This is an optimization exercise on Yosys and OpenROAD, whose aim is small area and a short achievable clock period, not a production implementation. The RTL was checked by simulation tests, not by an equivalence proof against the original design. The series may have gaps, and a smaller design here may also do less where the tests do not look. Power and IR drop assume default switching activity.

## flow/design.v in outline (module list and top-level ports)
// module Adder: 40 lines
// module MUX: 9 lines
// module AOI222: 6 lines
// module AOI22: 6 lines
// module NAND4: 6 lines
// module NAND3: 6 lines
// module OR3: 6 lines
// module FA: 7 lines
// module HA: 7 lines
// module BENC: 8 lines
// module BPP: 6 lines
// module PGCELL: 7 lines
// module GCELL: 6 lines
// module XOR2: 6 lines
// module AND4: 6 lines
// module AND3: 6 lines
// module Shift_Left: 7 lines
// module Sign_Extend: 14 lines
// module PC: 15 lines
// module ALU: 14 lines
// module Multiplier: 553 lines
// module RF_Decode: 14 lines
// module RF_Read: 518 lines
// module Control_Unit: 105 lines
// module Data_Path: 109 lines
// module MIPS_Core: 75 lines
module MIPS_Core (
input  wire          Clk_M,
input  wire          Reset_M,
output wire  [31:0]  PC_M,
input  wire  [31:0]  Instr_M,
output wire          MemWrite_M,
output wire  [31:0]  ALUOut_M,
output wire  [31:0]  WriteData_M,
input  wire  [31:0]  ReadData_M
);
  // ...
==> flow/flow/run.sh <==
#!/bin/bash
# Layout: the standard flow (standard.sh) unchanged, except that ORFS's
# timing repair aims at a setup slack of 10 ns rather than 0, so that it keeps
# speeding up the critical paths past what the 22 ns clock needs. The SDC,
# the clock period and every other step are the standard ones.
set -euo pipefail
export SETUP_SLACK_MARGIN=10
bash standard.sh > standard.log 2>&1
==> flow/standard.sh <==
#!/bin/bash
# synth_recipe.tcl (not shown) runs the flow's synth.tcl, then flattens the netlist and writes it again
# the make line also repeats each setting of config.mk as NAME=value (left out here)
make -C /OpenROAD-flow-scripts/flow DESIGN_CONFIG=/design/flow/config.mk WORK_HOME=/design/flow/orfs CLKGATE_MAP_FILE= SYNTH_SCRIPT=/design/flow/synth_recipe.tcl "${@:-finish}"
==> flow/config.mk <==
export PLATFORM = sky130hd
export DESIGN_NAME = MIPS_Core
export DESIGN_NICKNAME = MIPS_Core
export VERILOG_FILES = /design/flow/design.v
export SDC_FILE = /design/flow/constraint.sdc
export NUM_CORES = 4
export LEC_CHECK = 0
export CAP_MARGIN = 20
export CORE_MARGIN = 2
export CORE_UTILIZATION = 30
export SLEW_MARGIN = 20
export SYNTH_HIERARCHICAL = 1
==> flow/constraint.sdc <==
create_clock -name core_clock -period 22.0 [get_ports {Clk_M}]
set_input_delay 4.4000 -clock core_clock [delete_from_list [all_inputs] [get_ports {Clk_M}]]
set_output_delay 4.4000 -clock core_clock [all_outputs]
set_load 0.01 [all_outputs]
### Cell classes on the final placement, run 1

Drawn at 1 px/um.
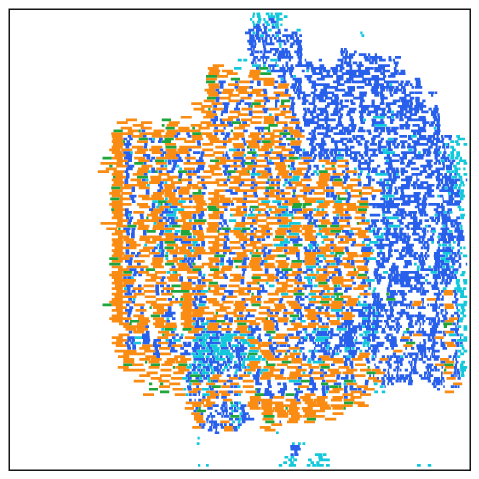
color	class	cells
cyan	other buffers and delay cells	591
green	clock drivers and dummy loads	206
orange	flip-flops	1,086
blue	all other logic	3,166
flip-flop and latch share of the layout cell area: 41.54%
end-of-flow core utilization: 37.63%

### Metal 2, run 1

Drawn at 1 px/um. Cells faint in the background.
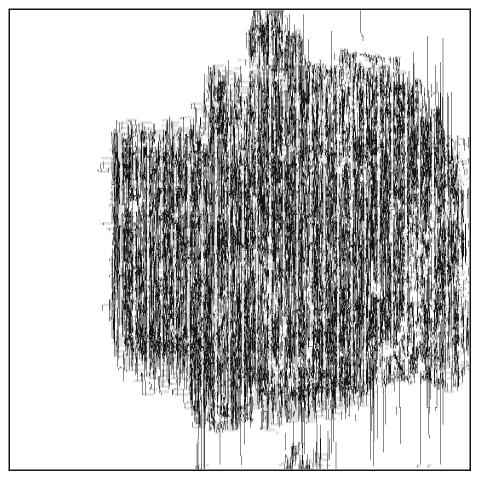
share of all routed wire	44%
longest straight run	141 um
wire length on this layer	119 mm
nets with wire on the layer	4,856

### Routed clock nets over the placement, run 1

Drawn at 1 px/um.
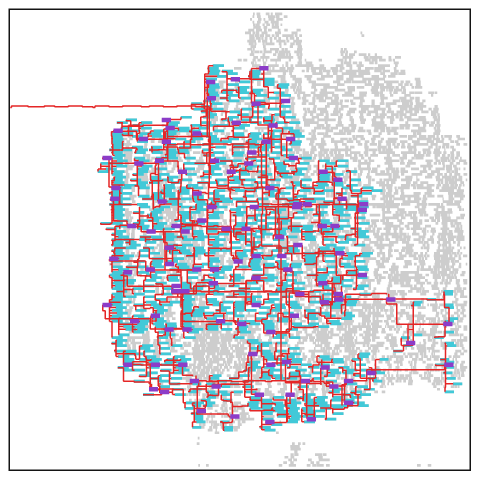
[purple] cells driving clock nets | count: 110
[cyan] flip-flops | count: 1,086
[red] clock wires | length: 13,000 um
routed clock nets	111
clock share of power: 33.4%
Clock Skew: 46.03 ps

==> flow_metrics.py, run 1 <==
metrics = {
    "run_status": {
        "outcome": "finished clean",
    },
    "clock_network": {
        "cts.path.max_buffers": 3,
        "clock-root-buffer": "sky130_fd_sc_hd__clkbuf_16",
        "clk-insertion-delay-late_ps": 770,
        "clock_tree.htree_level_count": 3,
        "clock_tree_from_tritoncts": "built",
        "cts_hold_buffers_added": 0,
        "worst_setup_hold_path_clk_slew_ps": 60,
    },
    "synth": {
        "synth_edf_count": 1024,
        "yosys_warnings": 8,
        "avgSynthCellArea_um2": 14.54,
        "flop_and_latch_count_out_of_synthesis": 1086,
        "synthCells": 4280,
        "synth_sequential_area_ratio_pct": 51.90,
        "synth_async_sr_flop_share_pct": 5.709,
        "synth.distinct_cells": 83,
    },
    "route": {
        "routed_wire_length_per_instance_um": 34.75,
        "antenna_left": 0,
        "avgViaCountPerCell": 6.499,
        "drcViolationCount": 0,
        "totalWireLength_um": 269600,
        "detail_route.first_pass.iterations": 13,
        "drt-initial-drc-count": 9979,
    },
    "global_routing": {
        "grt_busiest_layer": "met2",
        "global_route_met1_usage_pct": 29.38,
        "grt_pass1_wl_um": 369600,
        "grt.met2_usage_pct": 38.02,
        "grt_pass1_vias": 49230,
    },
    "power": {
        "power.ir.vdd_worst_mv": 0.06886,
        "power.share.switching_pct": 30.47,
        "power_density_mw_per_mm2": 73.90,
        "static-leakage-power_nw": 28.51,
        "net-switching-power_mw": 1.751,
        "seq_power_share_pct": 42.0,
    },
    "placed_design": {
        "buffer_ports.inserted": 160,
        "dp_hpwl_um": 157700,
        "placed_cell_areas_mm2": 0.06933,
    },
    "hold_path": {
        "holdPathStages": 1,
    },
    "final_layout": {
        "areaGrowthSynthToFinish_pct": 24.94,
        "drive_above_1_share_pct": 26.84,
        "nNetsFinal": 5384,
        "layout.cells.most_common_list": "sky130_fd_sc_hd__edfxtp_1, sky130_fd_sc_hd__a222oi_1, sky130_fd_sc_hd__xnor2_1, sky130_fd_sc_hd__a22oi_2, sky130_fd_sc_hd__buf_4",
    },
    "setup_path": {
        "worst-r2r-setup-slack_ps": 13640,
        "startpoint_type": "input pin",
        "setup.worst_path.class": "input pin to primary output",
        "r2r_cells": 27,
        "critical_path_required_ps": 17600,
    },
    "timing": {
        "period_minus_slack_ps": 12510,
        "timing.final.hold_violations": 0,
        "tightestPinTransition_ps": 1189,
        "finalMaxSlewViolations": 0,
        "max-slew-margin-rel_pct": 20.54,
        "final-setup-viol-count": 0,
        "fin_crit_sh_pct": 56.85,
        "grt_setup_unrepaired": "true",
        "setup_total_negative_slack_ps": 0,
    },
    "floorplan": {
        "placementRows": 167,
        "dieHeight_um": 459.5,
        "io_pins": 163,
        "start_util_pct": 30.12,
        "die_w_um": 459.5,
        "core_area_mm2": 0.2067,
    },
}
-- run 1: cell families after synthesis --
| group | count (synthesis) | synth area share [%] |
|---|---|---|
| compound gates | 1434 | 22.41 |
| flops | 1086 | 51.90 |
| simple gates | 796 | 7.706 |
| xor+xnor | 529 | 7.523 |
| fa+ha+maj | 363 | 9.710 |
| buf+inv | 65 | 0.6594 |
| mux | 5 | 0.08042 |
| other cells | 2 | 0.01207 |
-- run 1: area by class of cell --
type | count | area, um^2
diodes | 5 | 12.51
clock buffers | 125 | 2830
clock inverters | 81 | 825.8
fillers | 19200 | 128900
inverters | 12 | 45.04
multi-input cells | 3154 | 31960
flip-flops and latches | 1086 | 32300
well taps | 2704 | 3383
repair buffers | 591 | 6406
-- run 1: critical path, cell delays in order --
cell and delay [ps]:
sky130_fd_sc_hd__buf_12 120, sky130_fd_sc_hd__and3b_2 240, sky130_fd_sc_hd__buf_12 150, sky130_fd_sc_hd__and3_4 240, sky130_fd_sc_hd__a222oi_1 390, sky130_fd_sc_hd__and4_4 360
sky130_fd_sc_hd__nand3_4 120, sky130_fd_sc_hd__fa_2 360, sky130_fd_sc_hd__a21o_1 200, sky130_fd_sc_hd__a21o_4 240, sky130_fd_sc_hd__a21o_4 260, sky130_fd_sc_hd__a21o_4 300
sky130_fd_sc_hd__buf_6 150, sky130_fd_sc_hd__a21o_1 170, sky130_fd_sc_hd__xor2_2 180, sky130_fd_sc_hd__buf_2 160
-- run 1: routing by layer --
layer	up-vias	wire length [um]
met3	938	36550
li1	19990	-
met5	-	42
met4	8	19590
met1	25420	94200
met2	4065	119200
-- run 1: synth_stat cells (all sizes together) (18+ instances only) --
master  instances  share of area (%)
nor2          116               0.71
nand2          83               0.50
a21oi          66               0.54
nand3          87               0.70
buf            23               0.34
ha            163                3.3
nand2b         18               0.18
xor2          193                2.7
xnor2         333                4.7
edfxtp       1024                 49
o22ai          24               0.40
dfrtp          62                2.5
a222oi        671                 11
a22oi         334                6.6
and3          143                1.4
clkbuf         29               0.20
and2          143                1.4
fa            200                6.4
a21o          264                3.2
and4          135                1.9
o21ai          28               0.23
-- run 1: repair_timing --
item | in CTS | in global routing
setup endpoints to repair | 672 | 338
gates cloned | 42 | 7
gates resized for setup | 581 | 97
buffers inserted | 146 | 49
pin swaps | 182 | 75
-- run 1: power by group through the flow --
| stage | Sequential, mW | Combinational, mW | Clock [mW] |
|---|---|---|---|
| CTS | 2.41 | 1.35 | 1.93 |
| floorplan | 2.45 | 0.794 | 0 |
| global placement | 2.45 | 1.27 | 0 |
| detailed placement | 2.45 | 1.28 | 0 |
| global route | 2.42 | 1.51 | 2.01 |
| finish | 2.42 | 1.41 | 1.92 |
-- run 1: through the flow --
stage               setup slack (ps)  total power, mW  cells  hold WS, ps
floorplan                       9936            3.248   4286        432.2
global placement                7368            3.720   7303        498.9
detailed placement              7302            3.737   7303        496.0
CTS                             9589            5.693   7697        510.0
global route                    9418            5.942   7753        503.1
finish                          9492            5.746   7758        487.7
### Port wiring, run 1

Drawn at 1 px/um.
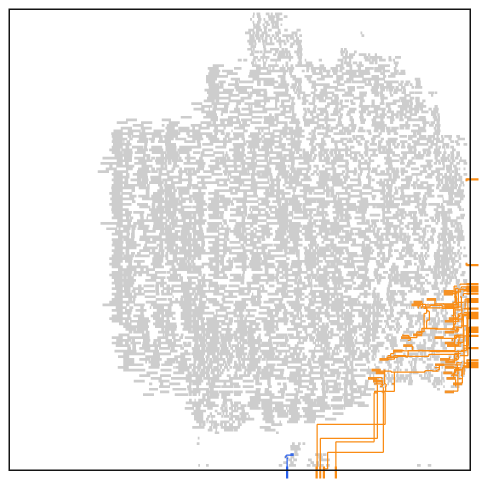

## Run 2: what changed since run 1
--- a/flow/design.v
+++ b/flow/design.v
@@ -8,33 +8,220 @@
 ) ;
-localparam L = $clog2(W);
-wire [W-1:0] g [0:L];
-wire [W-1:0] p [0:L];
-FA fa0 (.a(A[0]), .b(B[0]), .c(Cin), .s(C[0]), .co(g[0][0]));
-assign p[0][0] = 1'b0;
-genvar l, k;
-generate
-    for (k = 1; k < W; k = k + 1) begin : pg
-        HA ha (.a(A[k]), .b(B[k]), .s(p[0][k]), .co(g[0][k]));
-    end
-    for (l = 0; l < L; l = l + 1) begin : lvl
-        for (k = 0; k < W; k = k + 1) begin : bit_
-            if (((k >> l) & 1) == 1) begin : comb
-                localparam integer J = ((k >> l) << l) - 1;
-                if (J < (1 << l)) begin : last
-                    GCELL gc (.gh(g[l][k]), .ph(p[l][k]), .gl(g[l][J]), .g(g[l+1][k]));
-                    assign p[l+1][k] = 1'b0;
-                end else begin : mid
-                    PGCELL pgc (.gh(g[l][k]), .ph(p[l][k]), .gl(g[l][J]), .pl(p[l][J]),
-                                .g(g[l+1][k]), .p(p[l+1][k]));
-                end
-            end else begin : pass
-                assign g[l+1][k] = g[l][k];
-                assign p[l+1][k] = p[l][k];
-            end
-        end
-    end
-    for (k = 1; k < W; k = k + 1) begin : sum
-        XOR2 x (.a(p[0][k]), .b(g[L][k-1]), .y(C[k]));
-    end
-endgenerate
+wire g1; FA fa0 (.a(A[0]), .b(B[0]), .c(Cin), .s(C[0]), .co(g1));
+wire g2, p3; HA ha1 (.a(A[1]), .b(B[1]), .s(p3), .co(g2));
+wire g4, p5; HA ha2 (.a(A[2]), .b(B[2]), .s(p5), .co(g4));
+wire g6, p7; HA ha3 (.a(A[3]), .b(B[3]), .s(p7), .co(g6));
+wire g8, p9; HA ha4 (.a(A[4]), .b(B[4]), .s(p9), .co(g8));
+wire g10, p11; HA ha5 (.a(A[5]), .b(B[5]), .s(p11), .co(g10));
+wire g12, p13; HA ha6 (.a(A[6]), .b(B[6]), .s(p13), .co(g12));
+wire g14, p15; HA ha7 (.a(A[7]), .b(B[7]), .s(p15), .co(g14));
+wire g16, p17; HA ha8 (.a(A[8]), .b(B[8]), .s(p17), .co(g16));
+wire g18, p19; HA ha9 (.a(A[9]), .b(B[9]), .s(p19), .co(g18));
+wire g20, p21; HA ha10 (.a(A[10]), .b(B[10]), .s(p21), .co(g20));
+wire g22, p23; HA ha11 (.a(A[11]), .b(B[11]), .s(p23), .co(g22));
+wire g24, p25; HA ha12 (.a(A[12]), .b(B[12]), .s(p25), .co(g24));
+wire g26, p27; HA ha13 (.a(A[13]), .b(B[13]), .s(p27), .co(g26));
+wire g28, p29; HA ha14 (.a(A[14]), .b(B[14]), .s(p29), .co(g28));
+wire g30, p31; HA ha15 (.a(A[15]), .b(B[15]), .s(p31), .co(g30));
+wire g32, p33; HA ha16 (.a(A[16]), .b(B[16]), .s(p33), .co(g32));
+wire g34, p35; HA ha17 (.a(A[17]), .b(B[17]), .s(p35), .co(g34));
+wire g36, p37; HA ha18 (.a(A[18]), .b(B[18]), .s(p37), .co(g36));
+wire g38, p39; HA ha19 (.a(A[19]), .b(B[19]), .s(p39), .co(g38));
+wire g40, p41; HA ha20 (.a(A[20]), .b(B[20]), .s(p41), .co(g40));
+wire g42, p43; HA ha21 (.a(A[21]), .b(B[21]), .s(p43), .co(g42));
+wire g44, p45; HA ha22 (.a(A[22]), .b(B[22]), .s(p45), .co(g44));
+wire g46, p47; HA ha23 (.a(A[23]), .b(B[23]), .s(p47), .co(g46));
+wire g48, p49; HA ha24 (.a(A[24]), .b(B[24]), .s(p49), .co(g48));
+wire g50, p51; HA ha25 (.a(A[25]), .b(B[25]), .s(p51), .co(g50));
+wire g52, p53; HA ha26 (.a(A[26]), .b(B[26]), .s(p53), .co(g52));
+wire g54, p55; HA ha27 (.a(A[27]), .b(B[27]), .s(p55), .co(g54));
+wire g56, p57; HA ha28 (.a(A[28]), .b(B[28]), .s(p57), .co(g56));
+wire g58, p59; HA ha29 (.a(A[29]), .b(B[29]), .s(p59), .co(g58));
+wire g60, p61; HA ha30 (.a(A[30]), .b(B[30]), .s(p61), .co(g60));
+wire g62, p63; HA ha31 (.a(A[31]), .b(B[31]), .s(p63), .co(g62));
+wire g64; AOI21 cg64 (.a1(p3), .a2(g1), .b(g2), .y(g64));
+wire g65; AOI21 cg65 (.a1(p7), .a2(g4), .b(g6), .y(g65));
+wire p66; NAND2 cp66 (.a(p7), .b(p5), .y(p66));
+wire g67; AOI21 cg67 (.a1(p11), .a2(g8), .b(g10), .y(g67));
+wire p68; NAND2 cp68 (.a(p11), .b(p9), .y(p68));
+wire g69; AOI21 cg69 (.a1(p15), .a2(g12), .b(g14), .y(g69));
+wire p70; NAND2 cp70 (.a(p15), .b(p13), .y(p70));
+wire g71; AOI21 cg71 (.a1(p19), .a2(g16), .b(g18), .y(g71));
+wire p72; NAND2 cp72 (.a(p19), .b(p17), .y(p72));
+wire g73; AOI21 cg73 (.a1(p23), .a2(g20), .b(g22), .y(g73));
+wire p74; NAND2 cp74 (.a(p23), .b(p21), .y(p74));
+wire g75; AOI21 cg75 (.a1(p27), .a2(g24), .b(g26), .y(g75));
+wire p76; NAND2 cp76 (.a(p27), .b(p25), .y(p76));
+wire g77; AOI21 cg77 (.a1(p31), .a2(g28), .b(g30), .y(g77));
+wire p78; NAND2 cp78 (.a(p31), .b(p29), .y(p78));
+wire g79; AOI21 cg79 (.a1(p35), .a2(g32), .b(g34), .y(g79));
+wire p80; NAND2 cp80 (.a(p35), .b(p33), .y(p80));
+wire g81; AOI21 cg81 (.a1(p39), .a2(g36), .b(g38), .y(g81));
+wire p82; NAND2 cp82 (.a(p39), .b(p37), .y(p82));
+wire g83; AOI21 cg83 (.a1(p43), .a2(g40), .b(g42), .y(g83));
+wire p84; NAND2 cp84 (.a(p43), .b(p41), .y(p84));
+wire g85; AOI21 cg85 (.a1(p47), .a2(g44), .b(g46), .y(g85));
+wire p86; NAND2 cp86 (.a(p47), .b(p45), .y(p86));
+wire g87; AOI21 cg87 (.a1(p51), .a2(g48), .b(g50), .y(g87));
+wire p88; NAND2 cp88 (.a(p51), .b(p49), .y(p88));
+wire g89; AOI21 cg89 (.a1(p55), .a2(g52), .b(g54), .y(g89));
+wire p90; NAND2 cp90 (.a(p55), .b(p53), .y(p90));
+wire g91; AOI21 cg91 (.a1(p59), .a2(g56), .b(g58), .y(g91));
+wire p92; NAND2 cp92 (.a(p59), .b(p57), .y(p92));
+wire g93; AOI21 cg93 (.a1(p63), .a2(g60), .b(g62), .y(g93));
+wire p94; NAND2 cp94 (.a(p63), .b(p61), .y(p94));
+wire i95; INV ivi95 (.a(g64), .y(i95));
+wire g96; AOI21 cg96 (.a1(p5), .a2(i95), .b(g4), .y(g96));
+wire g97; OAI21 cg97 (.a1(p66), .a2(g64), .b(g65), .y(g97));
+wire i98; INV ivi98 (.a(g67), .y(i98));
+wire i99; INV ivi99 (.a(p68), .y(i99));
+wire g100; AOI21 cg100 (.a1(p13), .a2(i98), .b(g12), .y(g100));
+wire p101; NAND2 cp101 (.a(p13), .b(i99), .y(p101));
+wire g102; OAI21 cg102 (.a1(p70), .a2(g67), .b(g69), .y(g102));
+wire p103; NOR2 cp103 (.a(p70), .b(p68), .y(p103));
+wire i104; INV ivi104 (.a(g71), .y(i104));
+wire i105; INV ivi105 (.a(p72), .y(i105));
+wire g106; AOI21 cg106 (.a1(p21), .a2(i104), .b(g20), .y(g106));
+wire p107; NAND2 cp107 (.a(p21), .b(i105), .y(p107));
+wire g108; OAI21 cg108 (.a1(p74), .a2(g71), .b(g73), .y(g108));
+wire p109; NOR2 cp109 (.a(p74), .b(p72), .y(p109));
+wire i110; INV ivi110 (.a(g75), .y(i110));
+wire i111; INV ivi111 (.a(p76), .y(i111));
+wire g112; AOI21 cg112 (.a1(p29), .a2(i110), .b(g28), .y(g112));
+wire p113; NAND2 cp113 (.a(p29), .b(i111), .y(p113));
+wire g114; OAI21 cg114 (.a1(p78), .a2(g75), .b(g77), .y(g114));
+wire p115; NOR2 cp115 (.a(p78), .b(p76), .y(p115));
+wire i116; INV ivi116 (.a(g79), .y(i116));
+wire i117; INV ivi117 (.a(p80), .y(i117));
+wire g118; AOI21 cg118 (.a1(p37), .a2(i116), .b(g36), .y(g118));
+wire p119; NAND2 cp119 (.a(p37), .b(i117), .y(p119));
+wire g120; OAI21 cg120 (.a1(p82), .a2(g79), .b(g81), .y(g120));
+wire p121; NOR2 cp121 (.a(p82), .b(p80), .y(p121));
+wire i122; INV ivi122 (.a(g83), .y(i122));
+wire i123; INV ivi123 (.a(p84), .y(i123));
+wire g124; AOI21 cg124 (.a1(p45), .a2(i122), .b(g44), .y(g124));
+wire p125; NAND2 cp125 (.a(p45), .b(i123), .y(p125));
+wire g126; OAI21 cg126 (.a1(p86), .a2(g83), .b(g85), .y(g126));
+wire p127; NOR2 cp127 (.a(p86), .b(p84), .y(p127));
+wire i128; INV ivi128 (.a(g87), .y(i128));
+wire i129; INV ivi129 (.a(p88), .y(i129));
+wire g130; AOI21 cg130 (.a1(p53), .a2(i128), .b(g52), .y(g130));
+wire p131; NAND2 cp131 (.a(p53), .b(i129), .y(p131));
+wire g132; OAI21 cg132 (.a1(p90), .a2(g87), .b(g89), .y(g132));
+wire p133; NOR2 cp133 (.a(p90), .b(p88), .y(p133));
+wire i134; INV ivi134 (.a(g91), .y(i134));
+wire i135; INV ivi135 (.a(p92), .y(i135));
+wire g136; AOI21 cg136 (.a1(p61), .a2(i134), .b(g60), .y(g136));
+wire p137; NAND2 cp137 (.a(p61), .b(i135), .y(p137));
+wire g138; OAI21 cg138 (.a1(p94), .a2(g91), .b(g93), .y(g138));
+wire p139; NOR2 cp139 (.a(p94), .b(p92), .y(p139));
+wire g140; AOI21 cg140 (.a1(p9), .a2(g97), .b(g8), .y(g140));
+wire i141; INV ivi141 (.a(g97), .y(i141));
+wire g142; OAI21 cg142 (.a1(p68), .a2(i141), .b(g67), .y(g142));
+wire g143; OAI21 cg143 (.a1(p101), .a2(i141), .b(g100), .y(g143));
+wire g144; AOI21 cg144 (.a1(p103), .a2(g97), .b(g102), .y(g144));
+wire g145; AOI21 cg145 (.a1(p25), .a2(g108), .b(g24), .y(g145));
+wire p146; NAND2 cp146 (.a(p25), .b(p109), .y(p146));
+wire i147; INV ivi147 (.a(g108), .y(i147));
+wire i148; INV ivi148 (.a(p109), .y(i148));
+wire g149; OAI21 cg149 (.a1(p76), .a2(i147), .b(g75), .y(g149));
+wire p150; NOR2 cp150 (.a(p76), .b(i148), .y(p150));
+wire g151; OAI21 cg151 (.a1(p113), .a2(i147), .b(g112), .y(g151));
+wire p152; NOR2 cp152 (.a(p113), .b(i148), .y(p152));
+wire g153; AOI21 cg153 (.a1(p115), .a2(g108), .b(g114), .y(g153));
+wire p154; NAND2 cp154 (.a(p115), .b(p109), .y(p154));
+wire g155; AOI21 cg155 (.a1(p41), .a2(g120), .b(g40), .y(g155));
+wire p156; NAND2 cp156 (.a(p41), .b(p121), .y(p156));
+wire i157; INV ivi157 (.a(g120), .y(i157));
+wire i158; INV ivi158 (.a(p121), .y(i158));
+wire g159; OAI21 cg159 (.a1(p84), .a2(i157), .b(g83), .y(g159));
+wire p160; NOR2 cp160 (.a(p84), .b(i158), .y(p160));
+wire g161; OAI21 cg161 (.a1(p125), .a2(i157), .b(g124), .y(g161));
+wire p162; NOR2 cp162 (.a(p125), .b(i158), .y(p162));
+wire g163; AOI21 cg163 (.a1(p127), .a2(g120), .b(g126), .y(g163));
+wire p164; NAND2 cp164 (.a(p127), .b(p121), .y(p164));
+wire g165; AOI21 cg165 (.a1(p57), .a2(g132), .b(g56), .y(g165));
+wire p166; NAND2 cp166 (.a(p57), .b(p133), .y(p166));
+wire i167; INV ivi167 (.a(g132), .y(i167));
+wire i168; INV ivi168 (.a(p133), .y(i168));
+wire g169; OAI21 cg169 (.a1(p92), .a2(i167), .b(g91), .y(g169));
+wire p170; NOR2 cp170 (.a(p92), .b(i168), .y(p170));
+wire g171; OAI21 cg171 (.a1(p137), .a2(i167), .b(g136), .y(g171));
+wire p172; NOR2 cp172 (.a(p137), .b(i168), .y(p172));
+wire g173; AOI21 cg173 (.a1(p139), .a2(g132), .b(g138), .y(g173));
+wire p174; NAND2 cp174 (.a(p139), .b(p133), .y(p174));
+wire i175; INV ivi175 (.a(g144), .y(i175));
+wire g176; AOI21 cg176 (.a1(p17), .a2(i175), .b(g16), .y(g176));
+wire g177; OAI21 cg177 (.a1(p72), .a2(g144), .b(g71), .y(g177));
+wire g178; OAI21 cg178 (.a1(p107), .a2(g144), .b(g106), .y(g178));
+wire g179; AOI21 cg179 (.a1(p109), .a2(i175), .b(g108), .y(g179));
+wire g180; OAI21 cg180 (.a1(p146), .a2(g144), .b(g145), .y(g180));
+wire g181; AOI21 cg181 (.a1(p150), .a2(i175), .b(g149), .y(g181));
+wire g182; AOI21 cg182 (.a1(p152), .a2(i175), .b(g151), .y(g182));
+wire g183; OAI21 cg183 (.a1(p154), .a2(g144), .b(g153), .y(g183));
+wire i184; INV ivi184 (.a(g163), .y(i184));
+wire i185; INV ivi185 (.a(p164), .y(i185));
+wire g186; AOI21 cg186 (.a1(p49), .a2(i184), .b(g48), .y(g186));
+wire p187; NAND2 cp187 (.a(p49), .b(i185), .y(p187));
+wire g188; OAI21 cg188 (.a1(p88), .a2(g163), .b(g87), .y(g188));
+wire p189; NOR2 cp189 (.a(p88), .b(p164), .y(p189));
+wire g190; OAI21 cg190 (.a1(p131), .a2(g163), .b(g130), .y(g190));
+wire p191; NOR2 cp191 (.a(p131), .b(p164), .y(p191));
+wire g192; AOI21 cg192 (.a1(p133), .a2(i184), .b(g132), .y(g192));
+wire p193; NAND2 cp193 (.a(p133), .b(i185), .y(p193));
+wire g194; OAI21 cg194 (.a1(p166), .a2(g163), .b(g165), .y(g194));
+wire p195; NOR2 cp195 (.a(p166), .b(p164), .y(p195));
+wire g196; AOI21 cg196 (.a1(p170), .a2(i184), .b(g169), .y(g196));
+wire p197; NAND2 cp197 (.a(p170), .b(i185), .y(p197));
+wire g198; AOI21 cg198 (.a1(p172), .a2(i184), .b(g171), .y(g198));
+wire p199; NAND2 cp199 (.a(p172), .b(i185), .y(p199));
+wire g200; OAI21 cg200 (.a1(p174), .a2(g163), .b(g173), .y(g200));
+wire p201; NOR2 cp201 (.a(p174), .b(p164), .y(p201));
+wire g202; AOI21 cg202 (.a1(p33), .a2(g183), .b(g32), .y(g202));
+wire i203; INV ivi203 (.a(g183), .y(i203));
+wire g204; OAI21 cg204 (.a1(p80), .a2(i203), .b(g79), .y(g204));
+wire g205; OAI21 cg205 (.a1(p119), .a2(i203), .b(g118), .y(g205));
+wire g206; AOI21 cg206 (.a1(p121), .a2(g183), .b(g120), .y(g206));
+wire g207; OAI21 cg207 (.a1(p156), .a2(i203), .b(g155), .y(g207));
+wire g208; AOI21 cg208 (.a1(p160), .a2(g183), .b(g159), .y(g208));
+wire g209; AOI21 cg209 (.a1(p162), .a2(g183), .b(g161), .y(g209));
+wire g210; OAI21 cg210 (.a1(p164), .a2(i203), .b(g163), .y(g210));
+wire g211; OAI21 cg211 (.a1(p187), .a2(i203), .b(g186), .y(g211));
+wire g212; AOI21 cg212 (.a1(p189), .a2(g183), .b(g188), .y(g212));
+wire g213; AOI21 cg213 (.a1(p191), .a2(g183), .b(g190), .y(g213));
+wire g214; OAI21 cg214 (.a1(p193), .a2(i203), .b(g192), .y(g214));
+wire g215; AOI21 cg215 (.a1(p195), .a2(g183), .b(g194), .y(g215));
+wire g216; OAI21 cg216 (.a1(p197), .a2(i203), .b(g196), .y(g216));
+wire g217; OAI21 cg217 (.a1(p199), .a2(i203), .b(g198), .y(g217));
+wire g218; AOI21 cg218 (.a1(p201), .a2(g183), .b(g200), .y(g218));
+XOR2 x1 (.a(p3), .b(g1), .y(C[1]));
+XNOR2 x2 (.a(p5), .b(g64), .y(C[2]));
+XNOR2 x3 (.a(p7), .b(g96), .y(C[3]));
+XOR2 x4 (.a(p9), .b(g97), .y(C[4]));
+XNOR2 x5 (.a(p11), .b(g140), .y(C[5]));
+XOR2 x6 (.a(p13), .b(g142), .y(C[6]));
+XOR2 x7 (.a(p15), .b(g143), .y(C[7]));
+XNOR2 x8 (.a(p17), .b(g144), .y(C[8]));
+XNOR2 x9 (.a(p19), .b(g176), .y(C[9]));
+XOR2 x10 (.a(p21), .b(g177), .y(C[10]));
+XOR2 x11 (.a(p23), .b(g178), .y(C[11]));
+XNOR2 x12 (.a(p25), .b(g179), .y(C[12]));
+XOR2 x13 (.a(p27), .b(g180), .y(C[13]));
+XNOR2 x14 (.a(p29), .b(g181), .y(C[14]));
+XNOR2 x15 (.a(p31), .b(g182), .y(C[15]));
+XOR2 x16 (.a(p33), .b(g183), .y(C[16]));
+XNOR2 x17 (.a(p35), .b(g202), .y(C[17]));
+XOR2 x18 (.a(p37), .b(g204), .y(C[18]));
+XOR2 x19 (.a(p39), .b(g205), .y(C[19]));
+XNOR2 x20 (.a(p41), .b(g206), .y(C[20]));
+XOR2 x21 (.a(p43), .b(g207), .y(C[21]));
+XNOR2 x22 (.a(p45), .b(g208), .y(C[22]));
+XNOR2 x23 (.a(p47), .b(g209), .y(C[23]));
+XOR2 x24 (.a(p49), .b(g210), .y(C[24]));
+XOR2 x25 (.a(p51), .b(g211), .y(C[25]));
+XNOR2 x26 (.a(p53), .b(g212), .y(C[26]));
+XNOR2 x27 (.a(p55), .b(g213), .y(C[27]));
+XOR2 x28 (.a(p57), .b(g214), .y(C[28]));
+XNOR2 x29 (.a(p59), .b(g215), .y(C[29]));
+XOR2 x30 (.a(p61), .b(g216), .y(C[30]));
+XOR2 x31 (.a(p63), .b(g217), .y(C[31]));
 endmodule
@@ -138,2 +325,38 @@
 endmodule
+module AOI21 (
+input  wire a1, a2, b,
+output wire y
+);
+assign y = ~((a1 & a2) | b);
+endmodule
+module OAI21 (
+input  wire a1, a2, b,
+output wire y
+);
+assign y = ~((a1 | a2) & b);
+endmodule
+module NAND2 (
+input  wire a, b,
+output wire y
+);
+assign y = ~(a & b);
+endmodule
+module NOR2 (
+input  wire a, b,
+output wire y
+);
+assign y = ~(a | b);
+endmodule
+module INV (
+input  wire a,
+output wire y
+);
+assign y = ~a;
+endmodule
+module XNOR2 (
+input  wire a, b,
+output wire y
+);
+assign y = ~(a ^ b);
+endmodule
 module Shift_Left #(
--- a/flow/config.mk
+++ b/flow/config.mk
@@ -10,2 +10,4 @@
 export CORE_UTILIZATION = 30
+export CTS_CLUSTER_DIAMETER = 60
+export CTS_CLUSTER_SIZE = 25
 export SLEW_MARGIN = 20
### Port wiring, run 2

Drawn at 1 px/um.
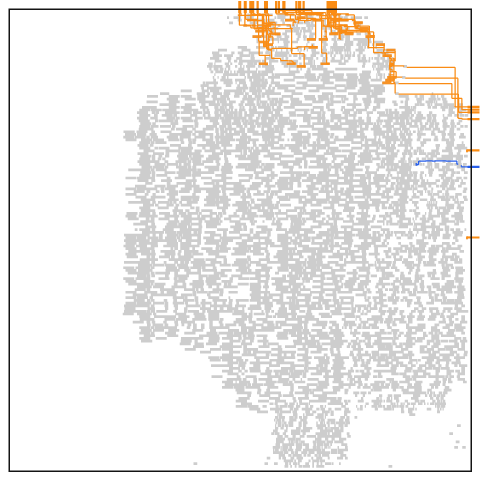
color	port	bits	direction	end cells	buffers	wire
blue	MemWrite_M	1	output	1	1	59.7 um
orange	PC_M	32	output	32	30	2,400 um
I/O pins: 163
port buffer count: 160

### Metal 2, run 2

Drawn at 1 px/um. Cells faint in the background.
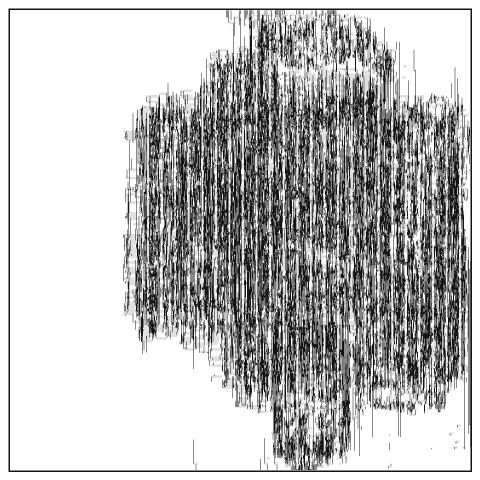
main direction	vertical
share of all routed wire	45%
nets with wire on the layer	4,853

==> flow_metrics.py, run 2 <==
metrics = {
    "final_layout": {
        "layout.cells.most_common_list": "sky130_fd_sc_hd__edfxtp_1, sky130_fd_sc_hd__a222oi_1, sky130_fd_sc_hd__xnor2_1, sky130_fd_sc_hd__a22oi_2, sky130_fd_sc_hd__buf_4",
        "nNetsFinal": 5393,
        "final_cells": 7805,
        "areaGrowthSynthToFinish_pct": 20.97,
        "drive_above_1_share_pct": 26.73,
        "final_common_cell": "sky130_fd_sc_hd__edfxtp_1",
        "post_layout_instance_area_mm2": 0.07560,
    },
    "timing": {
        "period_minus_slack_ps": 12440,
        "clock_skew_ps": 63.11,
        "max-slew-margin-rel_pct": 28.25,
        "tightestPinTransition_ps": 1074,
        "grt_setup_unrepaired": "true",
        "final-setup-viol-count": 0,
        "timing.final.hold_violations": 0,
        "finalMaxSlewViolations": 0,
        "setup_total_negative_slack_ps": 0,
        "fin_crit_sh_pct": 56.52,
    },
    "setup_path": {
        "r2r_cells": 28,
        "critical_path_required_ps": 17600,
        "max_stage_delay_ps": 470,
        "critical_path.endpoint_type": "primary output",
        "startpoint_type": "input pin",
        "crit_path_top_delay_cell": "sky130_fd_sc_hd__and3_4",
        "critPathArrivalTime_ps": 8040,
        "worst-r2r-setup-slack_ps": 13440,
        "timing.critical_path.cells": "buf_12 > buf_4 > nor3b_4 > buf_4 > and3_4 > a222oi_1 > and4_4 > nand3_4 > ha_4 > a21oi_2 > o21ai_4 > a21oi_4 > o21ai_4 > buf_12 > buf_4 > buf_12 > a21oi_4 > xnor2_2 > buf_2",
        "setup.worst_path.class": "input pin to primary output",
    },
    "synth": {
        "syn_area_mm2": 0.06249,
        "synth-simple-area-share_pct": 7.448,
        "yosys_warnings": 7,
        "yosysTopAreaCell": "sky130_fd_sc_hd__edfxtp_1",
        "synth_sequential_area_ratio_pct": 51.69,
        "synth_top_family_by_area": "compound AO/OA/AOI/OAI gates",
        "xor_xnor_portion_of_the_synthesized_cell_area_pct": 7.463,
        "yosysMostFrequentCell": "sky130_fd_sc_hd__edfxtp_1",
        "synth_async_sr_flop_share_pct": 5.709,
        "synth-compound-area-share_pct": 22.40,
        "yosys.area.top_type_share_pct": 49.21,
        "synthCells": 4413,
        "synth.area.mux_share_pct": 0.2223,
        "netlist_top_cells_count": "sky130_fd_sc_hd__edfxtp_1, sky130_fd_sc_hd__a222oi_1, sky130_fd_sc_hd__xnor2_1",
        "synth.distinct_cells": 82,
        "netlist_top_cells_area": "sky130_fd_sc_hd__edfxtp_1, sky130_fd_sc_hd__a222oi_1, sky130_fd_sc_hd__a22oi_2, sky130_fd_sc_hd__fa_1, sky130_fd_sc_hd__xnor2_1",
        "flop_and_latch_count_out_of_synthesis": 1086,
        "synthAdderAreaFrac_pct": 9.671,
        "synth_edf_count": 1024,
        "avgSynthCellArea_um2": 14.16,
    },
    "global_routing": {
        "grt_remaining_overflow": 0,
        "grt_use_total_pct": 24.16,
        "grt_pass1_wl_um": 367800,
        "antenna_found_initial": 9,
        "grt_pass1_vias": 49020,
        "grt_start_max_net_pins": 63,
    },
    "clock_network": {
        "clock-root-buffer": "sky130_fd_sc_hd__clkbuf_16",
        "tritoncts.num_buffers": 66,
        "cts.path.max_buffers": 3,
        "clock_tree_from_tritoncts": "built",
        "worst_setup_hold_path_clk_slew_ps": 80,
        "clk-insertion-delay-late_ps": 710,
        "clock_sinks": 1086,
        "cts_hold_buffers_added": 0,
        "clock_tree.htree_level_count": 3,
    },
    "floorplan": {
        "start_util_pct": 30.18,
        "die_w_um": 460.4,
        "core_area_mm2": 0.2071,
        "design.die.area_mm2": 0.2120,
        "placementRows": 167,
        "dieHeight_um": 460.4,
    },
    "placed_design": {
        "routabilityCongestion": 0.9070,
        "placed_cell_areas_mm2": 0.06952,
        "placedCellCount": 7511,
        "dp_hpwl_um": 153300,
    },
    "route": {
        "antenna_left": 0,
        "drcViolationCount": 0,
        "drt-initial-drc-count": 9799,
        "detail_route.first_pass.iterations": 16,
        "routed_wire_length_per_instance_um": 34.02,
        "totalWireLength_um": 265600,
        "avgViaCountPerCell": 6.437,
    },
    "power": {
        "power_density_mw_per_mm2": 69.21,
        "static-leakage-power_nw": 25.14,
        "power.ir.vdd_worst_mv": 0.05054,
    },
    "run": {
        "maxCapViolCount": 0,
    },
    "hold_path": {
        "holdPathStages": 1,
    },
    "run_status": {
        "outcome": "finished clean",
    },
}
## run 2: logic make-up (layout without fill, tap and decap cells)
family / count (synthesis) / after routing
fa+ha+maj: 363 / 363
compound gates: 1450 / 1450
other cells: 2 / 16
simple gates: 832 / 855
buf+inv: 143 / 710
flops: 1086 / 1086
mux: 11 / 11
xor+xnor: 526 / 526
## run 2: per-layer routing
layer | vias to the layer above | routed length, um | track usage (%)
li1 | 20050 | - | -
met1 | 25380 | 91760 | 29.06
met5 | - | 44 | 0
met4 | 4 | 20920 | 16.72
met2 | 3859 | 119600 | 37.83
met3 | 956 | 33200 | 6.222
## run 2: critical path, delay by kind of cell
kind                       cells  cell delay, ps
buffers and inverters          7            1120
and+or+nand+nor                4            1180
xor gates and xnor gates       1             150
adders and majority gates      1             240
AOI/OAI and AO/OA              6             910
## run 2: timing repair
| action | in CTS | in global routing |
|---|---|---|
| setup endpoints to repair | 672 | 438 |
| pin swaps | 175 | 20 |
| resized for setup | 568 | 61 |
| gates cloned | 42 | 0 |
| buffers inserted | 113 | 18 |
## run 2: through the flow
step | utilization (%) | setup WS, ps | hold WS [ps] | total power [mW]
floorplan | - | 10000 | 432.2 | 3.274
global placement | 33.57 | 6994 | 486.1 | 3.751
detailed placement | 33.57 | 6951 | 479.5 | 3.764
CTS | 36.32 | 9781 | 509.1 | 5.196
global route | 36.50 | 9531 | 520.4 | 5.415
finish | 36.51 | 9565 | 515.8 | 5.232
## run 2: cell type report
type / count / area, um^2
Tap cell: 2788 / 3488
Multi-Input combinational cell: 3213 / 31900
Inverter: 87 / 330.3
Fill cell: 19550 / 131500
Timing Repair Buffer: 510 / 5310
Clock buffer: 76 / 1742
Sequential cell: 1086 / 32300
Antenna cell: 8 / 20.02
Clock inverter: 37 / 499.2
## run 2: report_power, final
part	total [mW]	internal [mW]	switching, mW
registers	2.42	2.36	0.0558
logic	1.41	0.545	0.869
clock network	1.40	0.635	0.768
### Cell classes on the final placement, run 2

Drawn at 1 px/um.
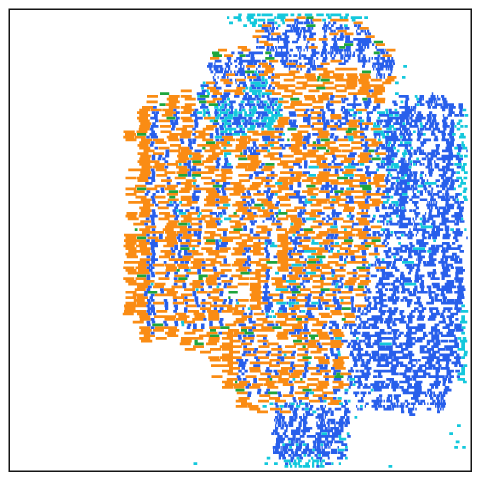

## Run 3: what changed since run 2
--- a/flow/design.v
+++ b/flow/design.v
@@ -1760,3 +1760,3 @@
 Adder #(.W(32)) AddrAdd (.A(rs_val), .B(simm), .Cin(1'b0), .C(addr));
-wire        r_sub = f_sub | f_slt;
+wire        r_sub = is_beq | (is_r & (f_sub | f_slt));
 wire [31:0] sum, prod;
@@ -1769,7 +1769,9 @@
 );
-wire [31:0] other = is_lw ? ReadData_M : is_r ? (f_slt ? {31'd0, sum[31]} : sum) : addr;
-assign ALUOut_M    = addr;
+wire        use_addr = is_lw | is_sw | is_addi;
+wire [31:0] other = use_addr ? addr : (is_r & f_slt) ? {31'd0, sum[31]} : sum;
+wire [31:0] alu_out = (is_r & f_mul) ? prod : other;
+assign ALUOut_M    = alu_out;
 assign WriteData_M = rt_val;
 assign MemWrite_M  = is_sw;
-assign wr_data     = (is_r & f_mul) ? prod : other;
+assign wr_data     = (is_r & f_mul) ? prod : is_lw ? ReadData_M : other;
 reg  [31:0] pc;
==> flow/flow/run.sh (replaced) <==
#!/bin/bash
# Layout: the standard flow (standard.sh) unchanged, except that ORFS's
# timing repair aims at a setup slack of 6 ns rather than 0, so that it keeps
# speeding up the critical paths past what the 22 ns clock needs. The SDC,
# the clock period and every other step are the standard ones.
set -euo pipefail
export SETUP_SLACK_MARGIN=6
bash standard.sh > standard.log 2>&1
### Cell classes on the final placement, run 3

Drawn at 1 px/um.
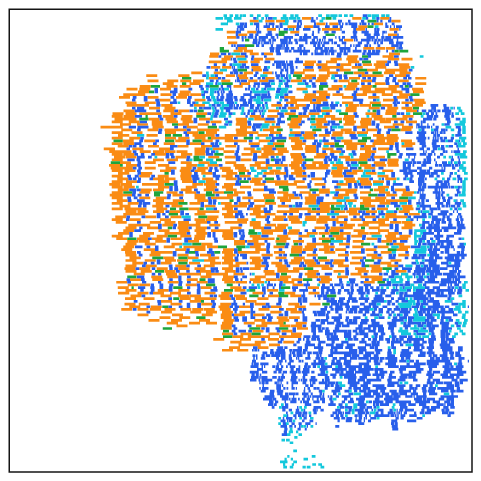
color	class	cells
green	clock drivers and dummy loads	168
blue	all other logic	3,360
cyan	other buffers and delay cells	567
orange	flip-flops	1,086

### Routed clock nets over the placement, run 3

Drawn at 1 px/um.
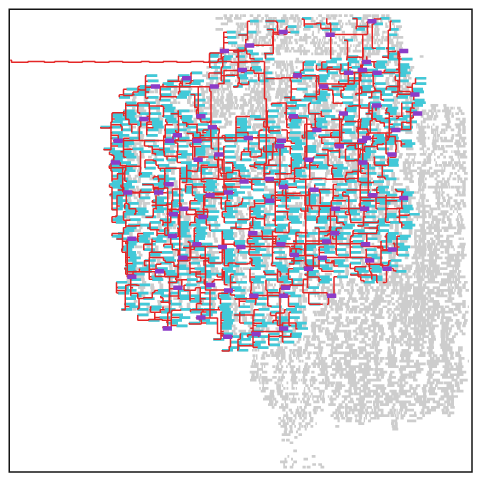
[red] clock wires | length: 12,300 um
[purple] cells driving clock nets | count: 90
[cyan] flip-flops | count: 1,086
routed clock nets	91

==> flow_metrics.py, run 3 <==
metrics = {
    "run_status": {
        "outcome": "finished clean",
    },
    "setup_path": {
        "setup.worst_path.class": "input pin to primary output",
        "critical_path_required_ps": 17600,
        "worst-r2r-setup-slack_ps": 14060,
        "critPathMostFrequentCell": "sky130_fd_sc_hd__fa_1",
        "critical_path.endpoint_type": "primary output",
        "r2r_cells": 29,
        "startpoint_type": "input pin",
        "crit_path_top_delay_cell": "sky130_fd_sc_hd__fa_1",
        "max_stage_delay_ps": 550,
    },
    "floorplan": {
        "dieHeight_um": 461.3,
        "placementRows": 167,
        "design.die.area_mm2": 0.2128,
        "die_w_um": 461.3,
        "start_util_pct": 30.24,
        "core_area_mm2": 0.2075,
    },
    "synth": {
        "synth_sequential_area_ratio_pct": 51.49,
        "syn_area_mm2": 0.06274,
        "flop_and_latch_count_out_of_synthesis": 1086,
        "yosysTopAreaCell": "sky130_fd_sc_hd__edfxtp_1",
        "avgSynthCellArea_um2": 13.94,
        "yosys.area.top_type_share_pct": 49.01,
        "yosysMostFrequentCell": "sky130_fd_sc_hd__edfxtp_1",
        "synthCells": 4501,
        "yosys_warnings": 7,
        "netlist_top_cells_area": "sky130_fd_sc_hd__edfxtp_1, sky130_fd_sc_hd__a222oi_1, sky130_fd_sc_hd__a22oi_2, sky130_fd_sc_hd__fa_1, sky130_fd_sc_hd__xnor2_1",
        "synth_edf_count": 1024,
        "synth.distinct_cells": 77,
        "netlist_top_cells_count": "sky130_fd_sc_hd__edfxtp_1, sky130_fd_sc_hd__a222oi_1, sky130_fd_sc_hd__xnor2_1",
    },
    "power": {
        "clock_power_share_pct": 31.2,
        "net-switching-power_mw": 1.886,
        "power.share.switching_pct": 32.92,
        "power_density_mw_per_mm2": 73.96,
        "power.ir.vdd_worst_mv": 0.05866,
        "static-leakage-power_nw": 26.71,
        "seq_power_share_pct": 41.8,
        "intPower_mw": 3.844,
        "comb_power_share_pct": 27.0,
    },
    "timing": {
        "period_minus_slack_ps": 16050,
        "setup_total_negative_slack_ps": 0,
        "clock_skew_ps": 53.71,
        "max-slew-margin-rel_pct": 25.12,
        "final-setup-viol-count": 0,
        "timing.final.hold_violations": 0,
        "tightestPinTransition_ps": 1116,
        "finalMaxSlewViolations": 0,
        "fin_crit_sh_pct": 72.96,
    },
    "final_layout": {
        "drive_above_1_share_pct": 27.95,
        "layout.core_utilization_pct": 37.34,
        "areaGrowthSynthToFinish_pct": 23.49,
        "final_common_cell": "sky130_fd_sc_hd__edfxtp_1",
        "nNetsFinal": 5534,
        "layout.cells.most_common_list": "sky130_fd_sc_hd__edfxtp_1, sky130_fd_sc_hd__a222oi_1, sky130_fd_sc_hd__xnor2_1, sky130_fd_sc_hd__a22oi_2, sky130_fd_sc_hd__buf_4",
    },
    "clock_network": {
        "clock-root-buffer": "sky130_fd_sc_hd__clkbuf_16",
        "tritoncts.num_buffers": 90,
        "worst_setup_hold_path_clk_slew_ps": 80,
        "clock_sinks": 1086,
        "clock_tree_from_tritoncts": "built",
        "clk-insertion-delay-late_ps": 710,
    },
    "route": {
        "drt-initial-drc-count": 9646,
        "detail_route.first_pass.iterations": 13,
        "totalWireLength_um": 253800,
        "drcViolationCount": 0,
        "avgViaCountPerCell": 6.310,
        "routed_wire_length_per_instance_um": 31.83,
        "antenna_left": 0,
    },
    "run": {
        "maxCapViolCount": 0,
    },
    "global_routing": {
        "grt_use_total_pct": 22.91,
        "grt_remaining_overflow": 0,
        "grt_start_max_net_pins": 63,
        "grt_pass1_vias": 48830,
        "antenna_found_initial": 9,
    },
    "hold_path": {
        "holdPathStages": 1,
    },
    "placed_design": {
        "dp_hpwl_um": 157500,
        "routabilityCongestion": 0.9045,
    },
}
[run 3: cell types whose count changed after synthesis, moves of 7 or more]
cell	change
sky130_fd_sc_hd__a31o_2	+15
sky130_fd_sc_hd__nand3_1	-7
sky130_fd_sc_hd__xnor2_1	-18
sky130_fd_sc_hd__nor2_1	-18
sky130_fd_sc_hd__o21ai_0	+34
sky130_fd_sc_hd__a222oi_1	-32
sky130_fd_sc_hd__clkbuf_1	+11
sky130_fd_sc_hd__a21oi_1	+63
sky130_fd_sc_hd__a21o_1	-16
sky130_fd_sc_hd__and3_1	+27
sky130_fd_sc_hd__xor2_1	+22
sky130_fd_sc_hd__nand2_1	+17
[run 3: area by class of cell]
| cell class | instances | area (um^2) |
|---|---|---|
| antenna | 4 | 10.01 |
| clock buffer | 95 | 2345 |
| clock inverter | 73 | 993.5 |
| fill | 19560 | 130000 |
| inverter | 89 | 340.3 |
| multi-input combinational | 3271 | 31820 |
| sequential | 1086 | 32300 |
| tap | 2788 | 3488 |
| timing repair buffer | 567 | 6173 |
[run 3: worst max-delay path: cells and delay by family]
kind | cells | cell delay [ps]
buffers and inverters | 8 | 1350
adder cells (fa/ha/maj) | 7 | 3210
XOR/XNOR | 2 | 430
AND/OR/NAND/NOR | 8 | 1320
AO/OA/AOI/OAI | 5 | 900
[run 3: cell families after synthesis]
logic type                 Yosys count  share of synthesized area (%)
other                                2                        0.01197
DFF                               1086                          51.49
muxes                                9                         0.1915
AOI/OAI and AO/OA                 1500                          22.39
and+or+nand+nor                    860                          7.678
xor gates and xnor gates           530                          7.489
adders and majority gates          363                          9.633
buffers and inverters              151                          1.115
[run 3: routing by layer]
| layer | part of all wire, % | vias to the layer above | track usage (%) |
|---|---|---|---|
| met2 | 44 | 3806 | 35.06 |
| li1 | - | 20440 | - |
| met1 | 37 | 25350 | 29.25 |
| met5 | 0.039 | - | 0.1837 |
| met4 | 5.6 | 12 | 11.17 |
| met3 | 14 | 706 | 7.115 |
[run 3: what timing repair did]
action,4_1_cts,5_1_grt
buffers inserted,109,65
resized for setup,454,201
pin swaps,102,123
setup endpoints to repair,27,17
gates cloned,13,9
hold buffers,0,0
[run 3: metrics by stage]
stage	area, um^2	setup slack, ps	std cells	power [mW]	hold WS (ps)
global placement	69740	3290	7604	3.735	477.8
global route	77460	5836	7969	5.932	514.3
CTS	75940	5934	7895	5.624	499.9
finish	77470	5949	7973	5.730	508.0
floorplan	62870	6007	4507	3.246	432.7
detailed placement	69770	3232	7605	3.745	481.6
[run 3: power groups by stage]
stage	Sequential [mW]	Clock [mW]	Combinational [mW]
floorplan	2.44	0	0.807
global placement	2.44	0	1.30
detailed placement	2.44	0	1.31
CTS	2.39	1.80	1.43
global route	2.40	1.88	1.65
finish	2.39	1.79	1.55
### CTS result over the die, run 3

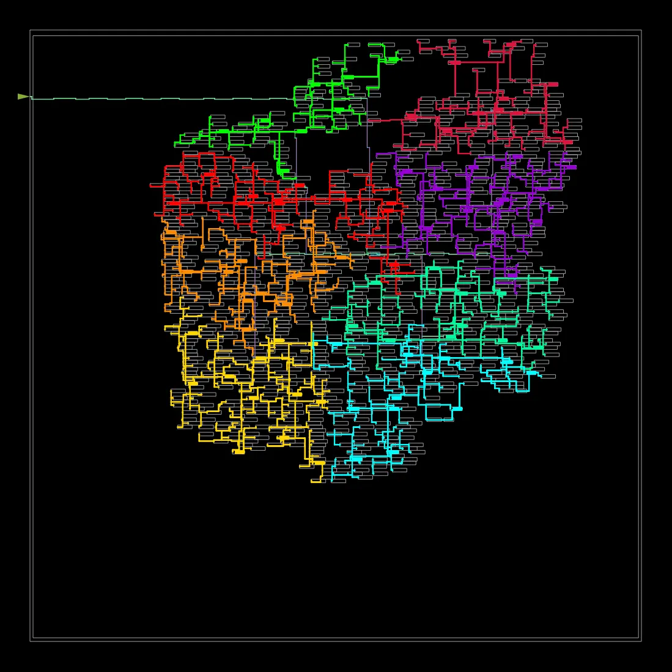

## Run 4: what changed since run 3
==> flow/flow/run.sh (replaced) <==
#!/bin/bash
# Layout: the standard flow (standard.sh), with three changes in how the
# layout is made. The SDC, the clock period and every step's script are the
# standard ones.
#  * ORFS's timing repair aims at a setup slack of 6 ns rather than 0, so that
#    it keeps speeding up the critical paths past what the 22 ns clock needs.
#  * Port buffering (still on every input and output) starts from buf_1; the
#    repair upsizes the ones on critical paths.
#  * After the standard synthesis, the a22oi/a21oi/o22ai gates that ABC sized
#    up to drive strength 2 start at strength 1; the repair upsizes the ones
#    on critical paths. Registers are not touched.
set -euo pipefail
ARGS=(SETUP_SLACK_MARGIN=6 "BUFFER_PORTS_ARGS=-buffer_cell sky130_fd_sc_hd__buf_1")
bash standard.sh "${ARGS[@]}" synth > synth.log 2>&1
NET=orfs/results/$FLOW_PLATFORM/MIPS_Core/base/1_2_yosys.v
sed -i -E 's/sky130_fd_sc_hd__(a22oi|a21oi|o22ai)_2 /sky130_fd_sc_hd__\1_1 /' "$NET"
touch "$NET"
bash standard.sh "${ARGS[@]}" finish > layout.log 2>&1
### CTS result over the die, run 4

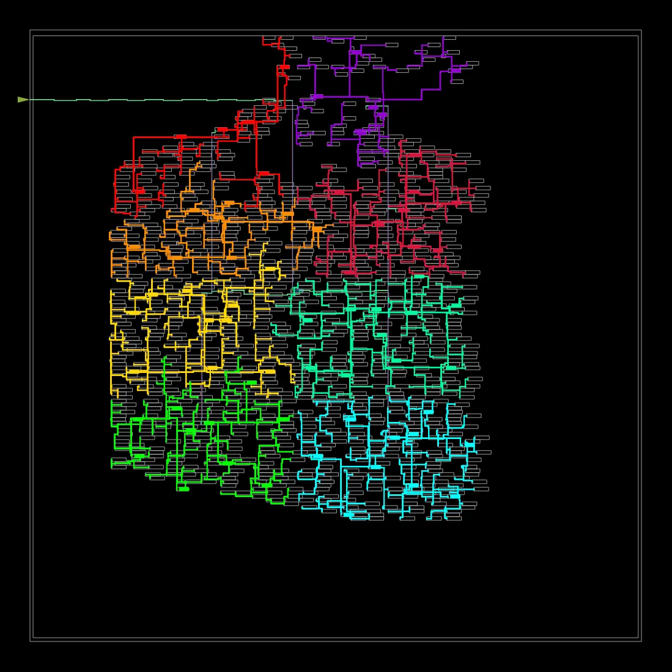
root buffer selected by CTS: sky130_fd_sc_hd__clkbuf_16
clock sinks: 1,086
total CTS buffers: 71
count of flip-flops and latches: 1,086

### Metal 2, run 4

Drawn at 1 px/um. Cells faint in the background.
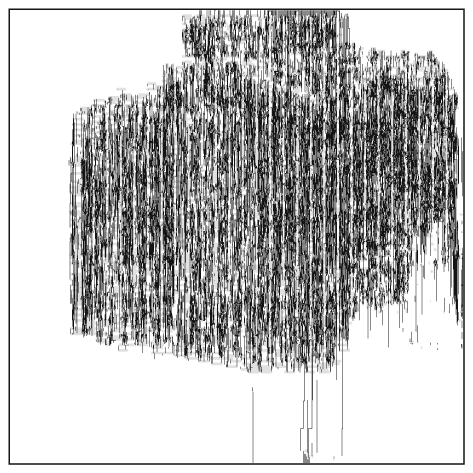
wire length on this layer	114 mm
share of all routed wire	44%
nets with wire on the layer	5,019
longest straight run	140 um
main direction	vertical
number of vias after detailed routing: 51,010
met2 Resource Use GR: 36.69%
DRT Wirelength: 257,900 um

==> flow_metrics.py, run 4 <==
metrics = {
    "global_routing": {
        "antenna_found_initial": 1,
        "grt_remaining_overflow": 0,
        "grt_start_max_net_pins": 63,
        "grt_pass1_vias": 48770,
    },
    "power": {
        "power.ir.vdd_worst_mv": 0.05472,
        "static-leakage-power_nw": 25.98,
        "power_density_mw_per_mm2": 72.19,
    },
    "route": {
        "drt-initial-drc-count": 10410,
        "drcViolationCount": 0,
        "avgViaCountPerCell": 6.508,
        "antenna_left": 0,
        "detail_route.first_pass.iterations": 13,
        "routed_wire_length_per_instance_um": 32.91,
    },
    "timing": {
        "grt_setup_unrepaired": "true",
        "final-setup-viol-count": 0,
        "clock_skew_ps": 65.30,
        "fin_crit_sh_pct": 73.07,
        "period_minus_slack_ps": 16070,
        "finalMaxSlewViolations": 0,
        "setup_total_negative_slack_ps": 0,
        "max-slew-margin-rel_pct": 30.17,
    },
    "floorplan": {
        "start_util_pct": 30.25,
        "core_area_mm2": 0.2001,
        "design.die.area_mm2": 0.2053,
        "die_w_um": 453.2,
        "io_pins": 163,
        "dieHeight_um": 453.2,
    },
    "final_layout": {
        "drive_above_1_share_pct": 19.39,
        "multiInputGateArea_mm2": 0.02991,
        "layout.cells.most_common_list": "sky130_fd_sc_hd__edfxtp_1, sky130_fd_sc_hd__a222oi_1, sky130_fd_sc_hd__xnor2_1, sky130_fd_sc_hd__a22oi_1, sky130_fd_sc_hd__buf_4",
        "final_common_cell": "sky130_fd_sc_hd__edfxtp_1",
        "post_layout_instance_area_mm2": 0.07434,
        "layout.area.seq_mm2": 0.03230,
    },
    "run_status": {
        "outcome": "finished clean",
    },
    "clock_network": {
        "cts_hold_buffers_added": 0,
        "cts.path.max_buffers": 3,
    },
    "placed_design": {
        "placed_cell_areas_mm2": 0.06616,
    },
    "synth": {
        "avgSynthCellArea_um2": 13.45,
        "syn_area_mm2": 0.06052,
        "synthCells": 4501,
    },
    "run": {
        "maxCapViolCount": 0,
    },
    "setup_path": {
        "worst-r2r-setup-slack_ps": 14150,
        "startpoint_type": "input pin",
        "critical_path.endpoint_type": "primary output",
        "critPathMostFrequentCell": "sky130_fd_sc_hd__fa_1",
        "setup.worst_path.class": "input pin to primary output",
        "max_stage_delay_ps": 540,
    },
}
## run 4: final cells by class
type	count	area share, %
sequential	1086	43.45
multi-input combinational	3280	40.24
timing repair buffer	597	7.913
tap	2656	4.470
clock buffer	77	2.506
clock inverter	50	0.9593
inverter	89	0.4544
antenna	3	0.01010
## run 4: report_power, final
group	internal, mW	switching [mW]
combinational	0.563	0.900
clock	0.718	0.794
sequential	2.35	0.0461
## run 4: per-layer routing
layer	GRT usage (%)	wire, um	vias to the layer above
met2	36.69	114400	4105
met3	6.593	35820	842
met1	29.40	91350	25610
met4	13.19	16300	2
met5	0	7	-
li1	-	-	20450
## run 4: critical path: cells and delay by family
family | cells | cell delay (ps)
XOR/XNOR | 3 | 590
adder cells (fa/ha/maj) | 7 | 3120
AO/OA/AOI/OAI | 4 | 1070
buffers and inverters | 7 | 1100
AND/OR/NAND/NOR | 9 | 1350
## run 4: metrics by stage
step | power [mW] | setup WS, ps | instances | hold WS [ps]
2_1_floorplan | 3.197 | 6081 | 4507 | 433.2
3_5_place_dp | 3.618 | 3541 | 7457 | 465.9
6_report | 5.367 | 5925 | 7838 | 488.8
3_3_place_gp | 3.605 | 3670 | 7457 | 465.9
4_1_cts | 5.235 | 5985 | 7740 | 482.4
5_1_grt | 5.545 | 5760 | 7835 | 514.0
## run 4: repair_timing
| action | in CTS | in global routing |
|---|---|---|
| cloned | 31 | 17 |
| resized for setup | 407 | 218 |
| endpoints found under the setup margin | 23 | 15 |
| pin swaps | 110 | 137 |
| buffers inserted | 125 | 77 |
### Routed clock nets over the placement, run 4

Drawn at 1 px/um.
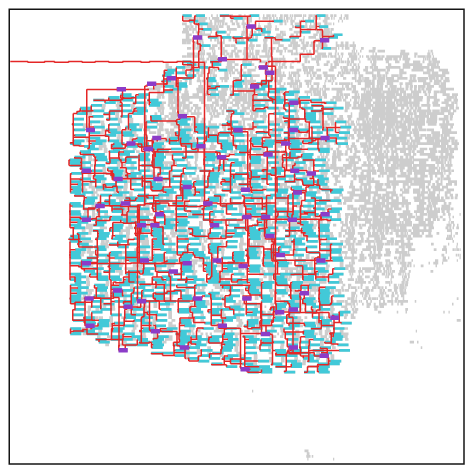

## Run 5: what changed since run 4
--- a/flow/design.v
+++ b/flow/design.v
@@ -1760,3 +1760,3 @@
 Adder #(.W(32)) AddrAdd (.A(rs_val), .B(simm), .Cin(1'b0), .C(addr));
-wire        r_sub = is_beq | (is_r & (f_sub | f_slt));
+wire        r_sub = f_sub | f_slt;
 wire [31:0] sum, prod;
@@ -1769,9 +1769,7 @@
 );
-wire        use_addr = is_lw | is_sw | is_addi;
-wire [31:0] other = use_addr ? addr : (is_r & f_slt) ? {31'd0, sum[31]} : sum;
-wire [31:0] alu_out = (is_r & f_mul) ? prod : other;
-assign ALUOut_M    = alu_out;
+wire [31:0] other = is_lw ? ReadData_M : is_r ? (f_slt ? {31'd0, sum[31]} : sum) : addr;
+assign ALUOut_M    = addr;
 assign WriteData_M = rt_val;
 assign MemWrite_M  = is_sw;
-assign wr_data     = (is_r & f_mul) ? prod : is_lw ? ReadData_M : other;
+assign wr_data     = (is_r & f_mul) ? prod : other;
 reg  [31:0] pc;
--- a/flow/flow/run.sh
+++ b/flow/flow/run.sh
@@ -4,3 +4,3 @@
 # standard ones.
-#  * ORFS's timing repair aims at a setup slack of 6 ns rather than 0, so that
+#  * ORFS's timing repair aims at a setup slack of 10 ns rather than 0, so that
 #    it keeps speeding up the critical paths past what the 22 ns clock needs.
@@ -12,3 +12,3 @@
 set -euo pipefail
-ARGS=(SETUP_SLACK_MARGIN=6 "BUFFER_PORTS_ARGS=-buffer_cell sky130_fd_sc_hd__buf_1")
+ARGS=(SETUP_SLACK_MARGIN=10 "BUFFER_PORTS_ARGS=-buffer_cell sky130_fd_sc_hd__buf_1")
 bash standard.sh "${ARGS[@]}" synth > synth.log 2>&1
### Routed clock nets over the placement, run 5

Drawn at 1 px/um.
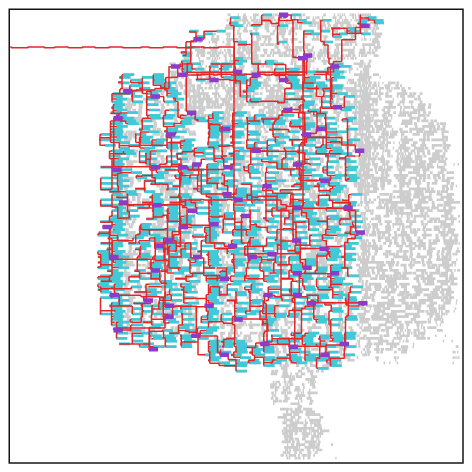
[purple] cells driving clock nets | count: 76
[cyan] flip-flops | count: 1,086
[red] clock wires | length: 12,300 um
routed clock nets	77
clock network power: 1.60 mW
Clock Skew: 68.22 ps

### Port wiring, run 5

Drawn at 1 px/um.
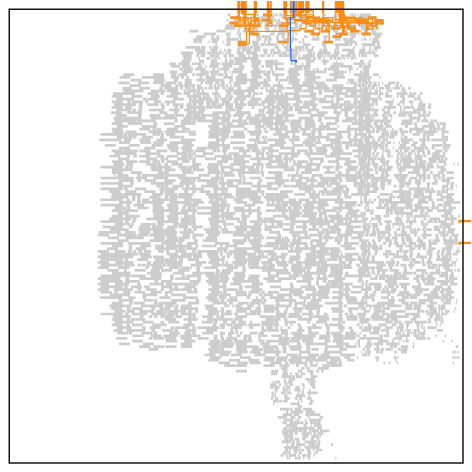
color	port	bits	direction	end cells	buffers	wire
blue	MemWrite_M	1	output	1	1	58.3 um
orange	PC_M	32	output	32	30	1,470 um

==> flow_metrics.py, run 5 <==
metrics = {
    "clock_network": {
        "clk-insertion-delay-late_ps": 740,
        "clock_sinks": 1086,
        "worst_setup_hold_path_clk_slew_ps": 70,
        "tritoncts.num_buffers": 76,
        "cts.path.max_buffers": 3,
        "clock_tree_from_tritoncts": "built",
        "clock-root-buffer": "sky130_fd_sc_hd__clkbuf_16",
        "cts_hold_buffers_added": 0,
        "clock_tree.htree_level_count": 3,
    },
    "route": {
        "drt-initial-drc-count": 10970,
        "totalWireLength_um": 254700,
        "via_count": 50140,
        "drcViolationCount": 0,
        "avgViaCountPerCell": 6.532,
        "detail_route.first_pass.iterations": 13,
        "antenna_left": 0,
        "routed_wire_length_per_instance_um": 33.18,
    },
    "final_layout": {
        "filler_cell_count": 18800,
        "largest_register_ff_count": 1024,
        "nNetsFinal": 5383,
        "final_common_cell": "sky130_fd_sc_hd__edfxtp_1",
        "areaGrowthSynthToFinish_pct": 21.44,
        "drive_above_1_share_pct": 18.09,
        "layout.core_utilization_pct": 36.66,
        "layout.cells.most_common_list": "sky130_fd_sc_hd__edfxtp_1, sky130_fd_sc_hd__a222oi_1, sky130_fd_sc_hd__xnor2_1, sky130_fd_sc_hd__a22oi_1, sky130_fd_sc_hd__buf_4",
    },
    "floorplan": {
        "die_w_um": 452.2,
        "core_area_mm2": 0.1997,
        "placementRows": 164,
        "start_util_pct": 30.19,
        "dieHeight_um": 452.2,
        "io_pins": 163,
        "design.die.area_mm2": 0.2045,
    },
    "placed_design": {
        "dp_hpwl_um": 152000,
        "routabilityCongestion": 0.9297,
        "buffer_ports.inserted": 160,
    },
    "setup_path": {
        "max_stage_delay_ps": 460,
        "startpoint_type": "input pin",
        "critical_path_required_ps": 17600,
        "timing.critical_path.fanout_max": 7,
        "crit_path_top_delay_cell": "sky130_fd_sc_hd__a222oi_1",
        "critPathArrivalTime_ps": 7870,
        "setup.worst_path.class": "input pin to primary output",
        "timing.critical_path.cells": "buf_12 > and3b_2 > and3_4 > buf_12 > a222oi_1 > and3_4 > nand3_4 > fa_2 > a21oi_4 > o21ai_4 > a21oi_4 > o21ai_4 > buf_12 > buf_12 > a21oi_4 > xnor2_2 > buf_2",
        "worst-r2r-setup-slack_ps": 13800,
        "r2r_cells": 26,
        "critical_path.endpoint_type": "primary output",
        "critPathMostFrequentCell": "sky130_fd_sc_hd__buf_12",
    },
    "timing": {
        "timing.final.hold_violations": 0,
        "setup_total_negative_slack_ps": 0,
        "tightestPinTransition_ps": 989.4,
        "fin_crit_sh_pct": 55.79,
        "final-setup-viol-count": 0,
        "max-slew-margin-rel_pct": 34.04,
        "finalMaxSlewViolations": 0,
        "max_freq_ghz": 0.08148,
        "grt_setup_unrepaired": "true",
        "period_minus_slack_ps": 12270,
    },
    "synth": {
        "synthCells": 4413,
        "syn_area_mm2": 0.06028,
        "avgSynthCellArea_um2": 13.66,
        "yosys_warnings": 7,
    },
    "global_routing": {
        "grt_start_max_net_pins": 63,
        "grt_use_total_pct": 23.70,
        "grt_pass1_vias": 47680,
        "grt_remaining_overflow": 0,
        "antenna_found_initial": 7,
        "grt_pass1_wl_um": 352700,
    },
    "power": {
        "power_density_mw_per_mm2": 72.72,
        "power.ir.vdd_worst_mv": 0.05699,
        "static-leakage-power_nw": 24.97,
    },
    "run": {
        "maxCapViolCount": 0,
    },
    "run_status": {
        "outcome": "finished clean",
    },
    "hold_path": {
        "holdPathStages": 1,
        "holdCritPathClass": "flip-flop to flip-flop",
    },
}
[run 5: repair_timing]
item,CTS,global route
setup buffers,79,23
endpoints found under the setup margin,480,380
gates cloned,38,2
pin swaps,181,32
gates resized for setup,478,82
[run 5: metal layers]
metal,wire [um],track usage [%],vias to the layer above
li1,-,-,20030
met4,17700,13.86,6
met5,43,0,-
met1,87350,28.90,25100
met3,33780,6.744,886
met2,115800,37.39,4117
[run 5: power by group]
| part | switching (mW) | internal, mW | total, mW |
|---|---|---|---|
| Sequential | 0.0454 | 2.36 | 2.41 |
| Combinational | 0.835 | 0.484 | 1.32 |
| Clock | 0.829 | 0.770 | 1.60 |
| Total | 1.71 | 3.61 | 5.32 |
[run 5: critical path, delay by kind of cell]
kind | cells | cell delay, ps
compound gates | 6 | 1230
xor+xnor | 1 | 150
fa+ha+maj | 1 | 390
buf+inv | 5 | 760
simple gates | 4 | 910
[run 5: area by class of cell]
| class | instances | area, um^2 | share of cell area [%] |
|---|---|---|---|
| Sequential cell | 1086 | 32300 | 44.13 |
| Multi-Input combinational cell | 3193 | 29550 | 40.37 |
| Timing Repair Buffer | 510 | 4893 | 6.685 |
| Tap cell | 2656 | 3323 | 4.540 |
| Clock buffer | 83 | 1963 | 2.682 |
| Clock inverter | 55 | 818.3 | 1.118 |
| Inverter | 87 | 334.1 | 0.4564 |
| Antenna cell | 6 | 15.01 | 0.02051 |
[run 5: metrics by stage]
stage	hold slack, ps	instance area [um^2]	setup WS (ps)	cells	power, mW
floorplan	432.7	60450	10010	4419	3.223
global placement	491.3	66080	7678	7389	3.631
detailed placement	478.6	66080	7618	7389	3.648
CTS	503.8	72690	9873	7644	5.282
global route	515.7	73190	9690	7670	5.506
finish	501.7	73200	9727	7676	5.323
### Metal 2, run 5

Drawn at 1 px/um. Cells faint in the background.
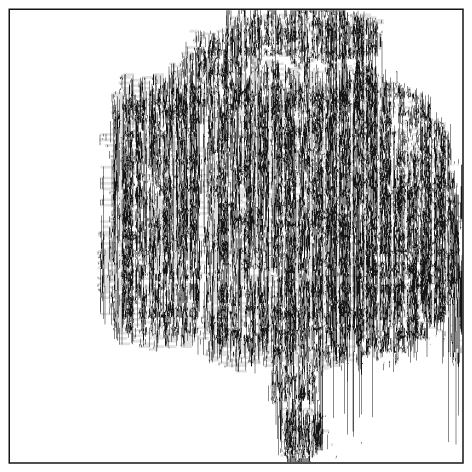

--- run 6: outline of the changes from run 5 ---
flow/design.v: 1785 -> 2337 lines; modules unchanged: 30
  Multiplier: edited, 553 -> 553 lines
  RF_Read2: new, 551 lines
  MIPS_Core: edited, 75 -> 76 lines
==> module MIPS_Core as of run 6 <==
module MIPS_Core (
input  wire          Clk_M,
input  wire          Reset_M,
output wire  [31:0]  PC_M,
input  wire  [31:0]  Instr_M,
output wire          MemWrite_M,
output wire  [31:0]  ALUOut_M,
output wire  [31:0]  WriteData_M,
input  wire  [31:0]  ReadData_M
);
wire [5:0]  op    = Instr_M[31:26];
wire [5:0]  funct = Instr_M[5:0];
wire [31:0] simm  = {{16{Instr_M[15]}}, Instr_M[15:0]};
wire is_r    = (op == 6'b00_0000);
wire is_addi = (op == 6'b00_1000);
wire is_lw   = (op == 6'b10_0011);
wire is_sw   = (op == 6'b10_1011);
wire is_beq  = (op == 6'b00_0100);
wire is_j    = (op == 6'b00_0010);
wire f_sub = (funct == 6'b10_0010);
wire f_slt = (funct == 6'b10_1010);
wire f_mul = (funct == 6'b01_1100);
wire        reg_write = is_r | is_addi | is_lw;
wire [4:0]  wr_addr   = is_r ? Instr_M[15:11] : Instr_M[20:16];
wire [31:0] rs_val, rt_val;
wire [31:0] wr_data;
reg [31:0] mem [0:31];
reg [31:0] valid;
always @(posedge Clk_M or negedge Reset_M)
    if (!Reset_M)
        valid <= 32'd0;
    else if (reg_write)
        valid[wr_addr] <= 1'b1;
always @(posedge Clk_M)
    if (reg_write)
        mem[wr_addr] <= wr_data;
wire [1023:0] mem_q;
genvar gi;
generate
    for (gi = 0; gi < 32; gi = gi + 1) begin : q_
        assign mem_q[32*gi +: 32] = mem[gi];
    end
endgenerate
wire [31:0] sel1, sel2;
RF_Decode Dec1 (.A(Instr_M[25:21]), .V(valid), .Sel(sel1));
RF_Decode Dec2 (.A(Instr_M[20:16]), .V(valid), .Sel(sel2));
wire [31:0] rs_addr;
RF_Read2 Rd1 (.Q(mem_q), .Sel(sel1), .RD(rs_val), .RDM(rs_addr));
RF_Read Rd2 (.Q(mem_q), .Sel(sel2), .RD(rt_val));
wire [31:0] addr;
Adder #(.W(32)) AddrAdd (.A(rs_addr), .B(simm), .Cin(1'b0), .C(addr));
wire        r_sub = f_sub | f_slt;
wire [31:0] sum, prod;
ALU Alu (
    .SrcA(rs_val),
    .SrcB(rt_val),
    .Sub(r_sub),
    .Sum(sum),
    .Prod(prod)
);
wire [31:0] other = is_lw ? ReadData_M : is_r ? (f_slt ? {31'd0, sum[31]} : sum) : addr;
assign ALUOut_M    = addr;
assign WriteData_M = rt_val;
assign MemWrite_M  = is_sw;
assign wr_data     = (is_r & f_mul) ? prod : other;
reg  [31:2] pc;
wire [31:2] pc4     = pc + 30'd1;
wire [31:2] pc_br   = pc4 + simm[29:0];
wire        take_br = is_beq & (rs_val == rt_val);
wire [31:2] pc_next = is_j    ? {pc4[31:28], Instr_M[25:0]} :
                      take_br ? pc_br : pc4;
always @(posedge Clk_M or negedge Reset_M)
    if (!Reset_M) pc <= 30'd0;
    else          pc <= pc_next;
assign PC_M = {pc, 2'b00};
endmodule
### Metal 2, run 6

Drawn at 1 px/um. Cells faint in the background.
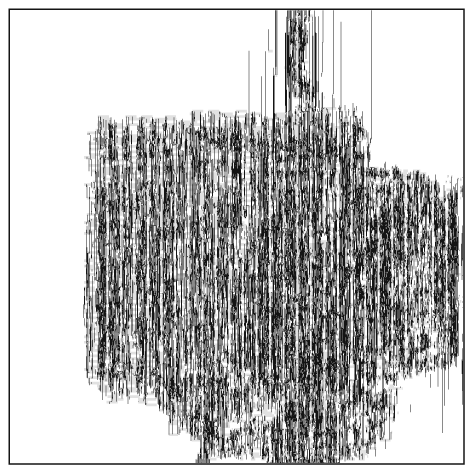
share of all routed wire	45%
longest straight run	129 um
nets with wire on the layer	4,843
DRT Wirelength: 253,000 um
met2 Resource Use GR: 37.54%
number of vias after detailed routing: 50,030

### Cell classes on the final placement, run 6

Drawn at 1 px/um.
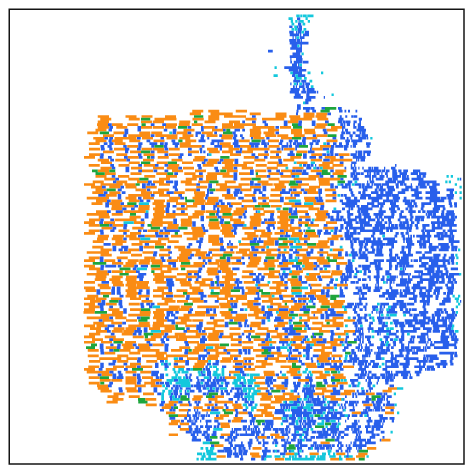
color	class	cells
orange	flip-flops	1,086
blue	all other logic	3,383
cyan	other buffers and delay cells	447
green	clock drivers and dummy loads	163
Core Footprint: 0.2003 mm^2
end-of-flow core utilization: 36.20%

==> flow_metrics.py, run 6 <==
metrics = {
    "floorplan": {
        "start_util_pct": 30.24,
        "die_w_um": 453.3,
        "io_pins": 163,
        "dieHeight_um": 453.3,
        "design.die.area_mm2": 0.2055,
        "placementRows": 164,
    },
    "timing": {
        "clock_skew_ps": 45.86,
        "fin_crit_sh_pct": 56.20,
        "period_minus_slack_ps": 12360,
        "max_freq_ghz": 0.08088,
        "grt_setup_unrepaired": "true",
        "setup_total_negative_slack_ps": 0,
        "timing.final.hold_violations": 0,
        "finalMaxSlewViolations": 0,
        "finalWorstSetupSlack_ps": 9636,
        "max-slew-margin-rel_pct": 25.62,
        "tightestPinTransition_ps": 1116,
        "final-setup-viol-count": 0,
    },
    "placed_design": {
        "placed_cell_areas_mm2": 0.06622,
        "routabilityCongestion": 0.9543,
        "preCtsSetupSlack_ps": 7765,
        "buffer_ports.inserted": 160,
        "dp_hpwl_um": 154200,
        "placedCellCount": 7475,
    },
    "setup_path": {
        "r2r_cells": 27,
        "critical_path.endpoint_type": "primary output",
        "setup.worst_path.class": "input pin to primary output",
        "max_stage_delay_ps": 430,
        "critical_path_required_ps": 17600,
        "timing.critical_path.fanout_max": 32,
        "worst-r2r-setup-slack_ps": 13680,
        "critPathArrivalTime_ps": 7960,
        "timing.critical_path.cells": "buf_12 > and2_4 > and3_2 > buf_8 > a222oi_1 > and4_4 > nand3_4 > ha_4 > nand2_1 > nor2_4 > nand2_2 > o21ai_2 > buf_6 > clkinvlp_4 > buf_12 > o21ai_2 > xor2_1 > buf_2",
        "startpoint_type": "input pin",
        "crit_path_top_delay_cell": "sky130_fd_sc_hd__a222oi_1",
    },
    "global_routing": {
        "antenna_found_initial": 6,
        "grt_pass1_vias": 48260,
        "grt_start_max_net_pins": 65,
        "grt_remaining_overflow": 0,
        "grt_use_total_pct": 23.69,
        "grt_pass1_wl_um": 354200,
    },
    "power": {
        "clock_power_share_pct": 31.9,
        "net-switching-power_mw": 1.807,
        "power_density_mw_per_mm2": 75.86,
        "seq_power_share_pct": 43.9,
        "static-leakage-power_nw": 24.55,
        "intPower_mw": 3.693,
        "total_power_mw": 5.500,
        "comb_power_share_pct": 24.2,
        "power.ir.vdd_worst_mv": 0.05576,
        "power.share.switching_pct": 32.86,
    },
    "final_layout": {
        "drive_above_1_share_pct": 16.70,
        "areaGrowthSynthToFinish_pct": 19.72,
        "final_common_cell": "sky130_fd_sc_hd__edfxtp_1",
        "final_cells": 7742,
        "nNetsFinal": 5434,
        "largest_register_ff_count": 1024,
        "layout.cells.most_common_list": "sky130_fd_sc_hd__edfxtp_1, sky130_fd_sc_hd__a222oi_1, sky130_fd_sc_hd__xnor2_1, sky130_fd_sc_hd__a22oi_1, sky130_fd_sc_hd__nand2_1",
        "post_layout_instance_area_mm2": 0.07250,
    },
    "run_status": {
        "outcome": "finished clean",
    },
    "hold_path": {
        "holdPathStages": 1,
        "holdCritPathClass": "flip-flop to flip-flop",
    },
    "clock_network": {
        "worst_setup_hold_path_clk_slew_ps": 70,
        "cts.path.max_buffers": 3,
        "clock_sinks": 1086,
        "cts_hold_buffers_added": 0,
        "tritoncts.num_buffers": 87,
        "clock-root-buffer": "sky130_fd_sc_hd__clkbuf_16",
        "clock_tree.htree_level_count": 3,
        "clock_tree_from_tritoncts": "built",
        "clk-insertion-delay-late_ps": 750,
    },
    "run": {
        "maxCapViolCount": 0,
    },
    "route": {
        "antenna_left": 0,
        "drt-initial-drc-count": 9915,
        "avgViaCountPerCell": 6.462,
        "drcViolationCount": 0,
        "detail_route.first_pass.iterations": 13,
        "routed_wire_length_per_instance_um": 32.68,
    },
    "synth": {
        "synthCells": 4516,
        "yosys_warnings": 7,
        "avgSynthCellArea_um2": 13.41,
        "syn_area_mm2": 0.06056,
    },
}
[run 6: power by group through the flow]
stage / clock, mW / combinational [mW] / sequential [mW]
6_report: 1.76 / 1.33 / 2.41
5_1_grt: 1.85 / 1.43 / 2.42
4_1_cts: 1.77 / 1.28 / 2.41
3_5_place_dp: 0 / 1.23 / 2.46
3_3_place_gp: 0 / 1.22 / 2.45
2_1_floorplan: 0 / 0.801 / 2.46
[run 6: critical path, delay by kind of cell]
kind                     cells  cell delay (ps)
XOR/XNOR                     1              200
AND/OR/NAND/NOR              7             1350
buffers and inverters        6              920
AO/OA/AOI/OAI                3              720
adder cells (fa/ha/maj)      1              330
[run 6: stage by stage]
step,hold slack [ps],utilization [%]
final,516.4,36.20
after global routing,528.1,36.19
after floorplan,441.6,-
after global placement,492.2,33.04
after CTS,507.0,35.87
after detailed placement,489.7,33.06
[run 6: cell type report]
type                    instances  area [um^2]
repair buffers                447         3535
fillers                     19110       127800
diodes                          7        17.52
well taps                    2656         3323
inverters                      90        349.1
flip-flops and latches       1086        32300
clock inverters                69        953.4
clock buffers                  94         2288
multi-input cells            3293        29730
[run 6: routing by layer]
| layer | up-vias | routed length (um) | GRT usage [%] | share of wire (%) |
|---|---|---|---|---|
| li1 | 20200 | - | - | - |
| met1 | 25150 | 88100 | 29.07 | 35 |
| met2 | 3893 | 114100 | 37.54 | 45 |
| met3 | 781 | 34700 | 6.910 | 14 |
| met4 | 8 | 16080 | 12.65 | 6.4 |
| met5 | - | 63 | 0 | 0.025 |
[run 6: timing repair]
action / in CTS / in global routing
gates resized for setup: 390 / 84
setup endpoints to repair: 579 / 443
gates cloned: 15 / 4
pin swaps: 162 / 43
setup buffers: 53 / 24
### CTS result over the die, run 6

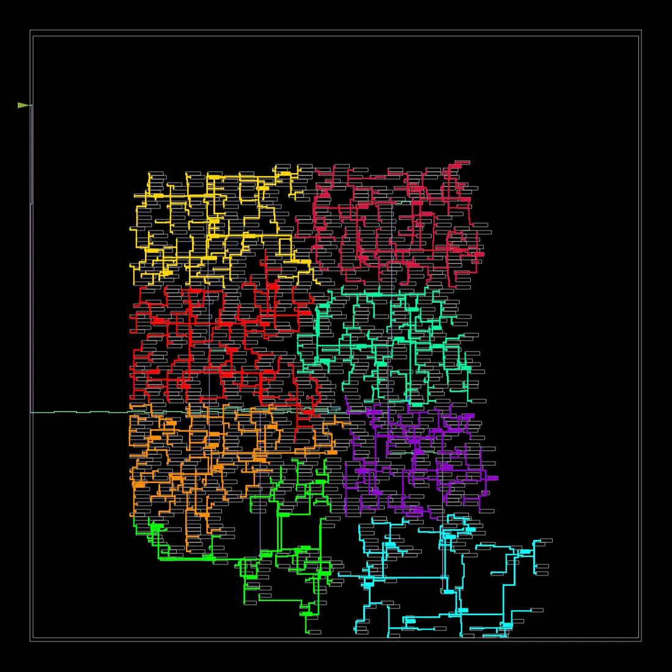

## Run 7: what changed since run 6
--- a/flow/design.v
+++ b/flow/design.v
@@ -2312,3 +2312,3 @@
 Adder #(.W(32)) AddrAdd (.A(rs_addr), .B(simm), .Cin(1'b0), .C(addr));
-wire        r_sub = f_sub | f_slt;
+wire        r_sub = is_beq | (is_r & (f_sub | f_slt));
 wire [31:0] sum, prod;
@@ -2321,7 +2321,9 @@
 );
-wire [31:0] other = is_lw ? ReadData_M : is_r ? (f_slt ? {31'd0, sum[31]} : sum) : addr;
-assign ALUOut_M    = addr;
+wire        use_addr = is_lw | is_sw | is_addi;
+wire [31:0] other = use_addr ? addr : (is_r & f_slt) ? {31'd0, sum[31]} : sum;
+wire [31:0] alu_out = (is_r & f_mul) ? prod : other;
+assign ALUOut_M    = alu_out;
 assign WriteData_M = rt_val;
 assign MemWrite_M  = is_sw;
-assign wr_data     = (is_r & f_mul) ? prod : other;
+assign wr_data     = (is_r & f_mul) ? prod : is_lw ? ReadData_M : other;
 reg  [31:2] pc;
--- a/flow/flow/run.sh
+++ b/flow/flow/run.sh
@@ -4,3 +4,3 @@
 # standard ones.
-#  * ORFS's timing repair aims at a setup slack of 10 ns rather than 0, so that
+#  * ORFS's timing repair aims at a setup slack of 6 ns rather than 0, so that
 #    it keeps speeding up the critical paths past what the 22 ns clock needs.
@@ -12,3 +12,3 @@
 set -euo pipefail
-ARGS=(SETUP_SLACK_MARGIN=10 "BUFFER_PORTS_ARGS=-buffer_cell sky130_fd_sc_hd__buf_1")
+ARGS=(SETUP_SLACK_MARGIN=6 "BUFFER_PORTS_ARGS=-buffer_cell sky130_fd_sc_hd__buf_1")
 bash standard.sh "${ARGS[@]}" synth > synth.log 2>&1
### CTS result over the die, run 7

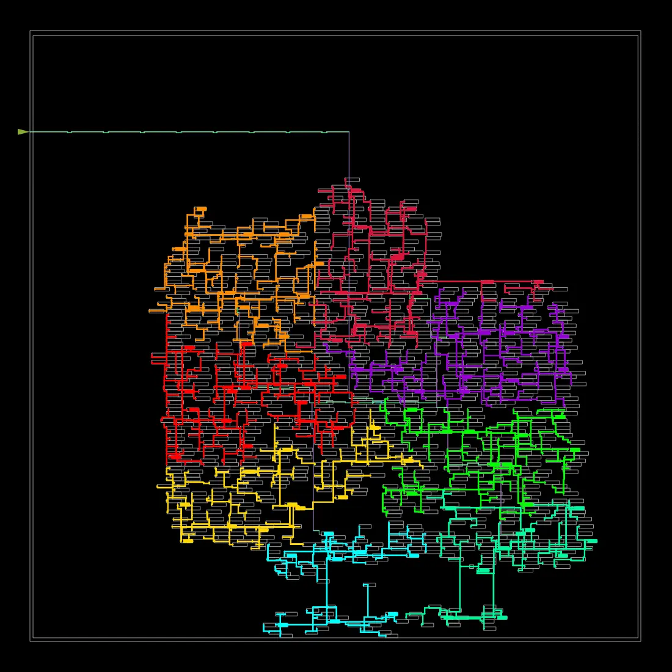
CTS HTree Levels: 3
total CTS buffers: 92

==> flow_metrics.py, run 7 <==
metrics = {
    "timing": {
        "setup_total_negative_slack_ps": 0,
        "fin_crit_sh_pct": 72.45,
        "max-slew-margin-rel_pct": 16.36,
        "period_minus_slack_ps": 15940,
        "timing.final.hold_violations": 0,
        "grt_setup_unrepaired": "true",
        "max_freq_ghz": 0.06274,
        "timing.hold.ws_ps": 519.6,
        "clock_skew_ps": 70.91,
        "tightestPinTransition_ps": 1245,
        "final-setup-viol-count": 0,
    },
    "setup_path": {
        "setup.worst_path.class": "input pin to primary output",
        "critPathMostFrequentCell": "sky130_fd_sc_hd__fa_1",
        "critical_path.endpoint_type": "primary output",
        "crit_path_top_delay_cell": "sky130_fd_sc_hd__fa_1",
        "startpoint_type": "input pin",
        "critPathArrivalTime_ps": 11540,
        "critical_path_required_ps": 17600,
        "max_stage_delay_ps": 550,
        "r2r_cells": 30,
        "timing.critical_path.fanout_max": 10,
        "worst-r2r-setup-slack_ps": 14200,
    },
    "floorplan": {
        "dieHeight_um": 455.2,
        "placementRows": 165,
        "die_w_um": 455.2,
        "core_area_mm2": 0.2023,
        "design.die.area_mm2": 0.2072,
        "start_util_pct": 30.19,
        "io_pins": 163,
    },
    "placed_design": {
        "routabilityCongestion": 0.8957,
        "buffer_ports.inserted": 160,
        "dp_hpwl_um": 152300,
    },
    "final_layout": {
        "nNetsFinal": 5496,
        "layout.cells.most_common_list": "sky130_fd_sc_hd__edfxtp_1, sky130_fd_sc_hd__a222oi_1, sky130_fd_sc_hd__xnor2_1, sky130_fd_sc_hd__a22oi_1, sky130_fd_sc_hd__nand2_1",
        "multiInputGateArea_mm2": 0.02988,
        "areaGrowthSynthToFinish_pct": 20.38,
        "final_common_cell": "sky130_fd_sc_hd__edfxtp_1",
        "filler_cell_count": 19240,
        "drive_above_1_share_pct": 16.33,
        "layout.area.seq_mm2": 0.03230,
        "largest_register_ff_count": 1024,
    },
    "clock_network": {
        "clk-insertion-delay-late_ps": 750,
        "worst_setup_hold_path_clk_slew_ps": 70,
        "clock_sinks": 1086,
        "clock-root-buffer": "sky130_fd_sc_hd__clkbuf_16",
        "cts.path.max_buffers": 3,
        "clock_tree_from_tritoncts": "built",
    },
    "route": {
        "avgViaCountPerCell": 6.415,
        "routed_wire_length_per_instance_um": 32.15,
        "totalWireLength_um": 251400,
        "detail_route.first_pass.iterations": 12,
        "antenna_left": 0,
        "via_count": 50170,
        "drt-initial-drc-count": 11010,
        "drcViolationCount": 0,
    },
    "power": {
        "seq_power_share_pct": 42.2,
        "power.ir.vdd_worst_mv": 0.07546,
        "power.share.switching_pct": 32.86,
        "clock_power_share_pct": 32.0,
        "static-leakage-power_nw": 25.25,
        "intPower_mw": 3.815,
        "comb_power_share_pct": 25.8,
        "net-switching-power_mw": 1.867,
    },
    "global_routing": {
        "grt_remaining_overflow": 0,
        "grt_start_max_net_pins": 67,
        "antenna_found_initial": 8,
        "grt_use_total_pct": 22.94,
    },
    "run": {
        "maxCapViolCount": 0,
    },
    "synth": {
        "avgSynthCellArea_um2": 13.41,
        "yosys_warnings": 7,
        "synthCells": 4556,
        "syn_area_mm2": 0.06108,
    },
    "run_status": {
        "outcome": "finished clean",
    },
    "hold_path": {
        "holdPathStages": 1,
        "holdCritPathClass": "flip-flop to flip-flop",
    },
}
### Metal 2, run 7

Drawn at 1 px/um. Cells faint in the background.
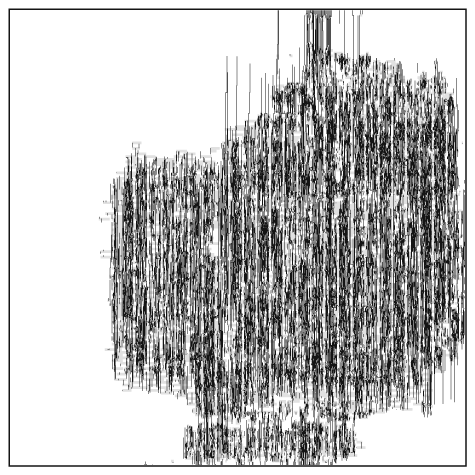
longest straight run	139 um
main direction	vertical
wire length on this layer	111 mm

[run 7: cell types whose count changed in the layout (fill, tap and decap cells not counted), sizes merged, moves of 11 or more]
cell | previous run | this run
nand2 | 246 | 261
nand3 | 150 | 116
a21oi | 250 | 202
mux2i | 21 | 41
a22oi | 320 | 334
nor2 | 136 | 147
clkbuf | 103 | 121
a21o | 6 | 24
mux2 | 7 | 33
[run 7: through the flow]
step	cells	setup WS, ps	utilization [%]	cell area [um^2]	power [mW]
floorplan	4562	6009	-	61150	3.255
global placement	7540	4412	33.01	66780	3.686
detailed placement	7541	4349	33.01	66790	3.700
CTS	7755	6001	35.48	71780	5.574
global route	7817	5899	36.34	73530	5.882
finish	7820	6062	36.35	73530	5.683
[run 7: cell type report]
class,instances,area share (%)
Tap cell,2672,4.547
Sequential cell,1086,43.93
Clock buffer,97,3.214
Clock inverter,75,1.399
Timing Repair Buffer,469,5.807
Inverter,89,0.4594
Multi-Input combinational cell,3329,40.64
Antenna cell,3,0.01021
[run 7: power by group through the flow]
stage	registers [mW]	logic (mW)	clock network (mW)
after floorplan	2.44	0.812	0
after global placement	2.44	1.25	0
after detailed placement	2.44	1.26	0
after CTS	2.39	1.35	1.83
after global routing	2.40	1.57	1.91
final	2.40	1.47	1.82
[run 7: critical path: cells and delay by family]
kind	cells	cell delay, ps
adder cells (fa/ha/maj)	6	2730
AND/OR/NAND/NOR	9	1530
buffers and inverters	9	1360
AO/OA/AOI/OAI	4	820
XOR/XNOR	2	460
multiplexers	1	220
[run 7: routing by layer]
metal / share of wire (%) / wire length [um] / up-vias / global-route usage [%]
met5: 0.0084 / 21 / - / 0
met4: 6.0 / 15000 / 4 / 12.07
met3: 13 / 33330 / 729 / 6.181
met2: 44 / 111100 / 3896 / 35.47
met1: 37 / 91970 / 25130 / 29.31
li1: - / - / 20410 / -
[run 7: what timing repair did]
action                                 CTS  global route
pin swaps                               62           136
buffers inserted                        31            45
endpoints found under the hold margin    0             0
gates resized for setup                242           249
gates cloned                            11            16
setup endpoints to repair               23            14

what the ideal ports hide:
In the flow no input, the clock included, has a driving cell. The finished layouts below were timed again as built, in two steps. Step 1 assumes that a clkbuf_16 drives the clock port and a buf_2 every other input. Step 2 adds t to the input delays and takes it off the output delays; t is the mean of the earliest and latest rising clock arrival at the registers after step 1. Input paths then give back, and output paths get back, about the clock's delay inside the block. Slacks: ideal / step 1 / step 2; pairs: ideal / step 1.
run	shift t [ns]	setup WS [ns]	hold slack, ns	worst register clock-pin slew, ns	cell pins on the clock port's net
run 1	0.838	9.492 / 9.241 / 9.203	0.488 / 0.488 / 0.488	0.07 / 0.07	1
run 2	0.748	9.565 / 9.409 / 9.146	0.516 / 0.516 / 0.516	0.11 / 0.11	1
run 3	0.767	5.949 / 5.837 / 5.837	0.508 / 0.508 / 0.508	0.09 / 0.09	1
run 4	0.755	5.925 / 5.822 / 5.822	0.489 / 0.489 / 0.489	0.10 / 0.10	1
run 5	0.788	9.727 / 9.569 / 9.349	0.502 / 0.502 / 0.502	0.10 / 0.10	1
run 6	0.806	9.636 / 9.554 / 9.232	0.516 / 0.516 / 0.516	0.10 / 0.10	1
run 7	0.800	6.062 / 5.901 / 5.901	0.520 / 0.520 / 0.520	0.10 / 0.10	1
After both steps setup and hold are still met in every run listed. The setup slack of run 2, which loses most, moves by -0.156 ns with the drivers and by -0.419 ns with both steps.
